This design comes from an exercise in tuning for small area on the open sky130 flow, not from production work. The RTL was checked by simulation tests, not by an equivalence proof against the original design. Not every run is shown, and edits may drop behaviour that the tests do not exercise.

**flow/design.v**
```verilog
module cmd_ctrl_top #(
    parameter       p_clk_freq  = 50000000,
    parameter       p_baud_freq = 115200
) (
    input           i_clk,
    input           i_rst,
    output          o_tx,
    input           i_rx
);
reg  [8:0] rxp;
reg  [3:0] rxs;      
reg  [7:0] rxd;
wire       rx_idle = (rxs == 4'd0);
wire       rx_tick = (rxp == 9'd217);
wire       rx_done = rx_idle & (rxp == 9'd218);    
wire       freeze;
always @(posedge i_clk) begin
    if (~i_rst | (i_rx & rx_idle) | (rxp == 9'd433))
        rxp <= 9'd0;
    else
        rxp <= rxp + 1'b1;
end
always @(posedge i_clk or negedge i_rst) begin
    if (~i_rst)
        rxs <= 4'd0;
    else if (rx_tick)
        rxs <= (rxs == 4'd10) ? 4'd0 : rxs + 1'b1;
end
always @(posedge i_clk) begin
    if (rx_tick & (rxs != 4'd0) & (rxs <= 4'd8) & ~freeze)
        rxd <= {i_rx, rxd[7:1]};
end
wire [3:0] rx_hex =
    (rxd[7:4] == 4'h3 && rxd[3:0] <= 4'h9)                     ? rxd[3:0] :
    (rxd[7:4] == 4'h4 && rxd[3:0] >= 4'h1 && rxd[3:0] <= 4'h5) ? rxd[3:0] + 4'h9 :
                                                                 4'hF;
reg  [8:0] txp;
reg  [3:0] ts;
wire       tx_tick = (txp == 9'd217);
wire       tx_rise = (ts == 4'd12);
wire       tx_go;
wire [7:0] ch;
always @(posedge i_clk) begin
    if (~i_rst | (txp == 9'd433))
        txp <= 9'd0;
    else
        txp <= txp + 1'b1;
end
always @(posedge i_clk or negedge i_rst) begin
    if (~i_rst)
        ts <= 4'd0;
    else if (tx_tick) begin
        if (ts == 4'd0)
            ts <= 4'd12;
        else if (ts == 4'd11)
            ts <= tx_go ? 4'd1 : 4'd11;
        else if (ts == 4'd10)
            ts <= 4'd0;
        else
            ts <= ts + 1'b1;
    end
    else if (ts == 4'd12)
        ts <= 4'd11;
end
wire [3:0] tsb = ts - 4'd2;
wire tx_out = (ts == 4'd1)                  ? 1'b0 :
              (ts >= 4'd2 && ts <= 4'd9)    ? ch[tsb[2:0]] :
              (ts == 4'd10)                 ? ^ch :
                                              1'b1;
localparam [4:0]
    S_IDLE  = 5'd0,
    S_CMD   = 5'd1,
    S_PRE_C = 5'd2,  S_W1_C  = 5'd3,  S_W_C  = 5'd4,
    S_D2    = 5'd5,  S_D1    = 5'd6,  S_D0   = 5'd7,
    S_PRE_G = 5'd8,  S_W1_G  = 5'd9,  S_W_G  = 5'd10,
    S_PROC  = 5'd11,
    S_R2    = 5'd12, S_W1_L  = 5'd13, S_W_L  = 5'd14,
    S_R1    = 5'd15, S_W1_H  = 5'd16, S_W_H  = 5'd17,
    S_R0    = 5'd18,
    S_PRE_CR= 5'd19, S_W1_CR = 5'd20, S_W_CR = 5'd21,
    S_PRE_LF= 5'd22, S_W1_LF = 5'd23, S_W_LF = 5'd24;
reg  [4:0] st;
reg        ca;       
reg        cb;       
reg  [7:0] r_reg;
reg  [3:0] pb_hi;    
wire in_w = (st == S_W_C) | (st == S_W_G) | (st == S_W_L) |
            (st == S_W_H) | (st == S_W_CR) | (st == S_W_LF);
assign tx_go = in_w;
always @(posedge i_clk or negedge i_rst) begin
    if (~i_rst)
        st <= S_IDLE;
    else case (st)
        S_IDLE:   if (rx_done) st <= S_CMD;
        S_CMD:    st <= (ca | cb) ? S_PRE_C : S_D0;
        S_PRE_C:  st <= S_W1_C;
        S_W1_C:   st <= S_W_C;
        S_W_C:    if (tx_rise) st <= ca ? S_D2 : S_D0;
        S_D2:     if (rx_done) st <= S_D1;
        S_D1:     if (rx_done) st <= S_D0;
        S_D0:     st <= cb ? S_PRE_G : S_PROC;
        S_PRE_G:  st <= S_W1_G;
        S_W1_G:   st <= S_W_G;
        S_W_G:    if (tx_rise) st <= S_PROC;
        S_PROC:   st <= cb ? S_R2 : S_R0;
        S_R2:     st <= S_W1_L;
        S_W1_L:   st <= S_W_L;
        S_W_L:    if (tx_rise) st <= S_R1;
        S_R1:     st <= S_W1_H;
        S_W1_H:   st <= S_W_H;
        S_W_H:    if (tx_rise) st <= S_R0;
        S_R0:     st <= (ca | cb) ? S_PRE_CR : S_IDLE;
        S_PRE_CR: st <= S_W1_CR;
        S_W1_CR:  st <= S_W_CR;
        S_W_CR:   if (tx_rise) st <= S_PRE_LF;
        S_PRE_LF: st <= S_W1_LF;
        S_W1_LF:  st <= S_W_LF;
        S_W_LF:   if (tx_rise) st <= S_IDLE;
        default:  st <= S_IDLE;
    endcase
end
always @(posedge i_clk) begin
    if (st == S_IDLE) begin
        ca <= (rxd == 8'h70) | (rxd == 8'h77);
        cb <= (rxd == 8'h70) | (rxd == 8'h72);
    end
end
always @(posedge i_clk or negedge i_rst) begin
    if (~i_rst)
        r_reg <= 8'd0;
    else if (((st == S_D2) | (st == S_D1)) & rx_done & ~cb)
        r_reg <= {r_reg[3:0], rx_hex};
end
always @(posedge i_clk) begin
    if ((st == S_D2) & rx_done)
        pb_hi <= rx_hex;
end
assign freeze = ca & cb & (st >= S_D0) & (st <= S_W_L);
wire       ping = ca & cb;
wire [3:0] dig  = (st == S_W_L) ? (ping ? rx_hex : r_reg[3:0])
                                : (ping ? pb_hi  : r_reg[7:4]);
wire [7:0] dig_ch = (dig <= 4'h9) ? {4'h3, dig} : {4'h4, dig - 4'h9};
assign ch = (st == S_W_C)  ? 8'h3A :
            (st == S_W_G)  ? 8'h3E :
            (st == S_W_CR) ? 8'h0D :
            (st == S_W_LF) ? 8'h0A :
                             dig_ch;
wire lb = ~(in_w | (st == S_W1_L) | (st == S_R2) | ((st == S_R0) & ~cb));
assign o_tx = lb ? i_rx : tx_out;
endmodule
```
**flow/run.sh**
```bash
#!/bin/bash
# synth_recipe.tcl (not shown) runs the flow's synth.tcl, then flattens the netlist and writes it again
# the make line also repeats each setting of config.mk as NAME=value (left out here)
make -C /OpenROAD-flow-scripts/flow DESIGN_CONFIG=/design/flow/config.mk WORK_HOME=/design/flow/orfs CLKGATE_MAP_FILE= SYNTH_SCRIPT=/design/flow/synth_recipe.tcl finish
```
**flow/config.mk**
```make
export PLATFORM = sky130hd
export DESIGN_NAME = cmd_ctrl_top
export DESIGN_NICKNAME = cmd_ctrl_top
export VERILOG_FILES = /design/flow/design.v
export SDC_FILE = /design/flow/constraint.sdc
export NUM_CORES = 4
export LEC_CHECK = 0
export ABC_AREA = 1
export CAP_MARGIN = 20
export CORE_MARGIN = 2
export CORE_UTILIZATION = 40
export SLEW_MARGIN = 20
```
**flow/constraint.sdc**
```tcl
create_clock -name core_clock -period 20.0 [get_ports {i_clk}]
set_input_delay 4.0000 -clock core_clock [delete_from_list [all_inputs] [get_ports {i_clk}]]
set_output_delay 4.0000 -clock core_clock [all_outputs]
set_load 0.01 [all_outputs]
```
Figure 1. Met1 routing (run 1).
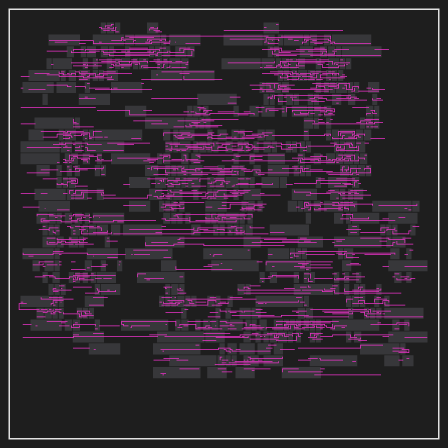
478 nets have wire on it. The wires run mostly horizontal.
met1 Track Usage GR: 22.1%
drt total wl: 7530 um
via count: 3108

Figure 2. The metal 2 layer (run 1).
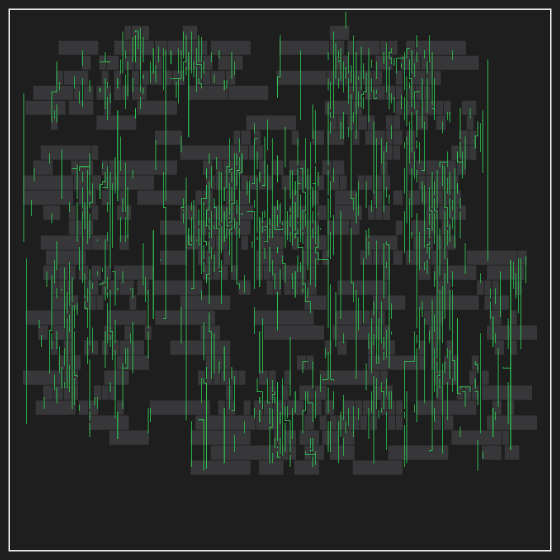
The layer holds 46% of the routed length. The wires run mostly vertical. The layer carries 3430 um of wire. 405 nets have wire on it.
met2 usage: 26.7%

Figure 3. M3 wires (run 1).
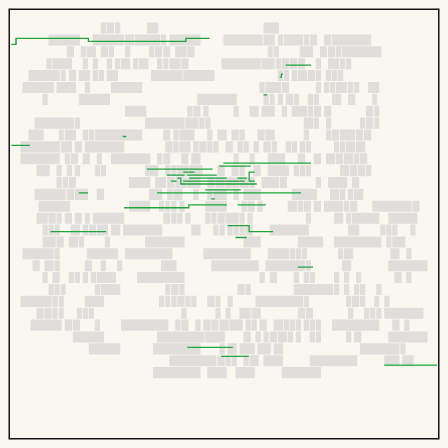
The layer carries 291 um of wire. The wires run mostly horizontal. The longest straight run is 32.7 um.

==> run 1: path summary, 6_finish.rpt <==
path	to	slack (ns)	depth (start not counted)
setup / recovery	o_tx	10.72	4
hold / removal	rxs[2]	0.47	1
setup reg to reg	st[1]	17.47	12
hold reg to reg	rxs[2]	0.47	1
max in group asynchronous	st[2]	15.69	2
min in group asynchronous	r_reg[1]	4.04	2
==> run 1: routing by layer <==
layer  up-vias  global-route usage [%]
met5         -                       0
met4         0                    4.49
met3         6                    2.93
met2        60                    26.7
met1      1434                    22.1
li1       1608                       -
==> run 1: kinds of logic (layout without fill, tap and decap cells) <==
| group | after synthesis | in the layout |
|---|---|---|
| xor+xnor | 4 | 4 |
| simple gates | 263 | 263 |
| fa+ha+maj | 12 | 12 |
| compound gates | 71 | 71 |
| flops | 53 | 53 |
| buf+inv | 82 | 88 |
==> metrics.md, run 1 <==
| Metric | Value |
|---|---|
| Multi-In Gates | `350` |
| Sequential cell area share | `34.4%` |
| Initial Utilization | `between 40 and 50%` |
| DR iter-0 viols | `220` |
| Area Overhead vs Synth | `7.37%` |
| Worst path slowest cell | `clkdlybuf4s50_1` |
| Crit path buffers/inverters | `2` |
| Clock buffer depth | `2` |
| Slew headroom | `40.2%` |
| Die height | `98.0 um` |
| Complex-gate fraction of the synthesized area | `13.9%` |
| Largest class | `multi-input combinational cells` |
| DRT Pass-1 Iters | `5` |
| Antenna Violating Nets Remaining | `0` |
| Critical path data required time | `between 15 and 20 ns` |
| Gpl congestion | `0.998` |
| DR WL/cell | `12.6 um` |
| Non-clk buf share | `0.990%` |
| Setup ws final | `roughly 11 ns` |
| IO Pins | `4` |
| Flops & latches, synth | `53` |
| Crit end category | `primary output` |
| N_taps | `108` |
| Post-CTS Setup Inserts | `0` |
| Hold Vio Cnt, Final | `0` |
| First-pass GRT wire length | `13100 um` |
| Hold WS | `0.469 ns` |
| Top post-synthesis cells by area | `dfrtp_1 15%, edfxtp_1 12%, nand2_1 11%` |
| Cts-stage hold buffer count | `0` |
| Placed cell area | `about 3700 um^2` |
| Fill cell count | `876` |
| CP top delay family | `buffers and inverters` |
| Inverter count | `76` |
| Synth Area per Inst | `7.28 um^2` |
| Diode count | `0` |
| Syn nets | `500` |
| Final cell count without fillers | `approximately 600` |
| Number of global-route vias before repair | `2979` |
| Final-layout clock-cell area share | `3.13%` |
| Number of synthesized flops with an enable pin | `14` |
| Multiplexer share of the synthesized area | `0%` |
| Multi-input combinational area share | `slightly above 50%` |
| Clk slew on worst S/H paths | `0.10 ns` |
| Post-synthesis async set-or-reset flop share | `39.6%` |
| Largest regs | `rxp (9), txp (9)` |
| Met2 WL | `3430 um` |
| Clk sinks | `between 50 and 60` |
| Final setup fails | `0` |
| Crit-path cells | `clkdlybuf4s50_1 > nand4_1 > nand2_1 > clkdlybuf4s50_1` |
| Die width | `98.0 um` |
| Core outline area | `8640 um^2` |
| Non-CTS buffers | `4` |
| Xor/xnor share of the synthesized area | `less than 1%` |
| DRC | `0` |
| Main flop type after synthesis | `dfrtp_1` |
| Footprint of the multi-input gates | `1910 um^2` |
| Initial antenna violation count | `0` |
| Number of sequential cells | `53` |
| Crit Path Category | `input port to primary output` |
| Post-synthesis adder-cell area fraction | `4.25%` |
| Worst Max-Slew Pin Slew | `roughly 0.9 ns` |
| Status | `complete, no violations` |
| Share of the synthesized area in the top cell type | `14.9%` |
| CP dominant cell by count | `clkdlybuf4s50_1` |
| Share of cells above drive strength 1 | `between 10% and 20%` |
| Most frequent cells in the layout | `108 x nand2_1, 64 x inv_1, 51 x nor2_1` |
| IO Port Bufs | `3` |
| Cell with the most instances after synthesis | `nand2_1` |
| Final Slew Violations | `0` |
| Commonest non-fill, non-tap cell in the layout | `nand2_1` |
| Final net count | `505` |
| Commonest cells in the netlist | `108 x nand2_1, 64 x inv_1, 51 x nor2_1` |
| Final HPWL DP | `approximately 5700 um` |
| Maxcap violations | `0` |
| Reg2Reg Launch Point | `st[4]` |
| # rows | `34` |
| Placed Cells | `591` |
| Post-synth top area cell | `dfrtp_1` |
| Post-route cell area | `3790 um^2` |
| Hold path start | `rxs[2]` |
| H-tree level count | `2` |
| Grt total ovfl | `0` |
| Final core utilization | `between 40% and 50%` |
| Yosys cell types | `51` |
| CTS Root Cell | `clkbuf_8` |
| Clock buffers | `7` |
| Die Footprint | `between 9000 and 10000 um^2` |
| Register area | `roughly 1300 um^2` |
| Largest family of logic cells by synthesized area | `simple AND/OR/NAND/NOR gates` |
| Total CTS buffers | `5` |
| Hold Crit Class | `flop to flop` |
| CP peak stage delay | `0.55 ns` |
| Ys Warns | `1` |
==> run 2, diff against run 1 <==
--- a/flow/config.mk
+++ b/flow/config.mk
@@ -6,5 +6,4 @@
 export NUM_CORES = 4
 export LEC_CHECK = 0
-export ABC_AREA = 1
 export CAP_MARGIN = 20
 export CORE_MARGIN = 2
Figure 4. Track usage over the die (run 2).
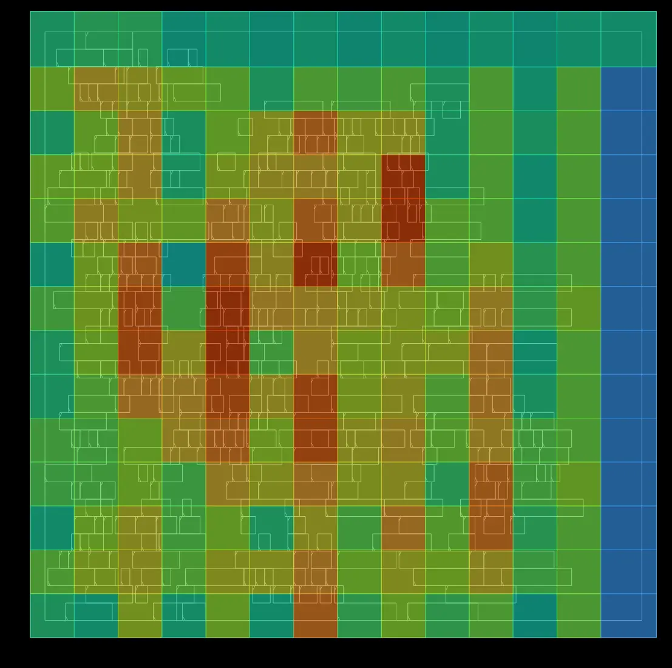
final core utilization: 43.5%
Top Usage Layer GRT: met2

Figure 5. Clock network drawn from the DEF (run 2).
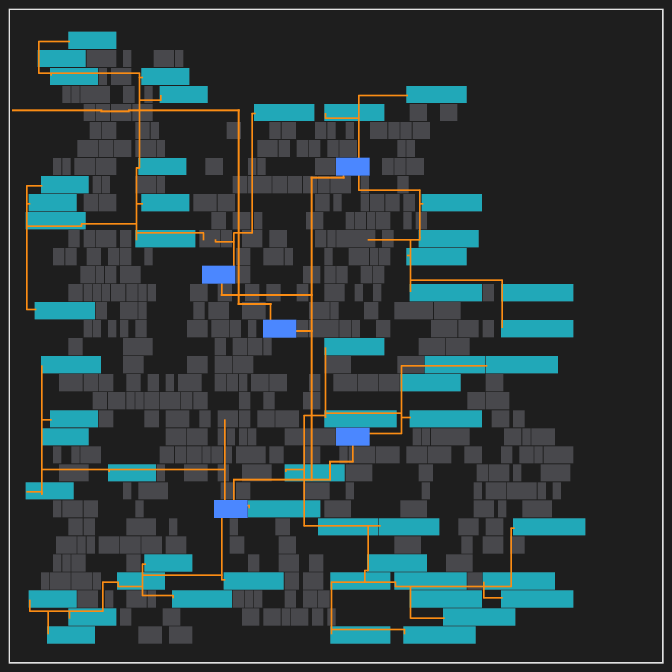
Key: orange = clock wires [length 699 um]; blue = clock-net drivers [count 5]; cyan = flip-flops [count 53]
There are 6 routed clock nets.
Worst-Skew Late Latency: 0.33 ns
skew final: 0.0151 ns

Figure 6. The metal 2 layer (run 2).
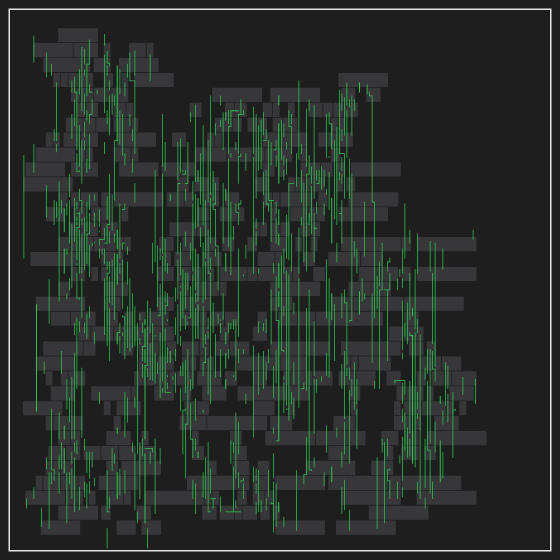
333 nets have wire on it. The wires run mostly vertical. The layer holds 46% of the routed length.
drt total wl: 7590 um
via count: 2977
met2 usage: 25.6%

==> metrics.md, run 2 <==
| Metric | Value |
|---|---|
| Total CTS buffers | `5 (unchanged)` |
| Worst Max-Slew Pin Slew | `0.908 ns (+0.0224 ns)` |
| Gpl congestion | `0.845 (-15%)` |
| N_taps | `108 (unchanged)` |
| Complex-gate fraction of the synthesized area | `21.7% (+7.9 points)` |
| Ys Warns | `1 (unchanged)` |
| Diode count | `0 (unchanged)` |
| Number of synthesized flops with an enable pin | `14 (unchanged)` |
| R2r setup slk | `17.29 ns (-0.18 ns)` |
| Cts-stage hold buffer count | `0 (unchanged)` |
| Inverter count | `14 (-82%)` |
| DR iter-0 viols | `243 (+10%)` |
| CTS Root Cell | `clkbuf_8` |
| Final HPWL DP | `5370 um (-6.4%)` |
| DRT Pass-1 Iters | `5 (unchanged)` |
| Initial Utilization | `41.1% (+0.20 points)` |
| Worst r2r dst | `r_reg[0]` |
| Multi-In Gates | `321 (-8.3%)` |
| Synth Area per Inst | `8.70 um^2 (+19%)` |
| Fill cell count | `881 (+0.57%)` |
| CP peak stage delay | `0.50 ns (-0.05 ns)` |
| Post-synthesis adder-cell area fraction | `4.21% (-0.042 points)` |
| Commonest cells in the netlist | `44 x nor2_1, 34 x nand2_1, 23 x a21oi_1` |
| Share of cells above drive strength 1 | `8.17% (-3.6 points)` |
| Cell with the most instances after synthesis | `nor2_1` |
| Worst setup path endpoint | `o_tx` |
| Number of global-route vias before repair | `2706 (-9.2%)` |
| Hold path start | `rxd[6]` |
| Sequential cell area share | `34.6% (+0.15 points)` |
| Post-synth top area cell | `dfrtp_1` |
| Largest family of logic cells by synthesized area | `simple AND/OR/NAND/NOR gates` |
| Crit Path Category | `input port to primary output` |
| Area Overhead vs Synth | `5.86%` |
| Die Footprint | `9690 um^2 (+0.95%)` |
| Post-synthesis async set-or-reset flop share | `39.6% (unchanged)` |
| IO Pins | `4 (unchanged)` |
| Multiplexer share of the synthesized area | `4.24% (+4.2 points)` |
| Clock buffer depth | `2 (unchanged)` |
| H-tree level count | `2 (unchanged)` |
| CP dominant cell by count | `clkdlybuf4s50_1` |
| DR WL/cell | `14.8 um (+18%)` |
| Yosys cell types | `70 (+37%)` |
| Initial antenna violation count | `0 (unchanged)` |
| Hold Vio Cnt, Final | `0 (unchanged)` |
| Final-layout clock-cell area share | `2.72% (-0.42 points)` |
| Non-clk buf share | `1.79% (+0.80 points)` |
| Clock buffers | `5 (-2)` |
| Main flop type after synthesis | `dfrtp_1` |
| Post-CTS Setup Inserts | `0 (unchanged)` |
| Status | `complete, no violations` |
| R2R depth | `4 (-8)` |
| Core outline area | `8680 um^2 (+0.49%)` |
| Die width | `98.4 um (+0.47%)` |
| Crit end category | `primary output` |
| Clk slew on worst S/H paths | `0.11 ns (about the same)` |
| Register area | `1310 um^2 (unchanged)` |
| # rows | `34 (unchanged)` |
| IO Port Bufs | `3 (unchanged)` |
| Syn nets | `425 (-15%)` |
| Final setup fails | `0 (unchanged)` |
| Commonest non-fill, non-tap cell in the layout | `nor2_1` |
| Worst path slowest cell | `clkdlybuf4s50_1` |
| Maxcap violations | `0 (unchanged)` |
| Xor/xnor share of the synthesized area | `4.91% (+3.9 points)` |
| Die height | `98.4 um (+0.47%)` |
| Largest regs | `rxp (9), txp (9)` |
| Grt total ovfl | `0 (unchanged)` |
| Number of sequential cells | `53 (unchanged)` |
| First-pass GRT wire length | `13100 um (+0.31%)` |
| Most frequent cells in the layout | `44 x nor2_1, 34 x nand2_1, 23 x a21oi_1` |
| Clk sinks | `53 (unchanged)` |
| Antenna Violating Nets Remaining | `0 (unchanged)` |
| Critical path data required time | `16.00 ns (about the same)` |
==> run 2: critical path: cells and delay by family <==
| family | cells | cell delay [ns] |
|---|---|---|
| buffers and inverters | 2 | 0.99 |
| and+or+nand+nor | 3 | 0.86 |
| AOI/OAI and AO/OA | 1 | 0.10 |
==> run 2: per-layer routing <==
| layer | global-route usage [%] | part of all wire [%] |
|---|---|---|
| met1 | 23.7 | 49 |
| met2 | 25.6 | 46 |
| met3 | 2.55 | 3.3 |
| met4 | 4.00 | 0.98 |
| met5 | 0 | 0 |
==> run 2: stage by stage <==
| step | utilization, % | area (um^2) | cells | hold slack, ns |
|---|---|---|---|---|
| 2_1_floorplan | - | 3570 | 410 | 0.428 |
| 3_3_place_gp | 42.3 | 3670 | 504 | 0.458 |
| 3_5_place_dp | 42.3 | 3670 | 504 | 0.444 |
| 4_1_cts | 43.5 | 3780 | 512 | 0.483 |
| 5_1_grt | 43.5 | 3780 | 512 | 0.518 |
| 6_report | 43.5 | 3780 | 512 | 0.480 |
==> run 3, diff against run 2 <==
==> flow/design.v (replaced) <==
module cmd_ctrl_top #(
    parameter       p_clk_freq  = 50000000,
    parameter       p_baud_freq = 115200
) (
    input           i_clk,
    input           i_rst,
    output          o_tx,
    input           i_rx
);
localparam [8:0] L_TICK = 9'b001001101;    
localparam [8:0] L_LAST = 9'b010110110;    
reg  [8:0] rxp;
reg  [3:0] rxs;
reg  [7:0] rxd;
wire       rx_idle = (rxs[3:1] == 3'b001);      
wire       rx_tick = (rxp == L_TICK);
wire       rx_done = (rxs == 4'd2);
wire       freeze;
always @(posedge i_clk) begin
    if (~i_rst | (i_rx & rx_idle) | (rxp == L_LAST))
        rxp <= 9'd0;
    else
        rxp <= {rxp[7:0], ~(rxp[8] ^ rxp[4])};
end
always @(posedge i_clk or negedge i_rst) begin
    if (~i_rst)
        rxs <= 4'd3;
    else if (rx_tick | rx_done)
        rxs <= (rxs == 4'd3) ? 4'd8 : rxs + 1'b1;
end
always @(posedge i_clk) begin
    if (rx_tick & rxs[3] & ~freeze)
        rxd <= {i_rx, rxd[7:1]};
end
wire [3:0] rx_hex =
    (rxd[7:4] == 4'h3 && rxd[3:0] <= 4'h9)                     ? rxd[3:0] :
    (rxd[7:4] == 4'h4 && rxd[3:0] >= 4'h1 && rxd[3:0] <= 4'h5) ? rxd[3:0] + 4'h9 :
                                                                 4'hF;
reg  [8:0] txp;
reg  [3:0] ts;
wire       tx_tick = (txp == L_TICK);
wire       tx_rise = (ts == 4'd2);
wire       tx_go;
wire [7:0] ch;
always @(posedge i_clk) begin
    if (~i_rst | (txp == L_LAST))
        txp <= 9'd0;
    else
        txp <= {txp[7:0], ~(txp[8] ^ txp[4])};
end
always @(posedge i_clk or negedge i_rst) begin
    if (~i_rst)
        ts <= 4'd1;
    else if (tx_tick | tx_rise) begin
        if (ts == 4'd3)
            ts <= tx_go ? 4'd7 : 4'd3;
        else
            ts <= ts + 1'b1;
    end
end
wire tx_out = ts[3]        ? ch[ts[2:0]] :
              (ts == 4'd7) ? 1'b0 :
              (ts == 4'd0) ? ^ch :
                             1'b1;
localparam [2:0] I_C = 3'd0, I_CR = 3'd1, I_G = 3'd2, I_L = 3'd3,
                 I_LF = 3'd4, I_X = 3'd5, I_D2 = 3'd6, I_H = 3'd7;
localparam [4:0]
    S_CMD  = {I_C,  2'd3},
    S_D0   = {I_G,  2'd3},
    S_PROC = {I_L,  2'd3},
    S_R0   = {I_CR, 2'd3},
    S_IDLE = {I_X,  2'd3},
    S_D2   = {I_D2, 2'd3},
    S_D1   = {I_H,  2'd3};
reg  [4:0] st;
reg        ca;       
reg        cb;       
reg  [7:0] r_reg;
reg  [3:0] pb_hi;    
wire [2:0] idx = st[4:2];
wire [1:0] ph  = st[1:0];
wire       in_w = (ph == 2'd2);
assign tx_go = in_w;
always @(posedge i_clk or negedge i_rst) begin
    if (~i_rst)
        st <= S_IDLE;
    else if (ph == 2'd0 || ph == 2'd1)
        st <= st + 1'b1;
    else if (ph == 2'd2) begin
        if (tx_rise) case (idx)
            I_C:     st <= ca ? S_D2 : S_D0;
            I_G:     st <= S_PROC;
            I_L:     st <= {I_H, 2'd0};
            I_H:     st <= S_R0;
            I_CR:    st <= {I_LF, 2'd0};
            default: st <= S_IDLE;
        endcase
    end
    else case (st)
        S_IDLE:  if (rx_done) st <= S_CMD;
        S_CMD:   st <= (ca | cb) ? {I_C, 2'd0} : S_D0;
        S_D2:    if (rx_done) st <= S_D1;
        S_D1:    if (rx_done) st <= S_D0;
        S_D0:    st <= cb ? {I_G, 2'd0} : S_PROC;
        S_PROC:  st <= cb ? {I_L, 2'd0} : S_R0;
        S_R0:    st <= (ca | cb) ? {I_CR, 2'd0} : S_IDLE;
        default: st <= S_IDLE;
    endcase
end
always @(posedge i_clk) begin
    if (st == S_IDLE) begin
        ca <= (rxd == 8'h70) | (rxd == 8'h77);
        cb <= (rxd == 8'h70) | (rxd == 8'h72);
    end
end
always @(posedge i_clk or negedge i_rst) begin
    if (~i_rst)
        r_reg <= 8'd0;
    else if (((st == S_D2) | (st == S_D1)) & rx_done & ~cb)
        r_reg <= {r_reg[3:0], rx_hex};
end
always @(posedge i_clk) begin
    if ((st == S_D2) & rx_done)
        pb_hi <= rx_hex;
end
wire ping = ca & cb;
assign freeze = ping & (idx[2:1] == 2'b01);
wire [3:0] dig  = ~idx[2] ? (ping ? rx_hex : r_reg[3:0])
                          : (ping ? pb_hi  : r_reg[7:4]);
wire [7:0] dig_ch = (dig <= 4'h9) ? {4'h3, dig} : {4'h4, dig - 4'h9};
assign ch = (idx == I_C)  ? 8'h3A :
            (idx == I_G)  ? 8'h3E :
            (idx == I_CR) ? 8'h0D :
            (idx == I_LF) ? 8'h0A :
                            dig_ch;
wire lb = ~(in_w | ((idx == I_L) & (ph != 2'd3)) | ((st == S_R0) & ~cb));
assign o_tx = lb ? i_rx : tx_out;
endmodule
Figure 7. Clock network drawn from the DEF (run 3).
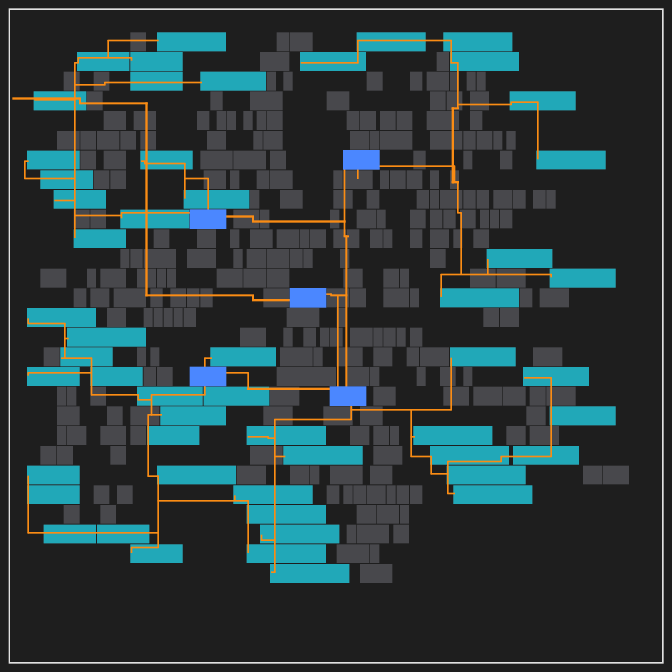
Key: orange = clock wires [length 649 um]; cyan = flip-flops [count 53]; blue = clock-net drivers [count 5]
There are 6 routed clock nets. Position of the flops: all over the die.

Figure 8. Met1 routing (run 3).
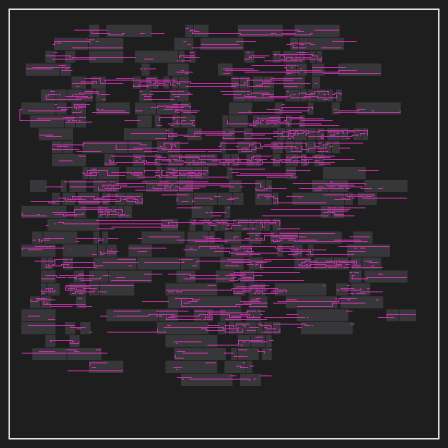
The layer holds 51% of the routed length. The layer carries 3000 um of wire. The longest straight run is 30.4 um. The wires run mostly horizontal. 297 nets have wire on it.

Figure 9. M3 wires (run 3).
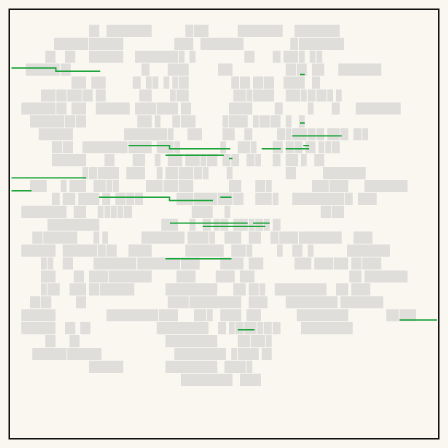
The wires run mostly horizontal. The layer holds 3.0% of the routed length. The layer carries 176 um of wire. The longest straight run is 16.1 um.
grt met3 use: 3.02%
via count: 2239

==> metrics.md, run 3 <==
| Metric | Value |
|---|---|
| Xor/xnor share of the synthesized area | `1.77% (-3.1 points)` |
| Initial Utilization | `41.1% (about the same)` |
| Commonest cells in the netlist | `29 x nor2_1, 21 x nand2_1, 18 x dfxtp_1` |
| Die height | `90.1 um (-8.5%)` |
| R2r setup slk | `17.56 ns (+0.27 ns)` |
| Crit end category | `primary output` |
| Met3 wire length | `176 um (-29%)` |
| Setup_tns | `0 ns` |
| Critical Path Fanout Max | `3` |
| Top Usage Layer GRT | `met2` |
| Met2 WL | `2670 um (-24%)` |
| Number of global-route vias before repair | `2170 (-20%)` |
| CP dominant cell by count | `clkdlybuf4s50_1` |
| Maxcap violations | `0 (unchanged)` |
| Seq/Total Area, Yosys | `44.4%` |
| Commonest non-fill, non-tap cell in the layout | `nor2_1` |
| CP peak stage delay | `0.53 ns (+0.03 ns)` |
| Placed cell area | `3090 um^2 (-16%)` |
| Post-route cell area | `3190 um^2 (-16%)` |
| Largest regs | `rxp (9), txp (9)` |
| Met2 usage | `24.4% (-1.2 points)` |
| Critical path data required time | `16.00 ns (about the same)` |
| DR iter-0 viols | `140 (-42%)` |
| Drt total wl | `5900 um (-22%)` |
| Largest family of logic cells by synthesized area | `simple AND/OR/NAND/NOR gates` |
| CTS Root Cell | `clkbuf_8` |
| Grt total ovfl | `0 (unchanged)` |
| Initial antenna violation count | `0 (unchanged)` |
| Final Slew Violations | `0` |
| Clock buffer depth | `2 (unchanged)` |
| Hold path start | `rxd[6]` |
| Syn nets | `322 (-24%)` |
| DRT Pass-1 Iters | `4 (-1)` |
| Worst-Skew Late Latency | `0.31 ns (-0.02 ns)` |
| Synth Area per Inst | `9.69 um^2 (+11%)` |
| Worst path slowest cell | `clkdlybuf4s50_1` |
| Ys Warns | `1 (unchanged)` |
| Diode count | `0 (unchanged)` |
| Final HPWL DP | `4320 um (-19%)` |
| CP top delay family | `buffers and inverters` |
| Crit path buffers/inverters | `3 (+1)` |
| Complex-gate fraction of the synthesized area | `17.9% (-3.8 points)` |
| R2R depth | `5 (+1)` |
| IO Port Bufs | `3 (unchanged)` |
| # rows | `31 (-8.8%)` |
| Clk slew on worst S/H paths | `0.11 ns (about the same)` |
| Total CTS buffers | `5 (unchanged)` |
| Yosys cell types | `66 (-5.7%)` |
| Die width | `90.1 um (-8.5%)` |
| Gpl congestion | `0.812 (-3.9%)` |
| Share of the synthesized area in the top cell type | `14.2%` |
| Most frequent cells in the layout | `29 x nor2_1, 21 x nand2_1, 18 x dfxtp_1` |
| Fin crit period | `9.36 ns` |
| Post-CTS Setup Inserts | `0 (unchanged)` |
| Highest routed layer | `met4` |
| Post-synthesis adder-cell area fraction | `5.49% (+1.3 points)` |
| H-tree level count | `2 (unchanged)` |
| Worst Max-Slew Pin Slew | `0.748 ns (-0.161 ns)` |
| First-pass GRT wire length | `10500 um (-20%)` |
| Cell with the most instances after synthesis | `nor2_1` |
| Post-synth top area cell | `edfxtp_1` |
| Hold Vio Cnt, Final | `0 (unchanged)` |
| Crit Path Category | `input port to primary output` |
| DR WL/cell | `14.5 um (-2.4%)` |
| Final setup fails | `0 (unchanged)` |
| Antenna Violating Nets Remaining | `0 (unchanged)` |
| IO Pins | `4 (unchanged)` |
| Wl on met1 | `3000 um (-20%)` |
| Core outline area | `7210 um^2 (-17%)` |
| Status | `complete, no violations` |
| Die Footprint | `8110 um^2 (-16%)` |
| Main flop type after synthesis | `dfxtp_1` |
| Number of synthesized flops with an enable pin | `14 (unchanged)` |
| Worst r2r dst | `r_reg[0]` |
| Share of cells above drive strength 1 | `11.7% (+3.5 points)` |
| Placed Cells | `400 (-21%)` |
| Post-synthesis async set-or-reset flop share | `39.6% (unchanged)` |
## run 3: cell count changes after synthesis, sizes merged, moves of 7 or more
cell,before,now
o21ai,21,14
nand2,35,21
xor2,11,1
dfrtp,21,14
nor2,44,29
and2,7,16
a21oi,24,16
dfstp,0,7
clkbuf,14,7
## run 3: metrics by stage
step | hold WS (ns)
5_1_grt | 0.491
2_1_floorplan | 0.431
4_1_cts | 0.476
6_report | 0.473
3_3_place_gp | 0.437
3_5_place_dp | 0.450
## run 3: area by class of cell
type | count | area (um^2)
Clock inverter | 3 | 28.8
Fill cell | 712 | 4030
Clock buffer | 5 | 68.8
Sequential cell | 53 | 1320
Tap cell | 99 | 124
Timing Repair Buffer | 4 | 37.5
Inverter | 16 | 60.1
Multi-Input combinational cell | 228 | 1550
## run 3: worst max-delay path by stage
stage           start   end  slack (ns)  depth (start not counted)
2_1_floorplan    i_rx  o_tx       11.70                          3
3_3_place_gp     i_rx  o_tx       10.70                          5
3_5_place_dp     i_rx  o_tx       10.65                          5
4_1_cts          i_rx  o_tx       10.64                          5
5_1_grt        rxd[0]  o_tx       10.53                         17
6_report         i_rx  o_tx       10.64                          5
==> run 4, diff against run 3 <==
--- a/flow/design.v
+++ b/flow/design.v
@@ -26,6 +26,18 @@
     if (~i_rst)
         rxs <= 4'd3;
-    else if (rx_tick | rx_done)
-        rxs <= (rxs == 4'd3) ? 4'd8 : rxs + 1'b1;
+    else if (rx_tick | rx_done) case (rxs)
+        4'd3:  rxs <= 4'd8;
+        4'd8:  rxs <= 4'd9;
+        4'd9:  rxs <= 4'd10;
+        4'd10: rxs <= 4'd11;
+        4'd11: rxs <= 4'd12;
+        4'd12: rxs <= 4'd13;
+        4'd13: rxs <= 4'd14;
+        4'd14: rxs <= 4'd15;
+        4'd15: rxs <= 4'd0;
+        4'd0:  rxs <= 4'd1;
+        4'd1:  rxs <= 4'd2;
+        default: rxs <= 4'd3;
+    endcase
 end
 always @(posedge i_clk) begin
@@ -33,8 +45,9 @@
         rxd <= {i_rx, rxd[7:1]};
 end
-wire [3:0] rx_hex =
-    (rxd[7:4] == 4'h3 && rxd[3:0] <= 4'h9)                     ? rxd[3:0] :
-    (rxd[7:4] == 4'h4 && rxd[3:0] >= 4'h1 && rxd[3:0] <= 4'h5) ? rxd[3:0] + 4'h9 :
-                                                                 4'hF;
+wire [3:0] lo = rxd[3:0];
+wire       is_dig = (rxd[7:4] == 4'h3) & ~(lo[3] & (lo[2] | lo[1]));
+wire       is_let = (rxd[7:4] == 4'h4) & ~lo[3] & (lo[2:0] != 3'b000) & (lo[2:0] != 3'b111);
+wire [3:0] rx_hex = is_dig ? (lo[3] ? {1'b1, lo[0], lo[0], lo[0]} : lo) :
+                    is_let ? {1'b1, lo[2:0]} : 4'b1110;
 reg  [8:0] txp;
 reg  [3:0] ts;
@@ -43,4 +56,5 @@
 wire       tx_go;
 wire [7:0] ch;
+wire       par;
 always @(posedge i_clk) begin
     if (~i_rst | (txp == L_LAST))
@@ -52,14 +66,23 @@
     if (~i_rst)
         ts <= 4'd1;
-    else if (tx_tick | tx_rise) begin
-        if (ts == 4'd3)
-            ts <= tx_go ? 4'd7 : 4'd3;
-        else
-            ts <= ts + 1'b1;
-    end
+    else if (tx_tick | tx_rise) case (ts)
+        4'd1:  ts <= 4'd2;
+        4'd2:  ts <= 4'd3;
+        4'd3:  ts <= tx_go ? 4'd7 : 4'd3;
+        4'd7:  ts <= 4'd8;
+        4'd8:  ts <= 4'd9;
+        4'd9:  ts <= 4'd10;
+        4'd10: ts <= 4'd11;
+        4'd11: ts <= 4'd12;
+        4'd12: ts <= 4'd13;
+        4'd13: ts <= 4'd14;
+        4'd14: ts <= 4'd15;
+        4'd15: ts <= 4'd0;
+        default: ts <= 4'd1;
+    endcase
 end
 wire tx_out = ts[3]        ? ch[ts[2:0]] :
               (ts == 4'd7) ? 1'b0 :
-              (ts == 4'd0) ? ^ch :
+              (ts == 4'd0) ? par :
                              1'b1;
 localparam [2:0] I_C = 3'd0, I_CR = 3'd1, I_G = 3'd2, I_L = 3'd3,
@@ -85,6 +108,8 @@
     if (~i_rst)
         st <= S_IDLE;
-    else if (ph == 2'd0 || ph == 2'd1)
-        st <= st + 1'b1;
+    else if (ph == 2'd0)
+        st <= {idx, 2'd1};
+    else if (ph == 2'd1)
+        st <= {idx, 2'd2};
     else if (ph == 2'd2) begin
         if (tx_rise) case (idx)
@@ -126,7 +151,17 @@
 wire ping = ca & cb;
 assign freeze = ping & (idx[2:1] == 2'b01);
-wire [3:0] dig  = ~idx[2] ? (ping ? rx_hex : r_reg[3:0])
-                          : (ping ? pb_hi  : r_reg[7:4]);
-wire [7:0] dig_ch = (dig <= 4'h9) ? {4'h3, dig} : {4'h4, dig - 4'h9};
+wire [3:0] dig = ~idx[2] ? (ping ? rx_hex : r_reg[3:0])
+                         : (ping ? pb_hi  : r_reg[7:4]);
+wire       dl  = dig[3] & (dig[2:0] != 3'b000) & (dig[2:0] != 3'b111);
+wire       d9  = (dig == 4'b1111);
+wire [7:0] dig_ch = {1'b0, dl, ~dl, ~dl, dig[3] & ~dl, dig[2] & ~d9, dig[1] & ~d9, dig[0]};
+reg        dig_par;
+always @(*) begin
+    case (dig)
+        4'b0000, 4'b0011, 4'b0101, 4'b0110, 4'b1111,
+        4'b1001, 4'b1010, 4'b1100: dig_par = 1'b0;
+        default:                   dig_par = 1'b1;
+    endcase
+end
 assign ch = (idx == I_C)  ? 8'h3A :
             (idx == I_G)  ? 8'h3E :
@@ -134,4 +169,9 @@
             (idx == I_LF) ? 8'h0A :
                             dig_ch;
+assign par = (idx == I_C)  ? 1'b0 :
+             (idx == I_G)  ? 1'b1 :
+             (idx == I_CR) ? 1'b1 :
+             (idx == I_LF) ? 1'b0 :
+                             dig_par;
 wire lb = ~(in_w | ((idx == I_L) & (ph != 2'd3)) | ((st == S_R0) & ~cb));
 assign o_tx = lb ? i_rx : tx_out;
Figure 10. The metal 2 layer (run 4).
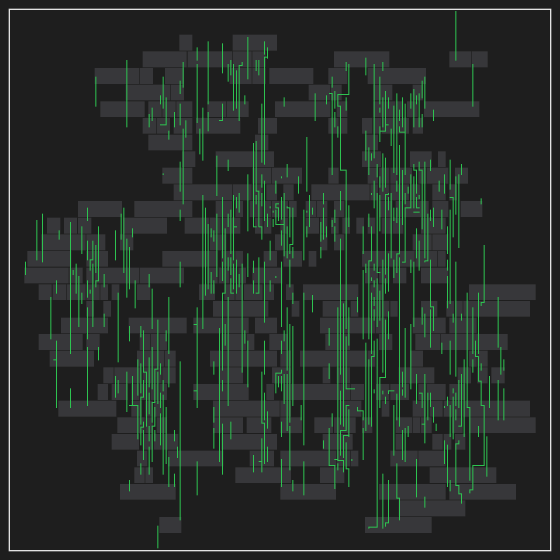
248 nets have wire on it. The wires run mostly vertical. The layer carries 2440 um of wire.
drt total wl: 5400 um
met2 usage: 24.6%
via count: 2100

Figure 11. Clock network drawn from the DEF (run 4).
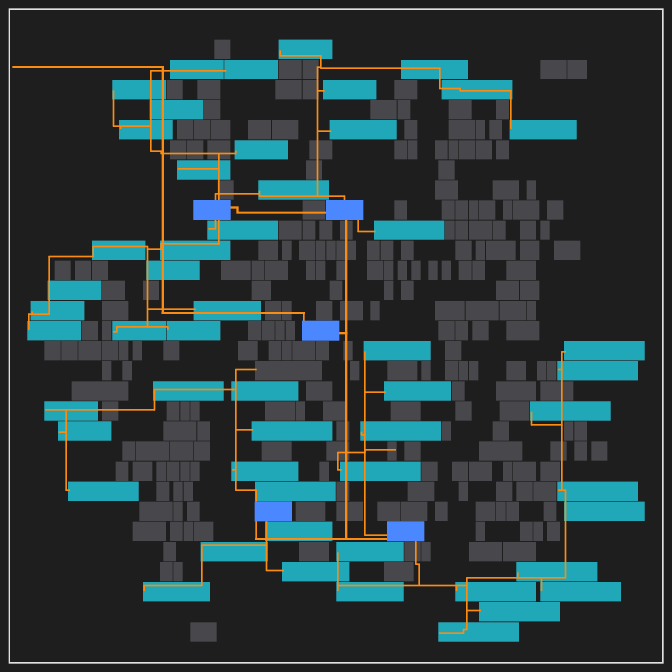
Key: blue = clock-net drivers [count 5]; cyan = flip-flops [count 53]; orange = clock wires [length 637 um]
There are 6 routed clock nets. Position of the flops: all over the die.

Figure 12. Met1 routing (run 4).
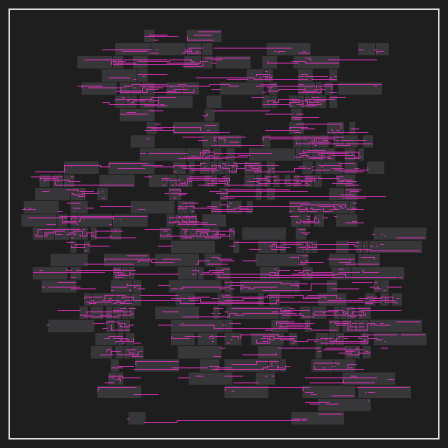
The layer holds 51% of the routed length. The longest straight run is 25.8 um. 278 nets have wire on it. The wires run mostly horizontal.

==> metrics.md, run 4 <==
| Metric | Value |
|---|---|
| DR iter-0 viols | `139 (-0.71%)` |
| Grt total ovfl | `0 (unchanged)` |
| Post-route cell area | `3050 um^2 (-4.4%)` |
| Ys Warns | `1 (unchanged)` |
| Post-synthesis async set-or-reset flop share | `39.6% (unchanged)` |
| Die Footprint | `7800 um^2 (-3.9%)` |
| Complex-gate fraction of the synthesized area | `19.7% (+1.8 points)` |
| N_taps | `96 (-3.0%)` |
| Number of synthesized flops with an enable pin | `14 (unchanged)` |
| Highest routed layer | `met4` |
| Xor/xnor share of the synthesized area | `1.23% (-0.54 points)` |
| Initial antenna violation count | `0 (unchanged)` |
| Top Usage Layer GRT | `met2` |
| Diode count | `0 (unchanged)` |
| Crit end category | `primary output` |
| Gpl congestion | `0.780 (-4.0%)` |
| Number of sequential cells | `53 (unchanged)` |
| Die width | `88.3 um (-2.0%)` |
| Yosys cell types | `65 (-1.5%)` |
| Fin crit period | `9.39 ns (+0.0261 ns)` |
| Wl on met1 | `2750 um (-8.4%)` |
| Final-layout clock-cell area share | `3.49% (+0.43 points)` |
| DRT Pass-1 Iters | `4 (unchanged)` |
| H-tree level count | `2 (unchanged)` |
| Maxcap violations | `0 (unchanged)` |
| Status | `complete, no violations` |
| Most frequent cells in the layout | `28 x nor2_1, 20 x nand2_1, 18 x and2_1, 18 x a21oi_1, 18 x dfxtp_1` |
| Synth Area per Inst | `9.70 um^2 (+0.16%)` |
| Placed Cells | `379 (-5.3%)` |
| Worst Max-Slew Pin Slew | `0.904 ns (+0.157 ns)` |
| Hold Vio Cnt, Final | `0 (unchanged)` |
| Grt met3 use | `3.08% (+0.061 points)` |
| Syn nets | `302 (-6.2%)` |
| Die height | `88.3 um (-2.0%)` |
| Met2 WL | `2440 um (-8.4%)` |
| IO Port Bufs | `3 (unchanged)` |
| Cell with the most instances after synthesis | `nor2_1` |
| Post-synthesis adder-cell area fraction | `2.64% (-2.8 points)` |
| Final Slew Violations | `0 (unchanged)` |
| Final setup fails | `0 (unchanged)` |
| Commonest cells in the netlist | `28 x nor2_1, 20 x nand2_1, 18 x a21oi_1, 18 x and2_1, 18 x dfxtp_1` |
| Non-clk buf share | `1.23% (+0.055 points)` |
| Footprint of the multi-input gates | `1420 um^2 (-8.7%)` |
| Fill cell count | `664 (-6.7%)` |
| Placed cell area | `2940 um^2 (-4.9%)` |
| Largest regs | `rxp (9), txp (9)` |
| Seq/Total Area, Yosys | `46.3% (+1.9 points)` |
| Initial Utilization | `41.6% (+0.53 points)` |
| Number of global-route vias before repair | `2008 (-7.5%)` |
| First-pass GRT wire length | `9350 um (-11%)` |
| Post-CTS Setup Inserts | `0 (unchanged)` |
| CTS Root Cell | `clkbuf_8` |
| Critical Path Fanout Max | `3 (unchanged)` |
| Critical path data required time | `16.00 ns (about the same)` |
==> run 4: changes by cell type after synthesis, moves of 4 or more <==
| cell | before | now |
|---|---|---|
| ha_1 | 13 | 6 |
| nor3_1 | 4 | 9 |
| a21o_1 | 5 | 1 |
| nor4_1 | 4 | 0 |
| buf_2 | 0 | 4 |
| and3_1 | 8 | 4 |
==> run 4: path summary, 6_finish.rpt <==
path                       startpoint  endpoint  slack, ns  cells past startpoint
setup / recovery                 i_rx      o_tx      10.61                      4
hold / removal                 txp[2]    txp[3]       0.47                      1
setup reg to reg               rxp[1]    rxd[6]      17.30                      4
hold reg to reg                txp[2]    txp[3]       0.47                      1
max in group asynchronous       i_rst    rxs[0]      15.64                      2
min in group asynchronous       i_rst  r_reg[4]       4.04                      2
==> run 4: worst max-delay path, cell delays in order <==
cell and delay, ns:
clkdlybuf4s50_1 0.58, nor2_1 0.08, a31oi_1 0.16, clkdlybuf4s50_1 0.56
==> run 5, diff against run 4 <==
--- a/flow/config.mk
+++ b/flow/config.mk
@@ -6,4 +6,5 @@
 export NUM_CORES = 4
 export LEC_CHECK = 0
+export ABC_AREA = 1
 export CAP_MARGIN = 20
 export CORE_MARGIN = 2
Figure 13. The metal 2 layer (run 5).
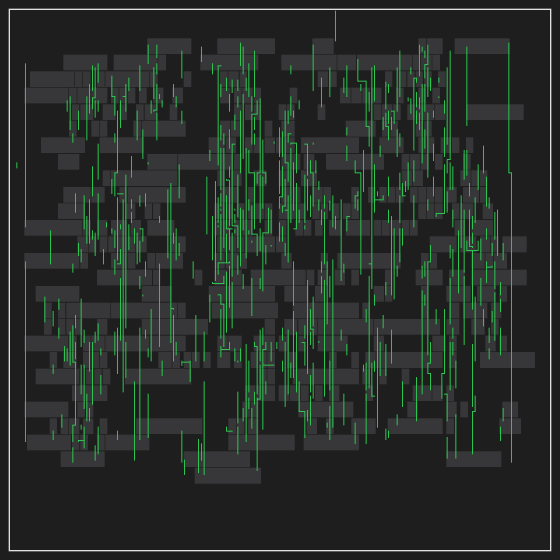
The wires run mostly vertical. 305 nets have wire on it.
met2 usage: 24.1%
drt total wl: 5610 um

Figure 14. Clock network drawn from the DEF (run 5).
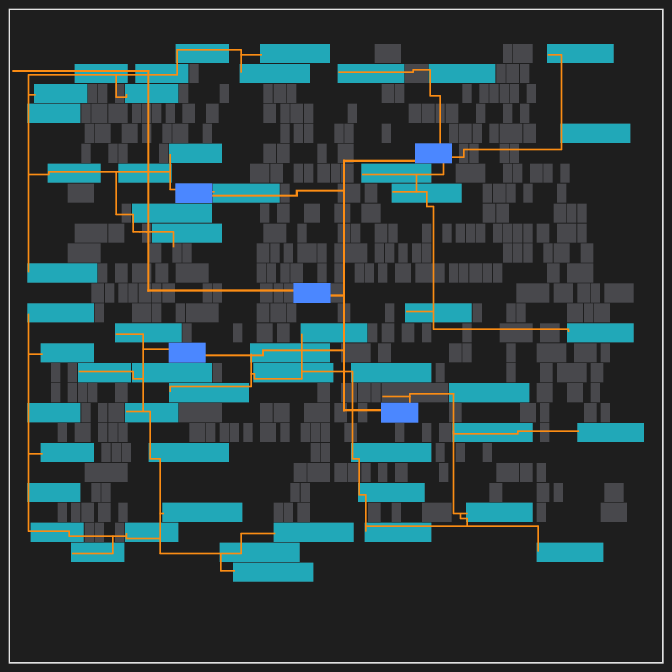
Key: orange = clock wires [length 689 um]; cyan = flip-flops [count 53]; blue = clock-net drivers [count 5]
Position of the flops: all over the die. There are 6 routed clock nets.

Figure 15. Track usage over the die (run 5).
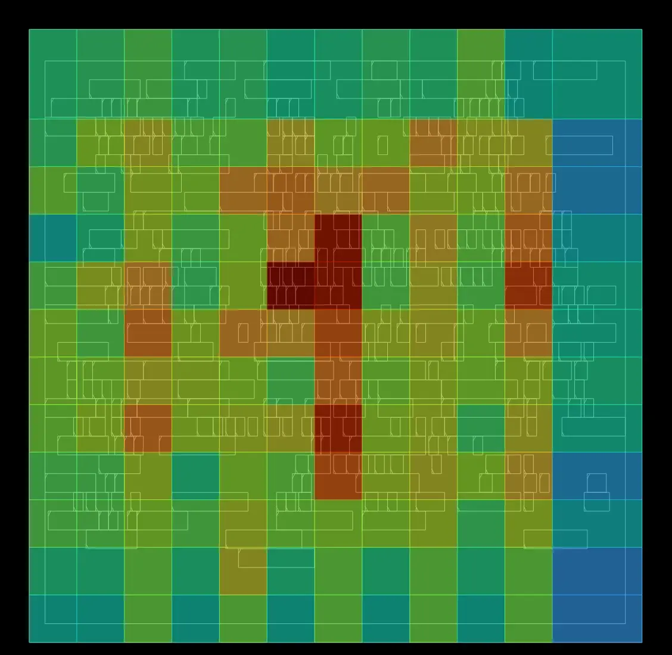
Tot GR Track Use: 16.0%
final core utilization: 45.7%
met1 Track Usage GR: 23.2%
grt met3 use: 3.88%

==> metrics.md, run 5 <==
| Metric | Value |
|---|---|
| Status | `complete, no violations` |
| Post-route cell area | `3140 um^2 (+3.1%)` |
| Number of sequential cells | `53 (unchanged)` |
| Most frequent cells in the layout | `73 x nand2_1, 65 x inv_1, 52 x nor2_1` |
| Xor/xnor share of the synthesized area | `0.304% (-0.93 points)` |
| Final-layout clock-cell area share | `3.47% (-0.026 points)` |
| DRT Pass-1 Iters | `4 (unchanged)` |
| H-tree level count | `2 (unchanged)` |
| Die height | `88.9 um (+0.67%)` |
| Die width | `88.9 um (+0.67%)` |
| Grt total ovfl | `0 (unchanged)` |
| Post-synthesis adder-cell area fraction | `2.60% (-0.037 points)` |
| Gpl congestion | `0.893 (+14%)` |
| Fin crit period | `9.35 ns (-0.0307 ns)` |
| Placed cell area | `3030 um^2 (+3.2%)` |
| Initial Utilization | `42.0% (+0.36 points)` |
| Crit end category | `primary output` |
| Cell with the most instances after synthesis | `nand2_1` |
| CP dominant cell by count | `clkdlybuf4s50_1` |
| Share of cells above drive strength 1 | `between 10% and 20%` |
| CP peak stage delay | `0.47 ns (-0.11 ns)` |
| Commonest cells in the netlist | `73 x nand2_1, 65 x inv_1, 52 x nor2_1` |
| Worst Max-Slew Pin Slew | `0.913 ns (+0.00818 ns)` |
| Seq/Total Area, Yosys | `45.6% (-0.64 points)` |
| Syn nets | `383 (+27%)` |
| Crit-path cells | `clkdlybuf4s50_1 > or2_2 > nand2_1 > inv_1 > clkdlybuf4s50_1` |
| Critical path data required time | `16.00 ns (about the same)` |
| Number of global-route vias before repair | `2177 (+8.4%)` |
| Simple-Gate Fraction of Synth Area | `29.7%` |
| Via count | `2357 (+12%)` |
| Synth Area per Inst | `7.71 um^2 (-21%)` |
| N_taps | `96 (unchanged)` |
| Crit path buffers/inverters | `3 (+1)` |
| IO Port Bufs | `3 (unchanged)` |
| Worst path slowest cell | `clkdlybuf4s50_1` |
| Yosys cell types | `42 (-35%)` |
| Ys Warns | `1 (unchanged)` |
| Post-synthesis async set-or-reset flop share | `39.6% (unchanged)` |
| Die Footprint | `7900 um^2 (+1.4%)` |
| Maxcap violations | `0 (unchanged)` |
| Initial antenna violation count | `0 (unchanged)` |
| Diode count | `0 (unchanged)` |
| Placed Cells | `472 (+25%)` |
| Post-CTS Setup Inserts | `0 (unchanged)` |
| Number of synthesized flops with an enable pin | `14 (unchanged)` |
| First-pass GRT wire length | `9870 um (+5.5%)` |
| Final setup fails | `0 (unchanged)` |
| Non-clk buf share | `1.20% (-0.037 points)` |
| DR iter-0 viols | `148 (+6.5%)` |
| Complex-gate fraction of the synthesized area | `12.0% (-7.7 points)` |
| CP top delay family | `buffers and inverters` |
| RSZ-0062 raised after global routing | `no` |
| Footprint of the multi-input gates | `1300 um^2 (-8.4%)` |
| Critical Path Fanout Max | `3 (unchanged)` |
| Largest regs | `rxp (9), txp (9)` |
-- run 5: cell types whose count changed after synthesis, moves of 7 or more --
cell	delta
mux2_2	-7
nand3_1	+13
nor2_1	+24
inv_1	+52
nand2_1	+53
clkbuf_1	-7
and2_1	-18
-- run 5: routing by layer --
layer / share of wire, % / vias to the layer above
met5: 0 / -
met4: 1.1 / 0
met3: 3.4 / 7
met2: 44 / 31
met1: 52 / 1080
li1: - / 1239
-- run 5: path summary, 6_finish.rpt --
| kind | startpoint | to | slack [ns] | cells after the start |
|---|---|---|---|---|
| worst max-delay path | i_rx | o_tx | 10.65 | 5 |
| worst min-delay path | txp[3] | txp[4] | 0.45 | 2 |
| worst max register to register | st[4] | r_reg[5] | 17.82 | 4 |
| worst min register to register | txp[3] | txp[4] | 0.45 | 2 |
| max in group asynchronous | i_rst | rxs[1] | 15.65 | 2 |
| min in group asynchronous | i_rst | r_reg[1] | 4.04 | 2 |
==> run 6, diff against run 5 <==
==> flow/flow/run.sh (new file) <==
#!/bin/bash
# Standard layout, except that synthesis maps the logic with an area-oriented
# ABC script (flow/area.abc) in place of ORFS's speed script. Registers,
# their names and cell types are those of the standard synthesis.
set -euo pipefail
W=$(pwd)
sed "s#SYNTH_SCRIPT=[^ ]*#SYNTH_SCRIPT=$W/flow/synth_wrap.tcl#" standard.sh > run_standard.sh
grep -q "synth_wrap.tcl" run_standard.sh
export FLOW_ABC_SCRIPT="$W/flow/area.abc"
export FLOW_SYNTH_TCL="$W/synth_recipe.tcl"
bash run_standard.sh > "$W/make_flow.log" 2>&1
==> flow/flow/area.abc (new file) <==
&get -n
&st
&syn2
&dch -f
&nf -R 1000
&put
==> flow/flow/synth_wrap.tcl (new file) <==
# synth_recipe.tcl with the final technology mapping's ABC script replaced.
proc abc {args} {
  set i [lsearch -exact $args -script]
  if { $i >= 0 } {
    set args [lreplace $args $i [expr { $i + 1 }]]
  }
  yosys abc -script $::env(FLOW_ABC_SCRIPT) {*}$args
}
source $::env(FLOW_SYNTH_TCL)
==> flow/standard.sh (new file) <==
#!/bin/bash
# synth_recipe.tcl (not shown) runs the flow's synth.tcl, then flattens the netlist and writes it again
# the make line also repeats each setting of config.mk as NAME=value (left out here)
make -C /OpenROAD-flow-scripts/flow DESIGN_CONFIG=/design/flow/config.mk WORK_HOME=/design/flow/orfs CLKGATE_MAP_FILE= SYNTH_SCRIPT=/design/flow/synth_recipe.tcl "${@:-finish}"
--- a/flow/config.mk
+++ b/flow/config.mk
@@ -6,5 +6,4 @@
 export NUM_CORES = 4
 export LEC_CHECK = 0
-export ABC_AREA = 1
 export CAP_MARGIN = 20
 export CORE_MARGIN = 2
removed: flow/run.sh
Figure 16. Clock network drawn from the DEF (run 6).
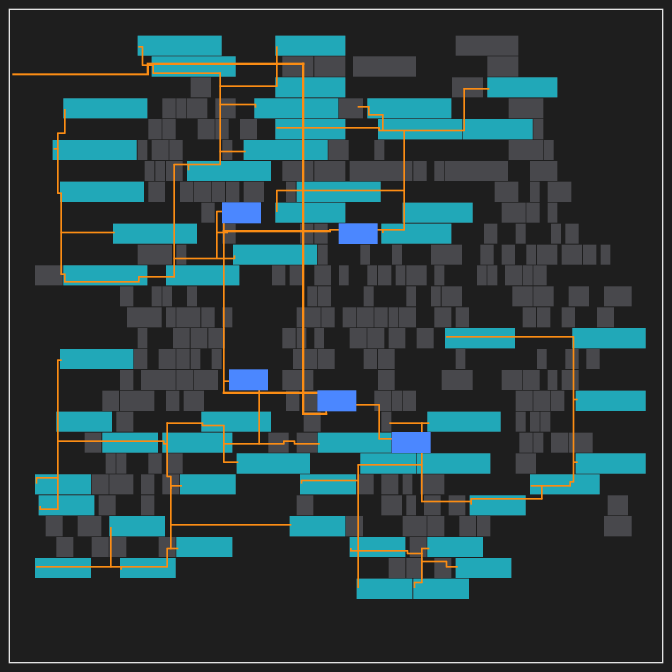
Key: cyan = flip-flops [count 53]; orange = clock wires [length 636 um]; blue = clock-net drivers [count 5]
Position of the flops: all over the die. There are 6 routed clock nets.

Figure 17. M3 wires (run 6).
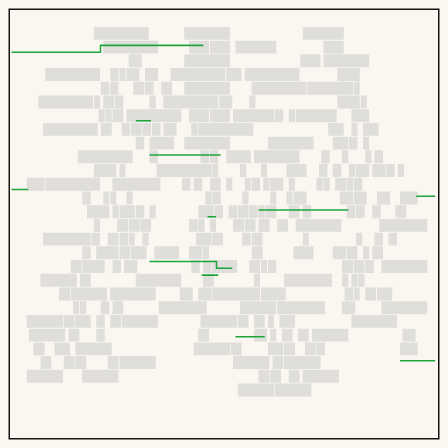
The longest straight run is 20.2 um. The layer carries 114 um of wire.
grt met3 use: 2.92%
drt total wl: 4840 um

Figure 18. Met1 routing (run 6).
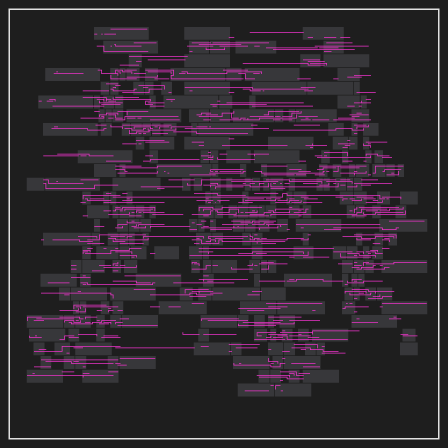
The wires run mostly horizontal. The layer holds 53% of the routed length. The longest straight run is 33.6 um. The layer carries 2550 um of wire. 260 nets have wire on it.

==> metrics.md, run 6 <==
| Metric | Value |
|---|---|
| Status | `complete, no violations` |
| Fin crit period | `9.36 ns (+0.00260 ns)` |
| Fmax | `107 MHz` |
| Crit path DAT | `between 5 and 6 ns` |
| Yosys cell types | `38 (-9.5%)` |
| Most frequent cells in the layout | `21 x nand2_1, 21 x nor2_1, 19 x a21oi_1` |
| H-tree level count | `2 (unchanged)` |
| Met3 wire length | `113 um (-40%)` |
| DR iter-0 viols | `145 (-2.0%)` |
| Wl on met1 | `2550 um (-12%)` |
| Gpl congestion | `0.806 (-9.7%)` |
| Crit-path cells | `clkdlybuf4s50_1 > clkinv_1 > a22oi_1 > clkdlybuf4s50_1` |
| Highest routed layer | `met4` |
| Placed Cells | `343 (-27%)` |
| Post-synthesis async set-or-reset flop share | `39.6% (unchanged)` |
| Final Slew Violations | `0` |
| Initial Utilization | `41.2% (-0.77 points)` |
| Met2 WL | `2130 um (-13%)` |
| Commonest cells in the netlist | `21 x nand2_1, 21 x nor2_1, 19 x a21oi_1` |
| Number of synthesized flops with an enable pin | `14 (unchanged)` |
| Final setup fails | `0 (unchanged)` |
| Largest regs | `rxp (9), txp (9)` |
| Hold Path Sink | `txp[3]` |
| Register area | `1320 um^2` |
| Non-clk buf share | `1.58% (+0.39 points)` |
| Post-synthesis adder-cell area fraction | `2.87% (+0.27 points)` |
| DRT Pass-1 Iters | `4 (unchanged)` |
| Mapped Area | `2620 um^2` |
| Post-CTS Setup Inserts | `0 (unchanged)` |
| Cts-stage hold buffer count | `0` |
| Inverter count | `13` |
| Clock buffers | `7` |
| Syn nets | `270 (-30%)` |
| Simple-Gate Fraction of Synth Area | `22.4% (-7.3 points)` |
| Final net count | `282` |
| IO Port Bufs | `3 (unchanged)` |
| Hold Path Depth | `1 (-1)` |
| Placed cell area | `2760 um^2 (-9.0%)` |
| Hold Crit Class | `flop to flop` |
| Hold path start | `txp[2]` |
| Final-layout clock-cell area share | `3.04% (-0.43 points)` |
| Die width | `84.9 um (-4.5%)` |
| Share of cells above drive strength 1 | `7.30% (-2.9 points)` |
| Critical Path Fanout Max | `3 (unchanged)` |
| Drt via density | `roughly 5.4` |
| Grt total ovfl | `0 (unchanged)` |
| Top post-synthesis cells by area | `edfxtp_1 16%, dfxtp_1 14%, dfrtp_1 13%` |
| Reg2Reg Launch Point | `rxp[2]` |
| Worst-Skew Late Latency | `0.30 ns` |
| Ys Warns | `1 (unchanged)` |
| Final core utilization | `44.8% (-0.93 points)` |
| Worst path slowest cell | `clkdlybuf4s50_1` |
| Footprint of the multi-input gates | `1250 um^2 (-3.6%)` |
| Die height | `84.9 um (-4.5%)` |
| Non-CTS buffers | `5` |
| Complex-gate fraction of the synthesized area | `13.7% (+1.7 points)` |
| Post-route cell area | `2840 um^2 (-9.4%)` |
| N_taps | `77 (-20%)` |
| Worst Max-Slew Pin Slew | `0.842 ns (-0.0706 ns)` |
| Met1 Track Usage GR | `20.7% (-2.5 points)` |
| Worst setup path endpoint | `o_tx` |
| Via count | `1909 (-19%)` |
| Met2 usage | `22.2% (-1.9 points)` |
| # rows | `29` |
| First-pass GRT wire length | `8410 um (-15%)` |
| Xor/xnor share of the synthesized area | `1.67% (+1.4 points)` |
| Seq/Total Area, Yosys | `50.3% (+4.6 points)` |
| Initial antenna violation count | `0 (unchanged)` |
| Critical path data required time | `16.00 ns (about the same)` |
| Die Footprint | `7200 um^2 (-8.8%)` |
| CP peak stage delay | `0.55 ns (+0.08 ns)` |
| Critical Path Start | `i_rx` |
| CP dominant cell by count | `clkdlybuf4s50_1` |
| Diode count | `0 (unchanged)` |
| R2r setup slk | `17.55 ns (-0.27 ns)` |
| Synth Area per Inst | `10.0 um^2 (+30%)` |
| Crit end category | `primary output` |
| Fill cell count | `609` |
| Number of global-route vias before repair | `1798 (-17%)` |
| Worst r2r dst | `rxd[7]` |
| Maxcap violations | `0 (unchanged)` |
| R2R depth | `5 (+1)` |
| Number of sequential cells | `53 (unchanged)` |
| Tot GR Track Use | `14.5% (-1.6 points)` |
| RSZ-0062 raised after global routing | `no` |
[run 6: logic make-up (layout without fill, tap and decap cells)]
logic type / Yosys count / in the layout
AND/OR/NAND/NOR: 113 / 113
AO/OA/AOI/OAI: 58 / 58
flip-flops: 53 / 53
multiplexers: 13 / 13
buffers and inverters: 13 / 26
adder cells (fa/ha/maj): 6 / 6
XOR/XNOR: 5 / 5
[run 6: critical path: cells and delay by family]
kind / cells / cell delay, ns
buffers and inverters: 3 / 1.17
AO/OA/AOI/OAI: 1 / 0.18
[run 6: per-stage QoR]
| stage | setup slack (ns) |
|---|---|
| finish | 10.64 |
| global route | 10.52 |
| CTS | 10.62 |
| detailed placement | 10.62 |
| global placement | 10.62 |
| floorplan | 11.71 |
==> run 7, diff against run 6 <==
--- a/flow/design.v
+++ b/flow/design.v
@@ -8,6 +8,6 @@
     input           i_rx
 );
-localparam [8:0] L_TICK = 9'b001001101;    
-localparam [8:0] L_LAST = 9'b010110110;    
+localparam [8:0] L_TICK  = 9'b111010101;
+localparam [8:0] L_START = 9'b010000010;
 reg  [8:0] rxp;
 reg  [3:0] rxs;
@@ -18,8 +18,8 @@
 wire       freeze;
 always @(posedge i_clk) begin
-    if (~i_rst | (i_rx & rx_idle) | (rxp == L_LAST))
-        rxp <= 9'd0;
+    if (~i_rst | (i_rx & rx_idle))
+        rxp <= L_START;
     else
-        rxp <= {rxp[7:0], ~(rxp[8] ^ rxp[4])};
+        rxp <= {rxp[7:0], ~(rxp[8] ^ rxp[4] ^ rx_tick)};
 end
 always @(posedge i_clk or negedge i_rst) begin
@@ -58,8 +58,8 @@
 wire       par;
 always @(posedge i_clk) begin
-    if (~i_rst | (txp == L_LAST))
-        txp <= 9'd0;
+    if (~i_rst)
+        txp <= L_START;
     else
-        txp <= {txp[7:0], ~(txp[8] ^ txp[4])};
+        txp <= {txp[7:0], ~(txp[8] ^ txp[4] ^ tx_tick)};
 end
 always @(posedge i_clk or negedge i_rst) begin
==> flow/flow/area.abc (replaced) <==
&get -n
&st
&deepsyn -T 20
&dch -f
&nf -R 1000
&put
Figure 19. Met1 routing (run 7).
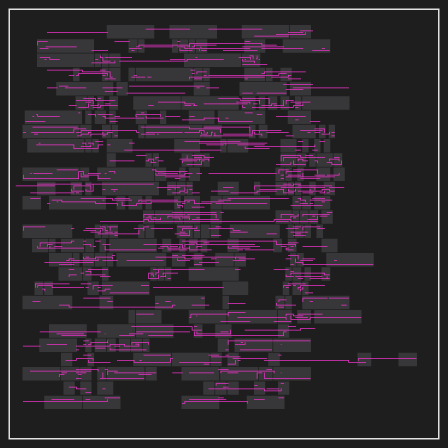
249 nets have wire on it. The layer carries 2160 um of wire. The wires run mostly horizontal. The longest straight run is 23.9 um.

Figure 20. The metal 2 layer (run 7).
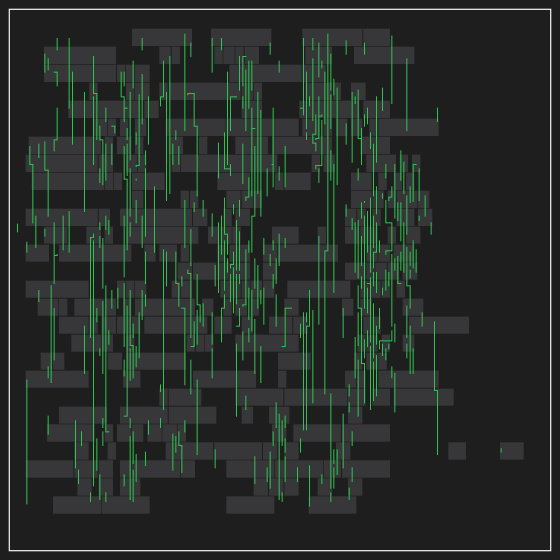
The wires run mostly vertical. The layer holds 46% of the routed length. 208 nets have wire on it.

Figure 21. M3 wires (run 7).
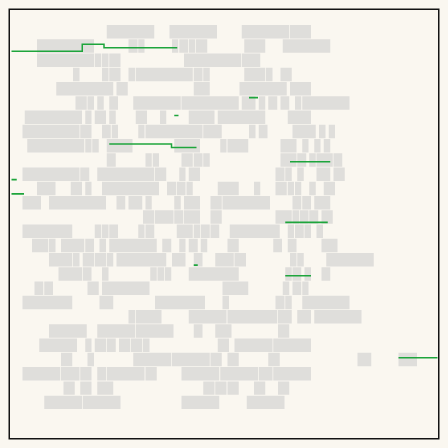
The longest straight run is 13.8 um. The wires run mostly horizontal. The layer holds 1.9% of the routed length.
drt total wl: 4230 um
via count: 1731
grt met3 use: 2.97%

==> metrics.md, run 7 <==
| Metric | Value |
|---|---|
| Status | `complete, no violations` |
| DR WL/cell | `12.7 um` |
| Crit-path cells | `clkdlybuf4s50_1 > nor2_1 > a21oi_1 > clkdlybuf4s50_1` |
| Worst setup path endpoint | `o_tx` |
| Crit Path Category | `input port to primary output` |
| Yosys cell types | `42 (+11%)` |
| Clk slew on worst S/H paths | `0.09 ns` |
| Post-synthesis adder-cell area fraction | `2.59% (-0.28 points)` |
| Final Slew Violations | `0 (unchanged)` |
| # rows | `28 (-3.4%)` |
| Final net count | `265 (-6.0%)` |
| Initial antenna violation count | `0 (unchanged)` |
| Fmax | `108 MHz (+1.1%)` |
| Worst-Skew Late Latency | `0.30 ns (about the same)` |
| Post-synthesis async set-or-reset flop share | `39.6% (unchanged)` |
| R2r setup slk | `17.63 ns (+0.08 ns)` |
| CTS Root Cell | `clkbuf_8` |
| Multi-In Gates | `180` |
| Synth Area per Inst | `9.81 um^2 (-2.2%)` |
| Largest family of logic cells by synthesized area | `simple AND/OR/NAND/NOR gates` |
| Register area | `1320 um^2 (unchanged)` |
| Number of global-route vias before repair | `1625 (-9.6%)` |
| Hold Crit Class | `flop to flop` |
| Non-clk buf share | `1.43% (-0.16 points)` |
| Hold Vio Cnt, Final | `0` |
| Cell with the most instances after synthesis | `nor2_1` |
| Commonest cells in the netlist | `33 x nor2_1, 26 x nand2_1, 18 x dfxtp_1` |
| Cell count after synthesis | `246` |
| Worst Max-Slew Pin Slew | `0.825 ns (-0.0175 ns)` |
| Syn nets | `254 (-5.9%)` |
| Non-CTS buffers | `4 (-1)` |
| CP Depth | `4 (unchanged)` |
| Tot GR Track Use | `13.9% (-0.61 points)` |
| Grt total ovfl | `0 (unchanged)` |
| Final HPWL DP | `approximately 3000 um` |
| Number of sequential cells | `53 (unchanged)` |
| Cts-stage hold buffer count | `0 (unchanged)` |
| Die width | `81.7 um (-3.8%)` |
| Crit path buffers/inverters | `2 (-1)` |
| Top post-synthesis cells by area | `edfxtp_1 17%, dfxtp_1 15%, dfrtp_1 15%` |
| CTS tree | `done` |
| Gpl congestion | `0.830 (+3.1%)` |
| Simple-Gate Fraction of Synth Area | `21.7% (-0.65 points)` |
| Post-synth top area cell | `edfxtp_1` |
| Maxcap violations | `0 (unchanged)` |
| Ys Warns | `1 (unchanged)` |
| Mapped Area | `2410 um^2 (-7.8%)` |
| CP peak stage delay | `0.56 ns (about the same)` |
| Clock buffers | `7 (unchanged)` |
| RSZ-0062 raised after global routing | `no` |
| N_taps | `75 (-2.6%)` |
| Initial Utilization | `41.0% (-0.22 points)` |
| Most frequent cells in the layout | `33 x nor2_1, 26 x nand2_1, 18 x dfxtp_1` |
| Post-CTS Setup Inserts | `0 (unchanged)` |
| Critical Path Fanout Max | `3 (unchanged)` |
| Hold path start | `txp[6]` |
| Reg2Reg Launch Point | `st[4]` |
| Critical Path Start | `i_rx` |
| Critical path data required time | `16.00 ns (about the same)` |
| Seq/Total Area, Yosys | `54.5% (+4.2 points)` |
| Die Footprint | `6670 um^2 (-7.4%)` |
| Resize count post-CTS | `0` |
| First-pass GRT wire length | `7230 um (-14%)` |
| Setup ws final | `10.74 ns (+0.0998 ns)` |
| Complex-gate fraction of the synthesized area | `14.5% (+0.79 points)` |
| Sequential cell area share | `50.0%` |
| Share of cells above drive strength 1 | `5.81% (-1.5 points)` |
| Inverter count | `13 (unchanged)` |
| Fill cell count | `583 (-4.3%)` |
| Largest regs | `rxp (9), txp (9)` |
| Fin crit period | `9.26 ns (-0.0998 ns)` |
| Crit path DAT | `5.26 ns (-0.10 ns)` |
| Final core utilization | `44.6% (-0.15 points)` |
| DRT Pass-1 Iters | `4 (unchanged)` |
| Crit start category | `input port` |
| R2R depth | `5 (unchanged)` |
| Clock buffer depth | `2` |
| Crit end category | `primary output` |
| Worst r2r dst | `r_reg[7]` |
| Post-route cell area | `2630 um^2 (-7.6%)` |
| Placed cell area | `2540 um^2 (-7.8%)` |
| Footprint of the multi-input gates | `1050 um^2 (-16%)` |
| CP dominant cell by count | `clkdlybuf4s50_1` |
| Xor/xnor share of the synthesized area | `1.45% (-0.22 points)` |
| Largest class | `sequential cells` |
| Placed Cells | `325 (-5.2%)` |
| IO Port Bufs | `3 (unchanged)` |
| Worst path slowest cell | `clkdlybuf4s50_1` |
| Share of the synthesized area in the top cell type | `17.4%` |
| DR iter-0 viols | `93 (-36%)` |
| CP top delay family | `buffers and inverters` |
| Diode count | `0 (unchanged)` |
| Die height | `81.7 um (-3.8%)` |
| Final-layout clock-cell area share | `3.19% (+0.15 points)` |
| Post-place setup slack | `10.76 ns (+0.135 ns)` |
| H-tree level count | `2 (unchanged)` |
| Drt via density | `5.20 (-4.4%)` |
| Number of synthesized flops with an enable pin | `14 (unchanged)` |
| Final setup fails | `0 (unchanged)` |
-- run 7: cell types whose count changed in the layout (fill, tap and decap cells not counted), sizes merged, moves of 4 or more --
cell   previous run  this run
nor2             21        33
nor3             13         5
nand2            21        26
nor2b             7         2
a21oi            19        15
and2             18        14
mux4              4         0
o21ai            10        14
or3               4         0
-- run 7: metal layers --
metal  global-route usage [%]  part of all wire, %  wire [um]
met5                        0                    0          0
met4                     3.50                 0.83         35
met3                     2.97                  1.9         81
met2                     22.5                   46       1950
met1                     18.9                   51       2160
-- run 7: how the worst min path moves through the flow --
stage | to | slack, ns | cells after the start
after detailed placement | rxp[7] | 0.42 | 1
after floorplan | rxp[1] | 0.40 | 1
final | txp[7] | 0.45 | 1
after global routing | txp[7] | 0.47 | 1
after CTS | txp[7] | 0.45 | 1
after global placement | rxp[7] | 0.42 | 1
==> run 8: a larger rewrite; changed files in full <==
==> flow/design.v <==
module cmd_ctrl_top #(
    parameter       p_clk_freq  = 50000000,
    parameter       p_baud_freq = 115200
) (
    input           i_clk,
    input           i_rst,
    output          o_tx,
    input           i_rx
);
localparam [8:0] L_TICK  = 9'b111010101;
localparam [8:0] L_START = 9'b010000010;
reg  [8:0] rxp;
reg  [3:0] rxs;
reg  [7:0] rxd;
wire       rx_idle = (rxs[3:1] == 3'b001);      
wire       rx_tick = (rxp == L_TICK);
wire       rx_done = (rxs == 4'd2);
wire       freeze;
always @(posedge i_clk) begin
    if (~i_rst | (i_rx & rx_idle))
        rxp <= L_START;
    else
        rxp <= {rxp[7:0], ~(rxp[8] ^ rxp[4] ^ rx_tick)};
end
always @(posedge i_clk) begin
    if (~i_rst)
        rxs <= 4'd3;
    else if (rx_tick | rx_done) case (rxs)
        4'd3:  rxs <= 4'd8;
        4'd8:  rxs <= 4'd9;
        4'd9:  rxs <= 4'd10;
        4'd10: rxs <= 4'd11;
        4'd11: rxs <= 4'd12;
        4'd12: rxs <= 4'd13;
        4'd13: rxs <= 4'd14;
        4'd14: rxs <= 4'd15;
        4'd15: rxs <= 4'd0;
        4'd0:  rxs <= 4'd1;
        4'd1:  rxs <= 4'd2;
        default: rxs <= 4'd3;
    endcase
end
always @(posedge i_clk) begin
    if (rx_tick & rxs[3] & ~freeze)
        rxd <= {i_rx, rxd[7:1]};
end
wire [3:0] lo = rxd[3:0];
wire       is_dig = (rxd[7:4] == 4'h3) & ~(lo[3] & (lo[2] | lo[1]));
wire       is_let = (rxd[7:4] == 4'h4) & ~lo[3] & (lo[2:0] != 3'b000) & (lo[2:0] != 3'b111);
wire [3:0] rx_hex = is_dig ? (lo[3] ? {1'b1, lo[0], lo[0], lo[0]} : lo) :
                    is_let ? {1'b1, lo[2:0]} : 4'b1110;
reg  [8:0] txp;
wire       tx_tick = (txp == L_TICK);
always @(posedge i_clk or negedge i_rst) begin
    if (~i_rst)
        txp <= L_START;
    else
        txp <= {txp[7:0], ~(txp[8] ^ txp[4] ^ tx_tick)};
end
localparam [2:0] I_C = 3'd0, I_CR = 3'd1, I_G = 3'd2, I_L = 3'd3,
                 I_LF = 3'd4, I_X = 3'd5, I_D2 = 3'd6, I_H = 3'd7;
localparam [3:0] P_REQ = 4'd4, P_OTHER = 4'd3;
localparam [6:0]
    S_CMD  = {I_C,  P_OTHER},
    S_D0   = {I_G,  P_OTHER},
    S_PROC = {I_L,  P_OTHER},
    S_R0   = {I_CR, P_OTHER},
    S_IDLE = {I_X,  P_OTHER},
    S_D2   = {I_D2, P_OTHER},
    S_D1   = {I_H,  P_OTHER};
reg  [6:0] st;
reg        ca;       
reg        cb;       
reg  [7:0] r_reg;
reg  [3:0] pb_hi;    
wire [2:0] idx = st[6:4];
wire [3:0] ph  = st[3:0];
wire [7:0] ch;
wire       par;
always @(posedge i_clk or negedge i_rst) begin
    if (~i_rst)
        st <= S_IDLE;
    else case (ph)
        4'd4:  st <= {idx, 4'd5};
        4'd5:  st <= {idx, 4'd6};
        4'd6:  if (tx_tick) st <= {idx, 4'd7};
        4'd7:  if (tx_tick) st <= {idx, 4'd8};
        4'd8:  if (tx_tick) st <= {idx, 4'd9};
        4'd9:  if (tx_tick) st <= {idx, 4'd10};
        4'd10: if (tx_tick) st <= {idx, 4'd11};
        4'd11: if (tx_tick) st <= {idx, 4'd12};
        4'd12: if (tx_tick) st <= {idx, 4'd13};
        4'd13: if (tx_tick) st <= {idx, 4'd14};
        4'd14: if (tx_tick) st <= {idx, 4'd15};
        4'd15: if (tx_tick) st <= {idx, 4'd0};
        4'd0:  if (tx_tick) st <= {idx, 4'd1};
        4'd1:  if (tx_tick) st <= {idx, 4'd2};
        4'd2:  case (idx)
            I_C:     st <= ca ? S_D2 : S_D0;
            I_G:     st <= S_PROC;
            I_L:     st <= {I_H, P_REQ};
            I_H:     st <= S_R0;
            I_CR:    st <= {I_LF, P_REQ};
            default: st <= S_IDLE;
        endcase
        default: case (idx)
            I_X:     if (rx_done) st <= S_CMD;
            I_C:     st <= (ca | cb) ? {I_C, P_REQ} : S_D0;
            I_D2:    if (rx_done) st <= S_D1;
            I_H:     if (rx_done) st <= S_D0;
            I_G:     st <= cb ? {I_G, P_REQ} : S_PROC;
            I_L:     st <= cb ? {I_L, P_REQ} : S_R0;
            I_CR:    st <= (ca | cb) ? {I_CR, P_REQ} : S_IDLE;
            default: st <= S_IDLE;
        endcase
    endcase
end
always @(posedge i_clk) begin
    if (st == S_IDLE) begin
        ca <= (rxd == 8'h70) | (rxd == 8'h77);
        cb <= (rxd == 8'h70) | (rxd == 8'h72);
    end
end
always @(posedge i_clk) begin
    if (~i_rst)
        r_reg <= 8'd0;
    else if (((st == S_D2) | (st == S_D1)) & rx_done & ~cb)
        r_reg <= {r_reg[3:0], rx_hex};
end
always @(posedge i_clk) begin
    if ((st == S_D2) & rx_done)
        pb_hi <= rx_hex;
end
wire ping = ca & cb;
assign freeze = ping & (idx[2:1] == 2'b01);
wire [3:0] dig = ~idx[2] ? (ping ? rx_hex : r_reg[3:0])
                         : (ping ? pb_hi  : r_reg[7:4]);
wire       dl  = dig[3] & (dig[2:0] != 3'b000) & (dig[2:0] != 3'b111);
wire       d9  = (dig == 4'b1111);
wire [7:0] dig_ch = {1'b0, dl, ~dl, ~dl, dig[3] & ~dl, dig[2] & ~d9, dig[1] & ~d9, dig[0]};
reg        dig_par;
always @(*) begin
    case (dig)
        4'b0000, 4'b0011, 4'b0101, 4'b0110, 4'b1111,
        4'b1001, 4'b1010, 4'b1100: dig_par = 1'b0;
        default:                   dig_par = 1'b1;
    endcase
end
assign ch = (idx == I_C)  ? 8'h3A :
            (idx == I_G)  ? 8'h3E :
            (idx == I_CR) ? 8'h0D :
            (idx == I_LF) ? 8'h0A :
                            dig_ch;
assign par = (idx == I_C)  ? 1'b0 :
             (idx == I_G)  ? 1'b1 :
             (idx == I_CR) ? 1'b1 :
             (idx == I_LF) ? 1'b0 :
                             dig_par;
wire tx_out = ph[3]       ? ch[ph[2:0]] :
              (ph == 4'd7) ? 1'b0 :
              (ph == 4'd0) ? par :
                             1'b1;
wire waiting = (ph != 4'd3) & (ph != 4'd4) & (ph != 4'd5);
wire lb = ~(waiting | ((idx == I_L) & (ph != 4'd3)) | ((st == S_R0) & ~cb));
assign o_tx = lb ? i_rx : tx_out;
endmodule
==> flow/flow/run.sh <==
#!/bin/bash
# Standard layout, except that synthesis maps the logic with an area-oriented
# ABC script (flow/area.abc) in place of ORFS's speed script, and leaves
# half/full adders to ABC (no extract_fa pass). Registers, their names and
# cell types are those of the standard synthesis.
set -euo pipefail
W=$(pwd)
sed -e "s#SYNTH_SCRIPT=[^ ]*#SYNTH_SCRIPT=$W/flow/synth_wrap.tcl#" \
    -e "s#CLKGATE_MAP_FILE= #CLKGATE_MAP_FILE= ADDER_MAP_FILE= #" standard.sh > run_standard.sh
grep -q "ADDER_MAP_FILE= " run_standard.sh
grep -q "synth_wrap.tcl" run_standard.sh
export CTS_ARGS="-sink_clustering_enable -repair_clock_nets -dont_use_dummy_load"
export FLOW_ABC_SCRIPT="$W/flow/area.abc"
export FLOW_SYNTH_TCL="$W/synth_recipe.tcl"
bash run_standard.sh > "$W/make_flow.log" 2>&1
Figure 22. Track usage over the die (run 8).
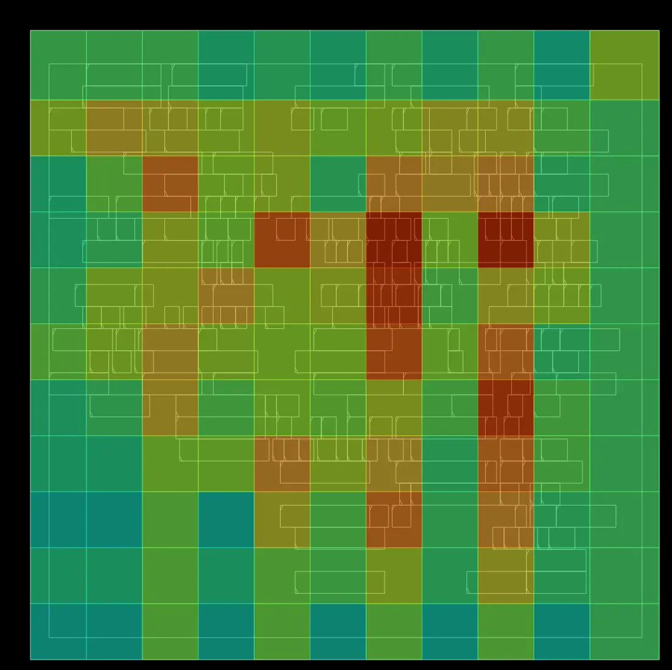
DR WL/cell: 13.2 um
met2 usage: 21.5%

Figure 23. The metal 2 layer (run 8).
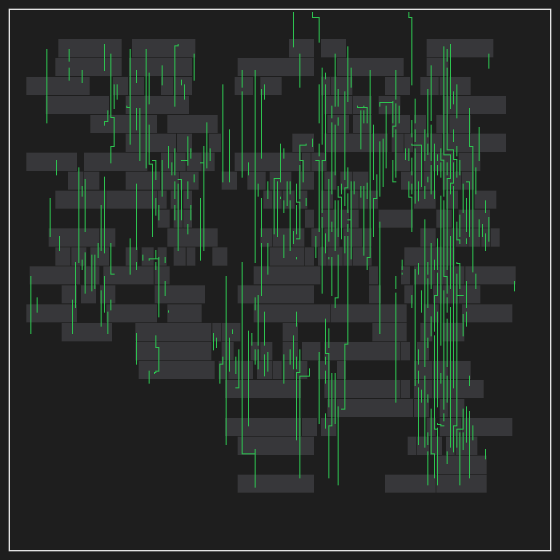
The layer carries 1760 um of wire. The longest straight run is 28.9 um. The wires run mostly vertical. The layer holds 46% of the routed length.

Figure 24. M3 wires (run 8).
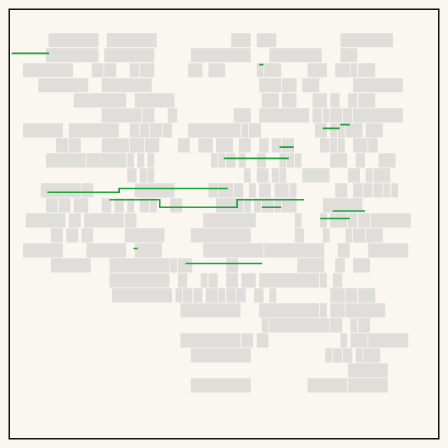
The layer carries 123 um of wire. The layer holds 3.2% of the routed length. The wires run mostly horizontal.
grt met3 use: 3.95%
via count: 1564
drt total wl: 3850 um

==> metrics.md, run 8 <==
| Metric | Value |
|---|---|
| Synth Area per Inst | `10.2 um^2 (+4.1%)` |
| CP dominant cell by count | `clkdlybuf4s50_1` |
| CTS tree | `done` |
| Crit start category | `input port` |
| Largest regs | `rxp (9), txp (9)` |
| Fin crit period | `9.23 ns (-0.0230 ns)` |
| Crit Path Category | `input port to primary output` |
| Initial antenna violation count | `0 (unchanged)` |
| CP peak stage delay | `0.53 ns (-0.03 ns)` |
| Die width | `77.6 um (-5.0%)` |
| Diode count | `0 (unchanged)` |
| Worst r2r dst | `r_reg[3]` |
| Final setup fails | `0 (unchanged)` |
| Number of synthesized flops with an enable pin | `14 (unchanged)` |
| Cell count after synthesis | `212 (-14%)` |
| Syn nets | `215 (-15%)` |
| Seq/Total Area, Yosys | `57.7% (+3.2 points)` |
| IO Port Bufs | `3 (unchanged)` |
| Die Footprint | `6020 um^2 (-9.8%)` |
| Cts-stage hold buffer count | `0 (unchanged)` |
| Placed cell area | `2290 um^2 (-10%)` |
| Number of global-route vias before repair | `1498 (-7.8%)` |
| RSZ-0062 raised after global routing | `no` |
| Mapped Area | `2160 um^2 (-10%)` |
| Drt via density | `5.37 (+3.4%)` |
| Share of the synthesized area in the top cell type | `19.4% (+2.0 points)` |
| Critical Path Start | `i_rx` |
| Worst-Skew Late Latency | `0.30 ns (about the same)` |
| Crit path buffers/inverters | `2 (unchanged)` |
| Crit path DAT | `5.23 ns (-0.03 ns)` |
| Ys Warns | `1 (unchanged)` |
| Status | `complete, no violations` |
| Share of cells above drive strength 1 | `5.43% (-0.38 points)` |
| Final HPWL DP | `2760 um (-8.3%)` |
| Gpl congestion | `0.864 (+4.0%)` |
| Setup ws final | `10.77 ns (+0.0230 ns)` |
| Die height | `77.6 um (-5.0%)` |
| Critical path data required time | `16.00 ns (about the same)` |
| Final net count | `226 (-15%)` |
| Register area | `1250 um^2 (-5.0%)` |
| Post-route cell area | `2360 um^2 (-10%)` |
==> run 8: cells by family after synthesis <==
| kind of cell | count (synthesis) | share of synthesized area (%) |
|---|---|---|
| AND/OR/NAND/NOR | 103 | 24.3 |
| flip-flops | 51 | 57.7 |
| AO/OA/AOI/OAI | 45 | 14.4 |
| buffers and inverters | 7 | 1.21 |
| XOR/XNOR | 6 | 2.43 |
==> run 8: cell type report <==
cell class	count	area share, %
well taps	70	3.71
inverters	7	1.11
flip-flops and latches	51	52.9
multi-input cells	154	37.7
repair buffers	4	1.59
clock buffers	5	2.92
==> run 8: metrics by stage <==
| step | cells | util (%) |
|---|---|---|
| after floorplan | 212 | - |
| after global placement | 286 | 44.3 |
| after detailed placement | 286 | 44.3 |
| after CTS | 291 | 45.6 |
| after global routing | 291 | 45.6 |
| final | 291 | 45.6 |
==> run 8: routing by layer <==
layer  part of all wire, %  track usage (%)  up-vias  wire length (um)
li1                      -                -      799                 -
met1                    49             18.5      738              1900
met2                    46             21.5       21              1760
met3                   3.2             3.95        6               123
met4                   1.8             6.43        0                70
met5                     0                0        -                 0
==> run 9, diff against run 8 <==
--- a/flow/flow/run.sh
+++ b/flow/flow/run.sh
@@ -10,5 +10,4 @@
 grep -q "ADDER_MAP_FILE= " run_standard.sh
 grep -q "synth_wrap.tcl" run_standard.sh
-export CTS_ARGS="-sink_clustering_enable -repair_clock_nets -dont_use_dummy_load"
 export FLOW_ABC_SCRIPT="$W/flow/area.abc"
 export FLOW_SYNTH_TCL="$W/synth_recipe.tcl"
Figure 25. Met1 routing (run 9).
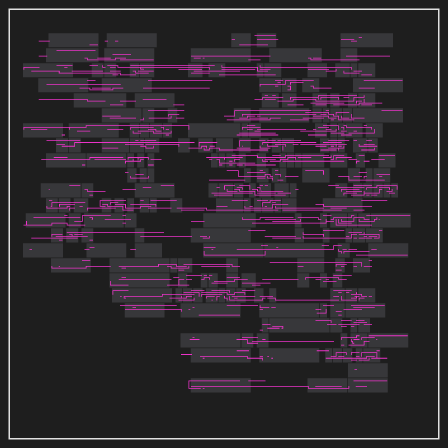
The wires run mostly horizontal. The layer carries 1900 um of wire.

Figure 26. M3 wires (run 9).
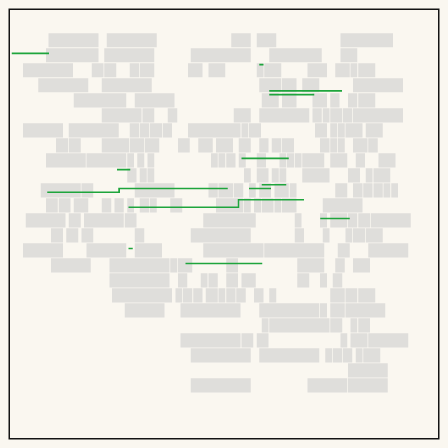
The longest straight run is 19.8 um. The layer carries 130 um of wire. 9 nets have wire on it.
drt total wl: 3920 um
via count: 1576

Figure 27. Clock network drawn from the DEF (run 9).
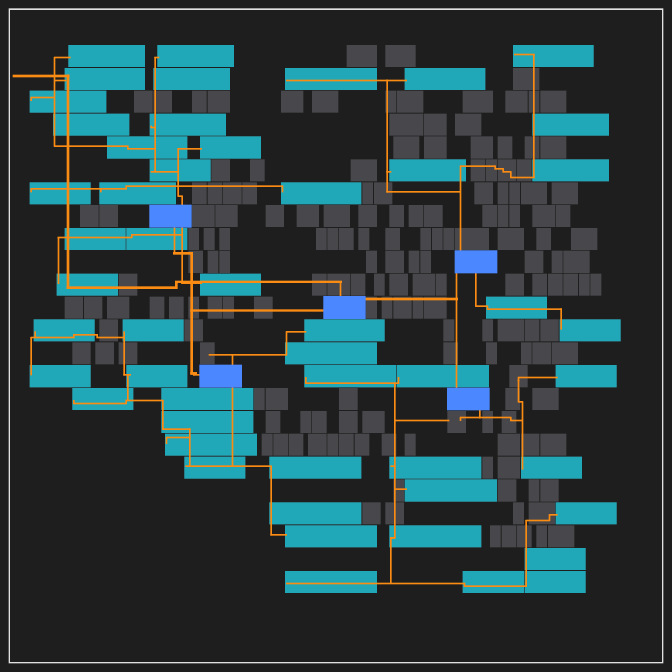
Key: cyan = flip-flops [count 51]; blue = clock-net drivers [count 5]; orange = clock wires [length 573 um]
There are 6 routed clock nets. Position of the flops: all over the die.

==> metrics.md, run 9 <==
| Metric | Value |
|---|---|
| Status | `complete, no violations` |
| Post-CTS Setup Inserts | `0` |
| Hold Path Sink | `txp[7]` |
| Placed cell area | `2290 um^2 (unchanged)` |
| Tot GR Track Use | `between 10% and 20%` |
| Area Overhead vs Synth | `10.0%` |
| Cts-stage hold buffer count | `0 (unchanged)` |
| Multi-In Gates | `154 (unchanged)` |
| Crit-path cells | `clkdlybuf4s50_1 > o221a_1 > clkdlybuf4s50_1` |
| Crit path buffers/inverters | `2 (unchanged)` |
| Non-clk buf share | `1.58% (-0.015 points)` |
| First-pass GRT wire length | `6820 um` |
| Critical Path Fanout Max | `3` |
| CP dominant cell by count | `clkdlybuf4s50_1` |
| Critical Path Start | `i_rx` |
| Cell with the most instances after synthesis | `nor2_1` |
| Mapped Area | `2160 um^2 (unchanged)` |
| DR iter-0 viols | `127` |
| Number of synthesized flops with an enable pin | `14 (unchanged)` |
| Inverter count | `7 (unchanged)` |
| CP peak stage delay | `0.53 ns (about the same)` |
| Crit path DAT | `5.23 ns (about the same)` |
| Hold Crit Class | `flop to flop` |
| Core outline area | `5170 um^2` |
| Commonest non-fill, non-tap cell in the layout | `nor2_1` |
| Non-CTS buffers | `4 (unchanged)` |
| Largest regs | `rxp (9), txp (9)` |
| Setup_tns | `0 ns` |
| Sequential cell area share | `52.4% (-0.50 points)` |
| Final cell count without fillers | `294 (+1.0%)` |
| Final net count | `226 (unchanged)` |
| Setup ws final | `10.77 ns (+0.000900 ns)` |
| Final core utilization | `46.0% (+0.44 points)` |
| Worst path slowest cell | `clkdlybuf4s50_1` |
| Worst setup path endpoint | `o_tx` |
| Worst Max-Slew Pin Slew | `0.948 ns` |
| IO Port Bufs | `3 (unchanged)` |
| Die height | `77.6 um (unchanged)` |
| Worst-Skew Late Latency | `0.30 ns (about the same)` |
| Final HPWL DP | `2760 um (unchanged)` |
| RSZ-0062 raised after global routing | `no` |
| Period Utilization, post-route | `between 40% and 50%` |
| Fin crit period | `9.23 ns (-0.000900 ns)` |
| Drt via density | `5.36 (-0.26%)` |
| Multi-input combinational area share | `37.4% (-0.36 points)` |
| Initial antenna violation count | `0 (unchanged)` |
| CTS tree | `done` |
| Synth Area per Inst | `10.2 um^2 (unchanged)` |
| Final-layout clock-cell area share | `3.84% (+0.92 points)` |
| Placed Cells | `286 (unchanged)` |
| Slew headroom | `36.7%` |
| Reg2Reg Launch Point | `st[1]` |
| Diode count | `0 (unchanged)` |
| Final setup fails | `0 (unchanged)` |
| CTS Root Cell | `clkbuf_8` |
| Crit Path Category | `input port to primary output` |
| Fill cell count | `486` |
| Worst r2r dst | `r_reg[4]` |
| Clock buffers | `5 (unchanged)` |
| Share of the synthesized area in the top cell type | `19.4% (unchanged)` |
| Largest class | `sequential cells` |
| Ys Warns | `1 (unchanged)` |
| Cell count after synthesis | `212 (unchanged)` |
| Share of cells above drive strength 1 | `6.70% (+1.3 points)` |
| Register area | `1250 um^2 (unchanged)` |
| Die width | `77.6 um (unchanged)` |
| Commonest cells in the netlist | `22 x nor2_1, 21 x dfxtp_1, 19 x nand2_1` |
| N_taps | `70 (unchanged)` |
| Number of sequential cells | `51 (unchanged)` |
| Seq/Total Area, Yosys | `57.7% (unchanged)` |
| Gpl congestion | `0.864 (unchanged)` |
| Number of global-route vias before repair | `1530 (+2.1%)` |
| Skew final | `0.00672 ns` |
| CP Depth | `3` |
| Hold Path Depth | `0` |
| Post-route cell area | `2380 um^2 (+0.95%)` |
| H-tree level count | `2` |
| Hold Vio Cnt, Final | `0` |
| DR WL/cell | `13.3 um (+0.93%)` |
| # rows | `26` |
| DRC | `0` |
| Die Footprint | `6020 um^2 (unchanged)` |
| Syn nets | `215 (unchanged)` |
| Crit start category | `input port` |
| Critical path data required time | `16.00 ns (about the same)` |
run 9: changes by cell type in the layout (fill, tap and decap cells not counted), sizes merged:
| cell | delta |
|---|---|
| clkinv | +1 |
| inv | +2 |
run 9: kinds of logic after synthesis:
group / Yosys count / share of synthesized area (%)
XOR/XNOR: 6 / 2.43
AND/OR/NAND/NOR: 103 / 24.3
buffers and inverters: 7 / 1.21
flip-flops: 51 / 57.7
AO/OA/AOI/OAI: 45 / 14.4
run 9: per-layer routing:
| layer | wire, um | track usage, % |
|---|---|---|
| met1 | 1900 | 18.3 |
| met2 | 1820 | 22.4 |
| met3 | 130 | 3.95 |
| met4 | 75 | 6.43 |
| met5 | 0 | 0 |
run 9: stage by stage:
stage	hold WS (ns)
2_1_floorplan	0.354
3_3_place_gp	0.362
3_5_place_dp	0.363
4_1_cts	0.389
5_1_grt	0.407
6_report	0.386
==> run 10, diff against run 9 <==
--- a/flow/flow/run.sh
+++ b/flow/flow/run.sh
@@ -10,4 +10,5 @@
 grep -q "ADDER_MAP_FILE= " run_standard.sh
 grep -q "synth_wrap.tcl" run_standard.sh
+export CTS_ARGS="-sink_clustering_enable -repair_clock_nets -dont_use_dummy_load -buf_list sky130_fd_sc_hd__clkbuf_8 -root_buf sky130_fd_sc_hd__clkbuf_8"
 export FLOW_ABC_SCRIPT="$W/flow/area.abc"
 export FLOW_SYNTH_TCL="$W/synth_recipe.tcl"
Figure 28. Met1 routing (run 10).
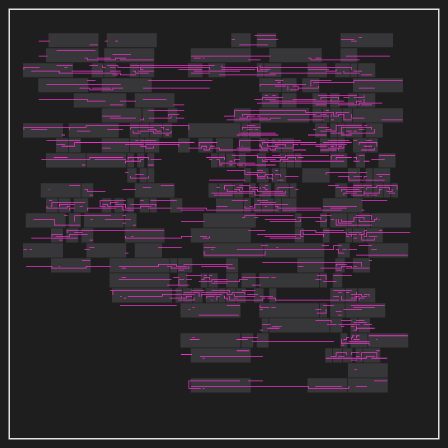
The layer holds 49% of the routed length. The wires run mostly horizontal. The layer carries 1900 um of wire. The longest straight run is 21.6 um.
via count: 1564
met1 Track Usage GR: 18.5%
drt total wl: 3850 um

Figure 29. Clock network drawn from the DEF (run 10).
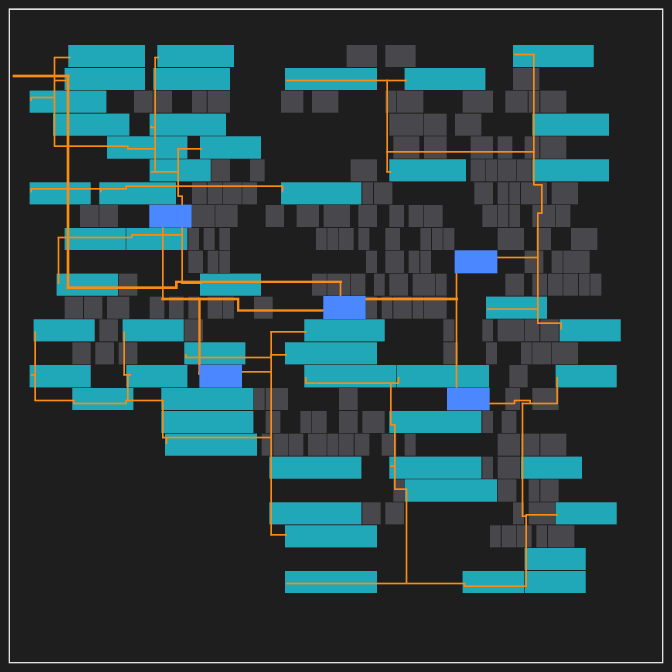
Key: cyan = flip-flops [count 51]; blue = clock-net drivers [count 5]; orange = clock wires [length 564 um]
There are 6 routed clock nets.
skew final: 0.0230 ns
Worst-Skew Late Latency: 0.30 ns

==> metrics.md, run 10 <==
| Metric | Value |
|---|---|
| H-tree level count | `2 (unchanged)` |
| Slew headroom | `36.9% (+0.26 points)` |
| Wl on met1 | `1900 um (-0.26%)` |
| Crit-path cells | `clkdlybuf4s50_1 > o221a_1 > clkdlybuf4s50_1` |
| Highest routed layer | `met4` |
| Mapped Area | `2160 um^2 (unchanged)` |
| Grt met3 use | `3.95% (unchanged)` |
| CP dominant cell by count | `clkdlybuf4s50_1` |
| # rows | `26 (unchanged)` |
| DR WL/cell | `13.2 um (-0.93%)` |
| Critical Path Start | `i_rx` |
| Period Utilization, post-route | `46.2% (about the same)` |
| Worst r2r dst | `r_reg[3]` |
| Cts-stage hold buffer count | `0 (unchanged)` |
| Placed cell area | `2290 um^2 (unchanged)` |
| Commonest non-fill, non-tap cell in the layout | `nor2_1` |
| Final cell count without fillers | `291 (-1.0%)` |
| CP peak stage delay | `0.53 ns (about the same)` |
| Core outline area | `5170 um^2 (unchanged)` |
| Cell with the most instances after synthesis | `nor2_1` |
| Setup_tns | `0 ns (unchanged)` |
| Post-route cell area | `2360 um^2 (-0.95%)` |
| Share of the synthesized area in the top cell type | `19.4% (unchanged)` |
| CTS Root Cell | `clkbuf_8` |
| Hold Path Sink | `txp[7]` |
| Die Footprint | `6020 um^2 (unchanged)` |
| Critical Path Fanout Max | `3 (unchanged)` |
| Status | `complete, no violations` |
| Final net count | `226 (unchanged)` |
| Synth Area per Inst | `10.2 um^2 (unchanged)` |
| Top Usage Layer GRT | `met2` |
| Die width | `77.6 um (unchanged)` |
| Cell count after synthesis | `212 (unchanged)` |
| Ys Warns | `1 (unchanged)` |
| Die height | `77.6 um (unchanged)` |
| DRC | `0 (unchanged)` |
| Tot GR Track Use | `14.0% (-0.23 points)` |
| Commonest cells in the netlist | `22 x nor2_1, 21 x dfxtp_1, 19 x nand2_1` |
| Final HPWL DP | `2760 um (unchanged)` |
| Met3 wire length | `123 um (-5.4%)` |
| Fill cell count | `487 (+0.21%)` |
| Seq/Total Area, Yosys | `57.7% (unchanged)` |
| First-pass GRT wire length | `6710 um (-1.6%)` |
| Share of cells above drive strength 1 | `5.43% (-1.3 points)` |
| Setup ws final | `10.77 ns (-0.000900 ns)` |
| Largest regs | `rxp (9), txp (9)` |
| Worst path slowest cell | `clkdlybuf4s50_1` |
| Final core utilization | `45.6% (-0.44 points)` |
| Hold Vio Cnt, Final | `0 (unchanged)` |
| Worst Max-Slew Pin Slew | `0.944 ns (-0.00389 ns)` |
| Drt via density | `5.37 (+0.26%)` |
| Reg2Reg Launch Point | `st[1]` |
| Met2 usage | `21.5% (-0.96 points)` |
| Syn nets | `215 (unchanged)` |
| Critical path data required time | `16.00 ns (about the same)` |
| Gpl congestion | `0.864 (unchanged)` |
| Number of global-route vias before repair | `1498 (-2.1%)` |
| Area Overhead vs Synth | `8.96%` |
| Placed Cells | `286 (unchanged)` |
| RSZ-0062 raised after global routing | `no` |
| Hold Crit Class | `flop to flop` |
run 10: cell counts after synthesis:
Identical to the previous run, type by type.
run 10: cells by family after synthesis:
logic type,after synthesis,share of synthesized area [%]
simple gates,103,24.3
flops,51,57.7
compound gates,45,14.4
buf+inv,7,1.21
xor+xnor,6,2.43
run 10: area by class of cell:
cell class | count | area, um^2 | area share [%]
clock buffers | 5 | 68.8 | 2.92
inverters | 7 | 26.3 | 1.11
multi-input cells | 154 | 890 | 37.7
flip-flops and latches | 51 | 1250 | 52.9
well taps | 70 | 87.6 | 3.71
repair buffers | 4 | 37.5 | 1.59
run 10: worst max-delay path by stage:
stage,depth (start not counted),slack [ns],end
3_5_place_dp,3,10.77,o_tx
5_1_grt,3,10.73,o_tx
3_3_place_gp,3,10.80,o_tx
4_1_cts,3,10.76,o_tx
2_1_floorplan,1,11.77,o_tx
6_report,3,10.77,o_tx
==> run 11, diff against run 10 <==
--- a/flow/flow/run.sh
+++ b/flow/flow/run.sh
@@ -3,5 +3,6 @@
 # ABC script (flow/area.abc) in place of ORFS's speed script, and leaves
 # half/full adders to ABC (no extract_fa pass). Registers, their names and
-# cell types are those of the standard synthesis.
+# cell types are those of the standard synthesis. Clock tree synthesis adds
+# no dummy loads, and the port buffers are buf_1.
 set -euo pipefail
 W=$(pwd)
@@ -10,5 +11,6 @@
 grep -q "ADDER_MAP_FILE= " run_standard.sh
 grep -q "synth_wrap.tcl" run_standard.sh
-export CTS_ARGS="-sink_clustering_enable -repair_clock_nets -dont_use_dummy_load -buf_list sky130_fd_sc_hd__clkbuf_8 -root_buf sky130_fd_sc_hd__clkbuf_8"
+export CTS_ARGS="-sink_clustering_enable -repair_clock_nets -dont_use_dummy_load"
+export BUFFER_PORTS_ARGS="-inputs -outputs -buffer_cell sky130_fd_sc_hd__buf_1"
 export FLOW_ABC_SCRIPT="$W/flow/area.abc"
 export FLOW_SYNTH_TCL="$W/synth_recipe.tcl"
Figure 30. The metal 2 layer (run 11).
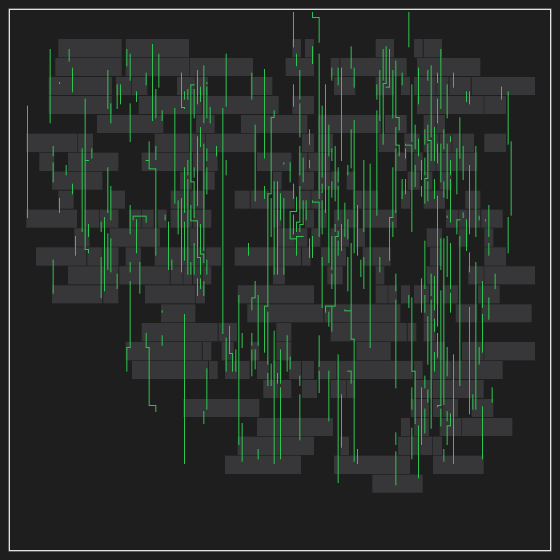
The layer holds 45% of the routed length. The layer carries 1790 um of wire.
via count: 1555
met2 usage: 22.1%
drt total wl: 3940 um

Figure 31. M3 wires (run 11).
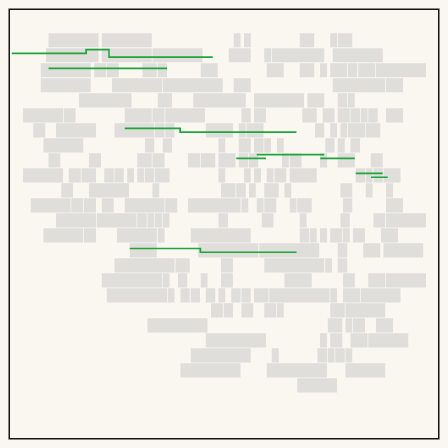
7 nets have wire on it. The longest straight run is 21.2 um.
grt met3 use: 4.77%

Figure 32. Met1 routing (run 11).
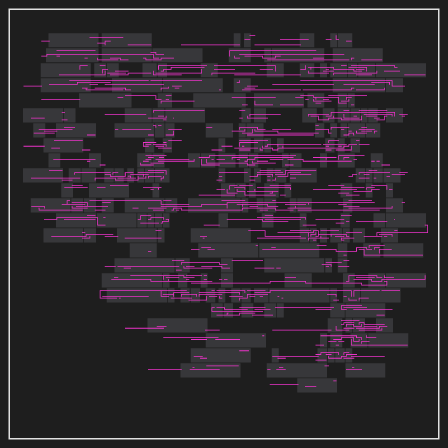
The layer carries 2010 um of wire. The longest straight run is 26.7 um. The wires run mostly horizontal.
met1 Track Usage GR: 19.7%

==> metrics.md, run 11 <==
| Metric | Value |
|---|---|
| Final net count | `226 (unchanged)` |
| Post-route cell area | `2340 um^2 (-0.80%)` |
| Crit end category | `primary output` |
| Critical path data required time | `16.00 ns (about the same)` |
| Synth Area per Inst | `10.2 um^2 (unchanged)` |
| Largest family of logic cells by synthesized area | `simple AND/OR/NAND/NOR gates` |
| Core outline area | `5170 um^2 (unchanged)` |
| Final core utilization | `45.2% (-0.36 points)` |
| Crit-path cells | `buf_1 > o221a_1 > buf_1` |
| Die width | `77.6 um (unchanged)` |
| Crit path DAT | `around 4.5 ns` |
| Hold Crit Class | `flop to flop` |
| CTS Root Cell | `clkbuf_8` |
| DR WL/cell | `13.5 um (+2.5%)` |
| # rows | `26 (unchanged)` |
| Largest regs | `rxp (9), txp (9)` |
| CP dominant cell by count | `buf_1` |
| Period Utilization, post-route | `42.3% (-3.9 points)` |
| Multiplexer share of the synthesized area | `0% (unchanged)` |
| Post-synthesis adder-cell area fraction | `0% (unchanged)` |
| H-tree level count | `2 (unchanged)` |
| Cell count after synthesis | `212 (unchanged)` |
| CP peak stage delay | `0.19 ns (-0.34 ns)` |
| Seq/Total Area, Yosys | `57.7% (unchanged)` |
| Cell with the most instances after synthesis | `nor2_1` |
| Hold Vio Cnt, Final | `0 (unchanged)` |
| Xor/xnor share of the synthesized area | `2.43% (unchanged)` |
| Die Footprint | `6020 um^2 (unchanged)` |
| DRC | `0 (unchanged)` |
| Commonest cells in the netlist | `22 x nor2_1, 21 x dfxtp_1, 19 x nand2_1` |
| Gpl congestion | `0.862 (-0.22%)` |
| Share of the synthesized area in the top cell type | `19.4% (unchanged)` |
| Share of cells above drive strength 1 | `5.43% (unchanged)` |
| Syn nets | `215 (unchanged)` |
| Cts-stage hold buffer count | `0 (unchanged)` |
| Commonest non-fill, non-tap cell in the layout | `nor2_1` |
| Slew headroom | `35.1% (-1.9 points)` |
| Setup ws final | `11.54 ns (+0.775 ns)` |
| Worst Max-Slew Pin Slew | `0.972 ns (+0.0281 ns)` |
| Final HPWL DP | `2850 um (+3.5%)` |
| Drt via density | `5.34 (-0.58%)` |
| First-pass GRT wire length | `6910 um (+3.0%)` |
| Skew final | `0.0250 ns (+0.00202 ns)` |
| Status | `complete, no violations` |
| Simple-Gate Fraction of Synth Area | `24.3% (unchanged)` |
| Placed cell area | `2270 um^2 (-0.82%)` |
| Area Overhead vs Synth | `8.09%` |
| Tot GR Track Use | `14.5% (+0.44 points)` |
| Final cell count without fillers | `291 (unchanged)` |
| Ys Warns | `1 (unchanged)` |
| Setup_tns | `0 ns (unchanged)` |
| Worst path slowest cell | `o221a_1` |
| Placed Cells | `286 (unchanged)` |
-- run 11: worst paths after layout --
path                       startpoint       end  slack (ns)  cells past startpoint
setup / recovery                 i_rx      o_tx       11.54                      3
hold / removal                 txp[2]    txp[3]        0.39                      0
setup reg to reg                st[1]  r_reg[7]       17.00                      5
hold reg to reg                txp[2]    txp[3]        0.39                      0
max in group asynchronous       i_rst     st[0]       16.07                      2
min in group asynchronous       i_rst    txp[2]        3.64                      2
-- run 11: routing by layer --
metal	share of wire, %	vias to the layer above	global-route usage [%]
met2	45	18	22.1
met1	51	735	19.7
li1	-	802	-
met4	0	0	4.11
met5	0	-	0
met3	3.8	0	4.77
-- run 11: final cells by class --
cell class / instances / area [um^2]
fill: 486 / 2830
sequential: 51 / 1250
multi-input combinational: 154 / 890
tap: 70 / 87.6
clock buffer: 5 / 68.8
inverter: 7 / 26.3
timing repair buffer: 4 / 18.8
==> run 12, diff against run 11 <==
--- a/flow/flow/run.sh
+++ b/flow/flow/run.sh
@@ -11,5 +11,5 @@
 grep -q "ADDER_MAP_FILE= " run_standard.sh
 grep -q "synth_wrap.tcl" run_standard.sh
-export CTS_ARGS="-sink_clustering_enable -repair_clock_nets -dont_use_dummy_load"
+export CTS_ARGS="-sink_clustering_enable -repair_clock_nets -dont_use_dummy_load -sink_clustering_size 60 -sink_clustering_max_diameter 500 -buf_list sky130_fd_sc_hd__clkbuf_16 -root_buf sky130_fd_sc_hd__clkbuf_16"
 export BUFFER_PORTS_ARGS="-inputs -outputs -buffer_cell sky130_fd_sc_hd__buf_1"
 export FLOW_ABC_SCRIPT="$W/flow/area.abc"
Figure 33. Track usage over the die (run 12).
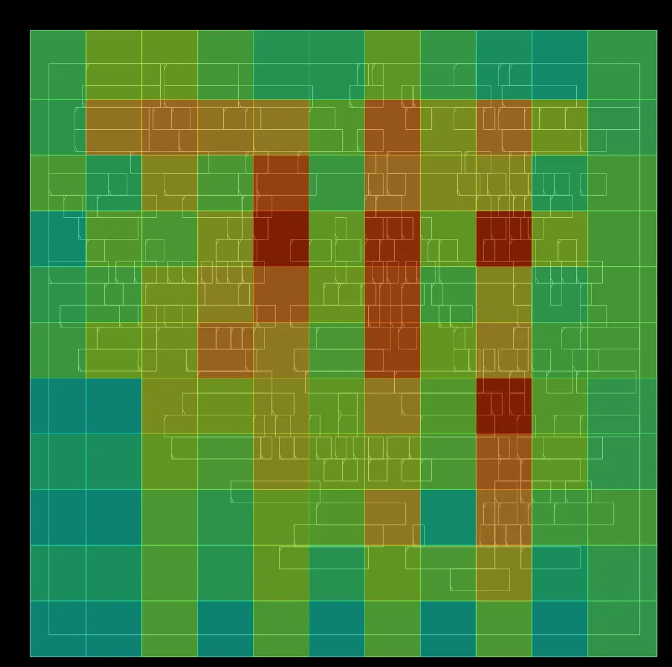
Tot GR Track Use: 14.7%
final core utilization: 46.3%
met1 Track Usage GR: 19.4%

Figure 34. M3 wires (run 12).
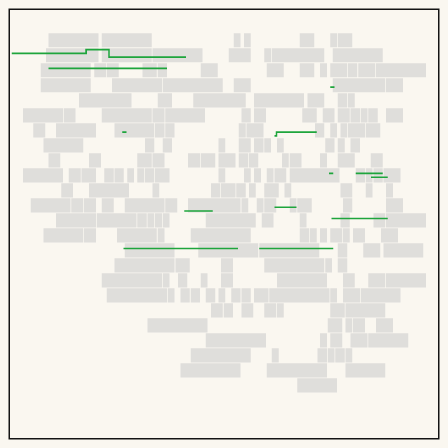
7 nets have wire on it. The layer carries 123 um of wire. The longest straight run is 21.2 um. The wires run mostly horizontal. The layer holds 3.1% of the routed length.

Figure 35. Met1 routing (run 12).
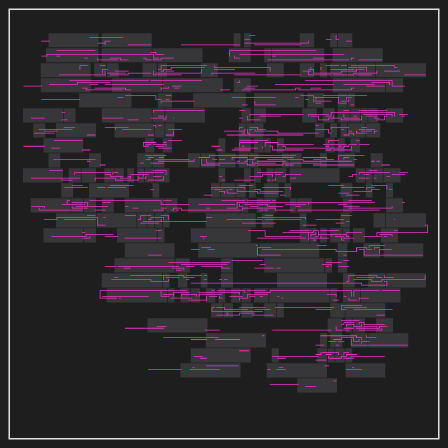
The wires run mostly horizontal. 213 nets have wire on it.

==> metrics.md, run 12 <==
| Metric | Value |
|---|---|
| Critical Path Start | `i_rx` |
| Area Overhead vs Synth | `10.7%` |
| Wl on met1 | `2000 um (about the same)` |
| Multi-In Gates | `154 (unchanged)` |
| CP dominant cell by count | `buf_1` |
| Die width | `77.6 um (unchanged)` |
| Met2 WL | `1750 um (-2.1%)` |
| Drt total wl | `3950 um (+0.23%)` |
| Cts-stage hold buffer count | `0 (unchanged)` |
| Top Usage Layer GRT | `met2` |
| Number of global-route vias before repair | `between 1000 and 1500` |
| Crit end category | `primary output` |
| Worst path slowest cell | `o221a_1` |
| Met3 wire length | `122 um (-19%)` |
| Non-clk buf share | `0.783% (-0.019 points)` |
| Crit-path cells | `buf_1 > o221a_1 > buf_1` |
| Number of sequential cells | `51 (unchanged)` |
| N_taps | `70 (unchanged)` |
| Core outline area | `5170 um^2 (unchanged)` |
| Syn nets | `215 (unchanged)` |
| R2R depth | `5 (unchanged)` |
| Multi-input combinational area share | `37.1% (-0.89 points)` |
| Largest class | `sequential cells` |
| Cell with the most instances after synthesis | `nor2_1` |
| Gpl congestion | `0.862 (unchanged)` |
| Commonest non-fill, non-tap cell in the layout | `nor2_1` |
| CTS Root Cell | `clkbuf_16` |
| Crit path DAT | `4.46 ns (about the same)` |
| Highest routed layer | `met4` |
| Status | `complete, no violations` |
| CP peak stage delay | `0.19 ns (about the same)` |
| Commonest cells in the netlist | `22 x nor2_1, 21 x dfxtp_1, 19 x nand2_1` |
| First-pass GRT wire length | `6960 um (+0.61%)` |
| Worst setup path endpoint | `o_tx` |
| Ys Warns | `1 (unchanged)` |
| Grt total ovfl | `0` |
| # rows | `26 (unchanged)` |
| Hold Crit Class | `flop to flop` |
| Non-CTS buffers | `4 (unchanged)` |
| Period Utilization, post-route | `42.3% (about the same)` |
| CP Depth | `3 (unchanged)` |
| Worst Max-Slew Pin Slew | `0.968 ns (-0.00412 ns)` |
| Final HPWL DP | `2850 um (unchanged)` |
| Seq/Total Area, Yosys | `57.7% (unchanged)` |
| Register area | `1250 um^2 (unchanged)` |
| Die Footprint | `6020 um^2 (unchanged)` |
| Footprint of the multi-input gates | `890 um^2 (unchanged)` |
| Met2 usage | `21.9% (-0.17 points)` |
| Sequential cell area share | `52.1% (-1.3 points)` |
| Synth Area per Inst | `10.2 um^2 (unchanged)` |
| Via count | `1567 (+0.77%)` |
| Share of the synthesized area in the top cell type | `19.4% (unchanged)` |
| Cell count after synthesis | `212 (unchanged)` |
| Slew headroom | `35.3% (+0.28 points)` |
| Hold Vio Cnt, Final | `0 (unchanged)` |
| DRC | `0 (unchanged)` |
| Fill cell count | `474 (-2.5%)` |
| Reg2Reg Launch Point | `st[1]` |
| Clock buffers | `5 (unchanged)` |
| R2r setup slk | `16.99 ns (about the same)` |
run 12: cell counts after synthesis:
No cell type changed its count.
run 12: kinds of logic after synthesis:
kind of cell	share of synthesized area, %
xor gates and xnor gates	2.43
DFF	57.7
and+or+nand+nor	24.3
buffers and inverters	1.21
AOI/OAI and AO/OA	14.4
run 12: worst register-to-register path, delay by kind of cell, from the launching register on:
kind            cells  cell delay (ns)
compound gates      1             0.26
flops               1             0.65
simple gates        4             2.00
run 12: through the flow:
step	std cells	instance area [um^2]	worst slack, ns
2_1_floorplan	212	2160	11.77
3_3_place_gp	286	2270	11.57
3_5_place_dp	286	2270	11.54
4_1_cts	291	2400	11.54
5_1_grt	291	2400	11.48
6_report	291	2400	11.54
run 12: worst min path at each step:
stage,from,endpoint,slack (ns),depth (start not counted)
floorplan,txp[0],txp[1],0.35,0
CTS,txp[2],txp[3],0.38,0
detailed placement,txp[2],txp[3],0.36,0
global placement,txp[2],txp[3],0.36,0
finish,txp[2],txp[3],0.38,0
global route,txp[2],txp[3],0.39,0

## Gallery

Clock network drawn from the DEF.
Plate I
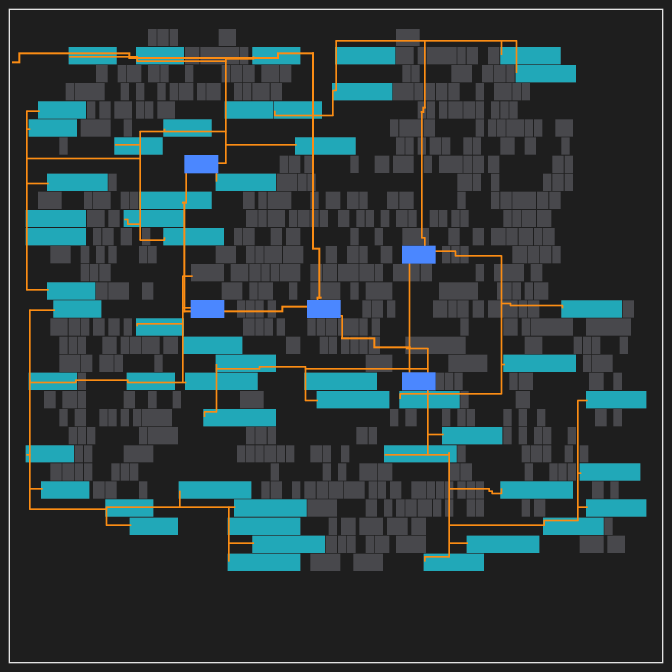
Plate II
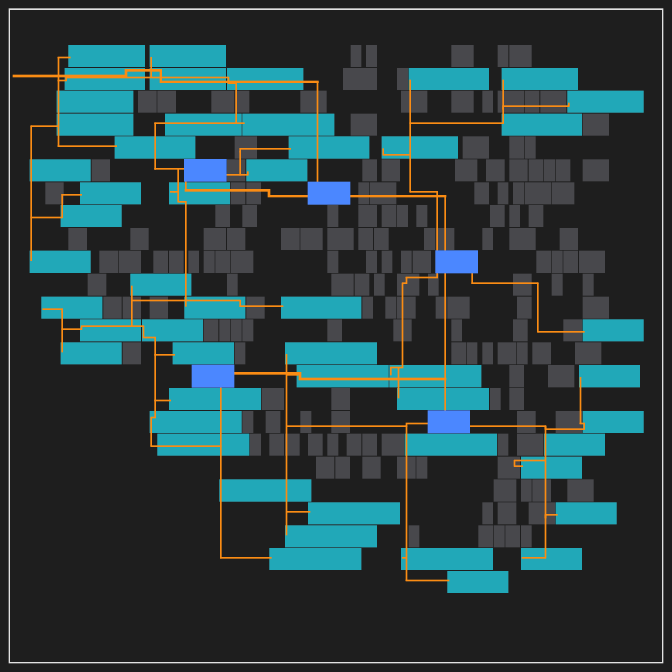
Plate III
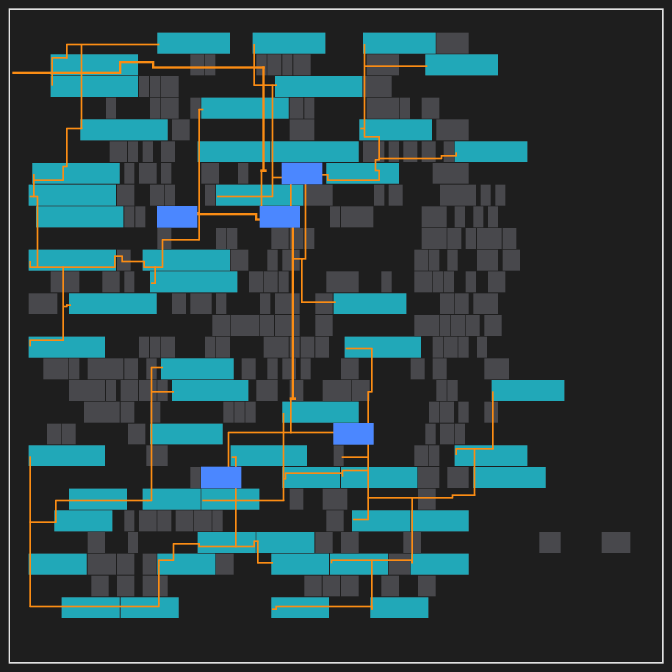
Plate II is run 11.
Plate III is run 7.
Plate I is run 1.

Key to Plate I:
Key: blue = clock-net drivers [count 5]; cyan = flip-flops [count 53]; orange = clock wires [length 767 um]
Position of the flops: all over the die. There are 6 routed clock nets.


==> notes/layouts.md <==
Pictures saved along the way, in no particular order.

Track usage over the die.
picture 1
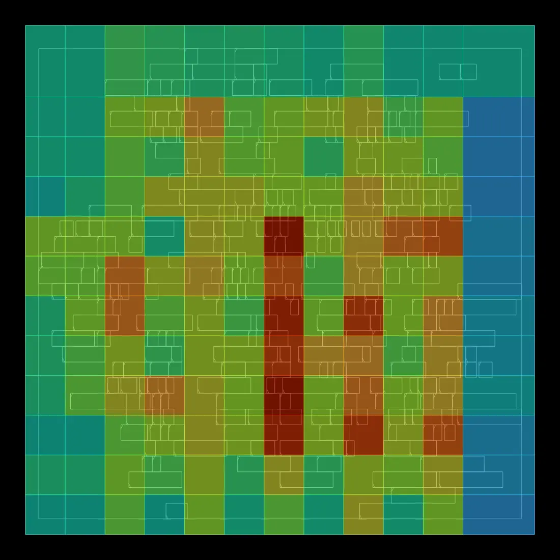
picture 2
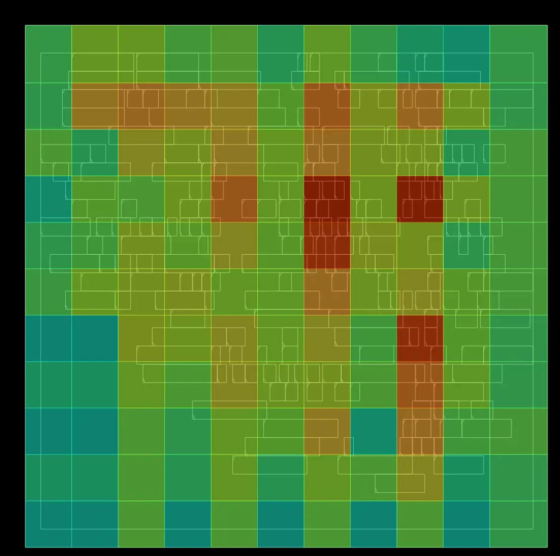
picture 3
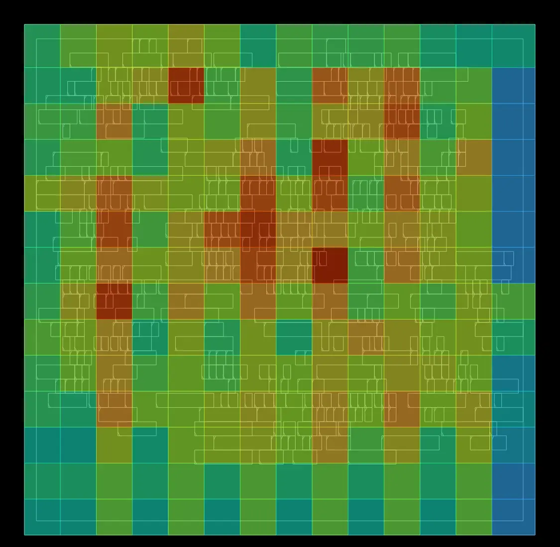
picture 3 -> run 1
picture 1 -> run 4
picture 2 -> run 11

-- re-timing with driven ports --
No port has a modelled driver above. Below, the same layouts with a new extraction and two added sets of constraints.
Step 1: set_driving_cell puts a clkbuf_16 on i_clk and a buf_2 on each other input, an assumption about the parent block.
Step 2 times the ports against the registers' clock, not the clock port: input delays grow and output delays shrink by t, the midpoint of the rising clock arrivals with the driver on.
Three values: ideal ports, drivers, drivers and shift; two values: the first two.
run	t, ns	slack for setup (ns)	worst data-port slew with drivers (ns)
run 1	0.338	10.723 / 10.700 / 10.700	0.03
run 2	0.351	10.054 / 10.034 / 10.034	0.03
run 3	0.339	10.641 / 10.618 / 10.618	0.03
run 4	0.335	10.615 / 10.593 / 10.593	0.03
run 5	0.341	10.645 / 10.623 / 10.623	0.03
run 6	0.324	10.643 / 10.621 / 10.621	0.03
run 7	0.319	10.743 / 10.721 / 10.721	0.03
run 8	0.317	10.766 / 10.743 / 10.743	0.03
run 9	0.325	10.766 / 10.744 / 10.744	0.03
run 10	0.317	10.766 / 10.743 / 10.743	0.03
run 11	0.317	11.540 / 11.519 / 11.519	0.03
run 12	0.312	11.540 / 11.518 / 11.518	0.03
After both steps setup and hold are still met in every run listed.
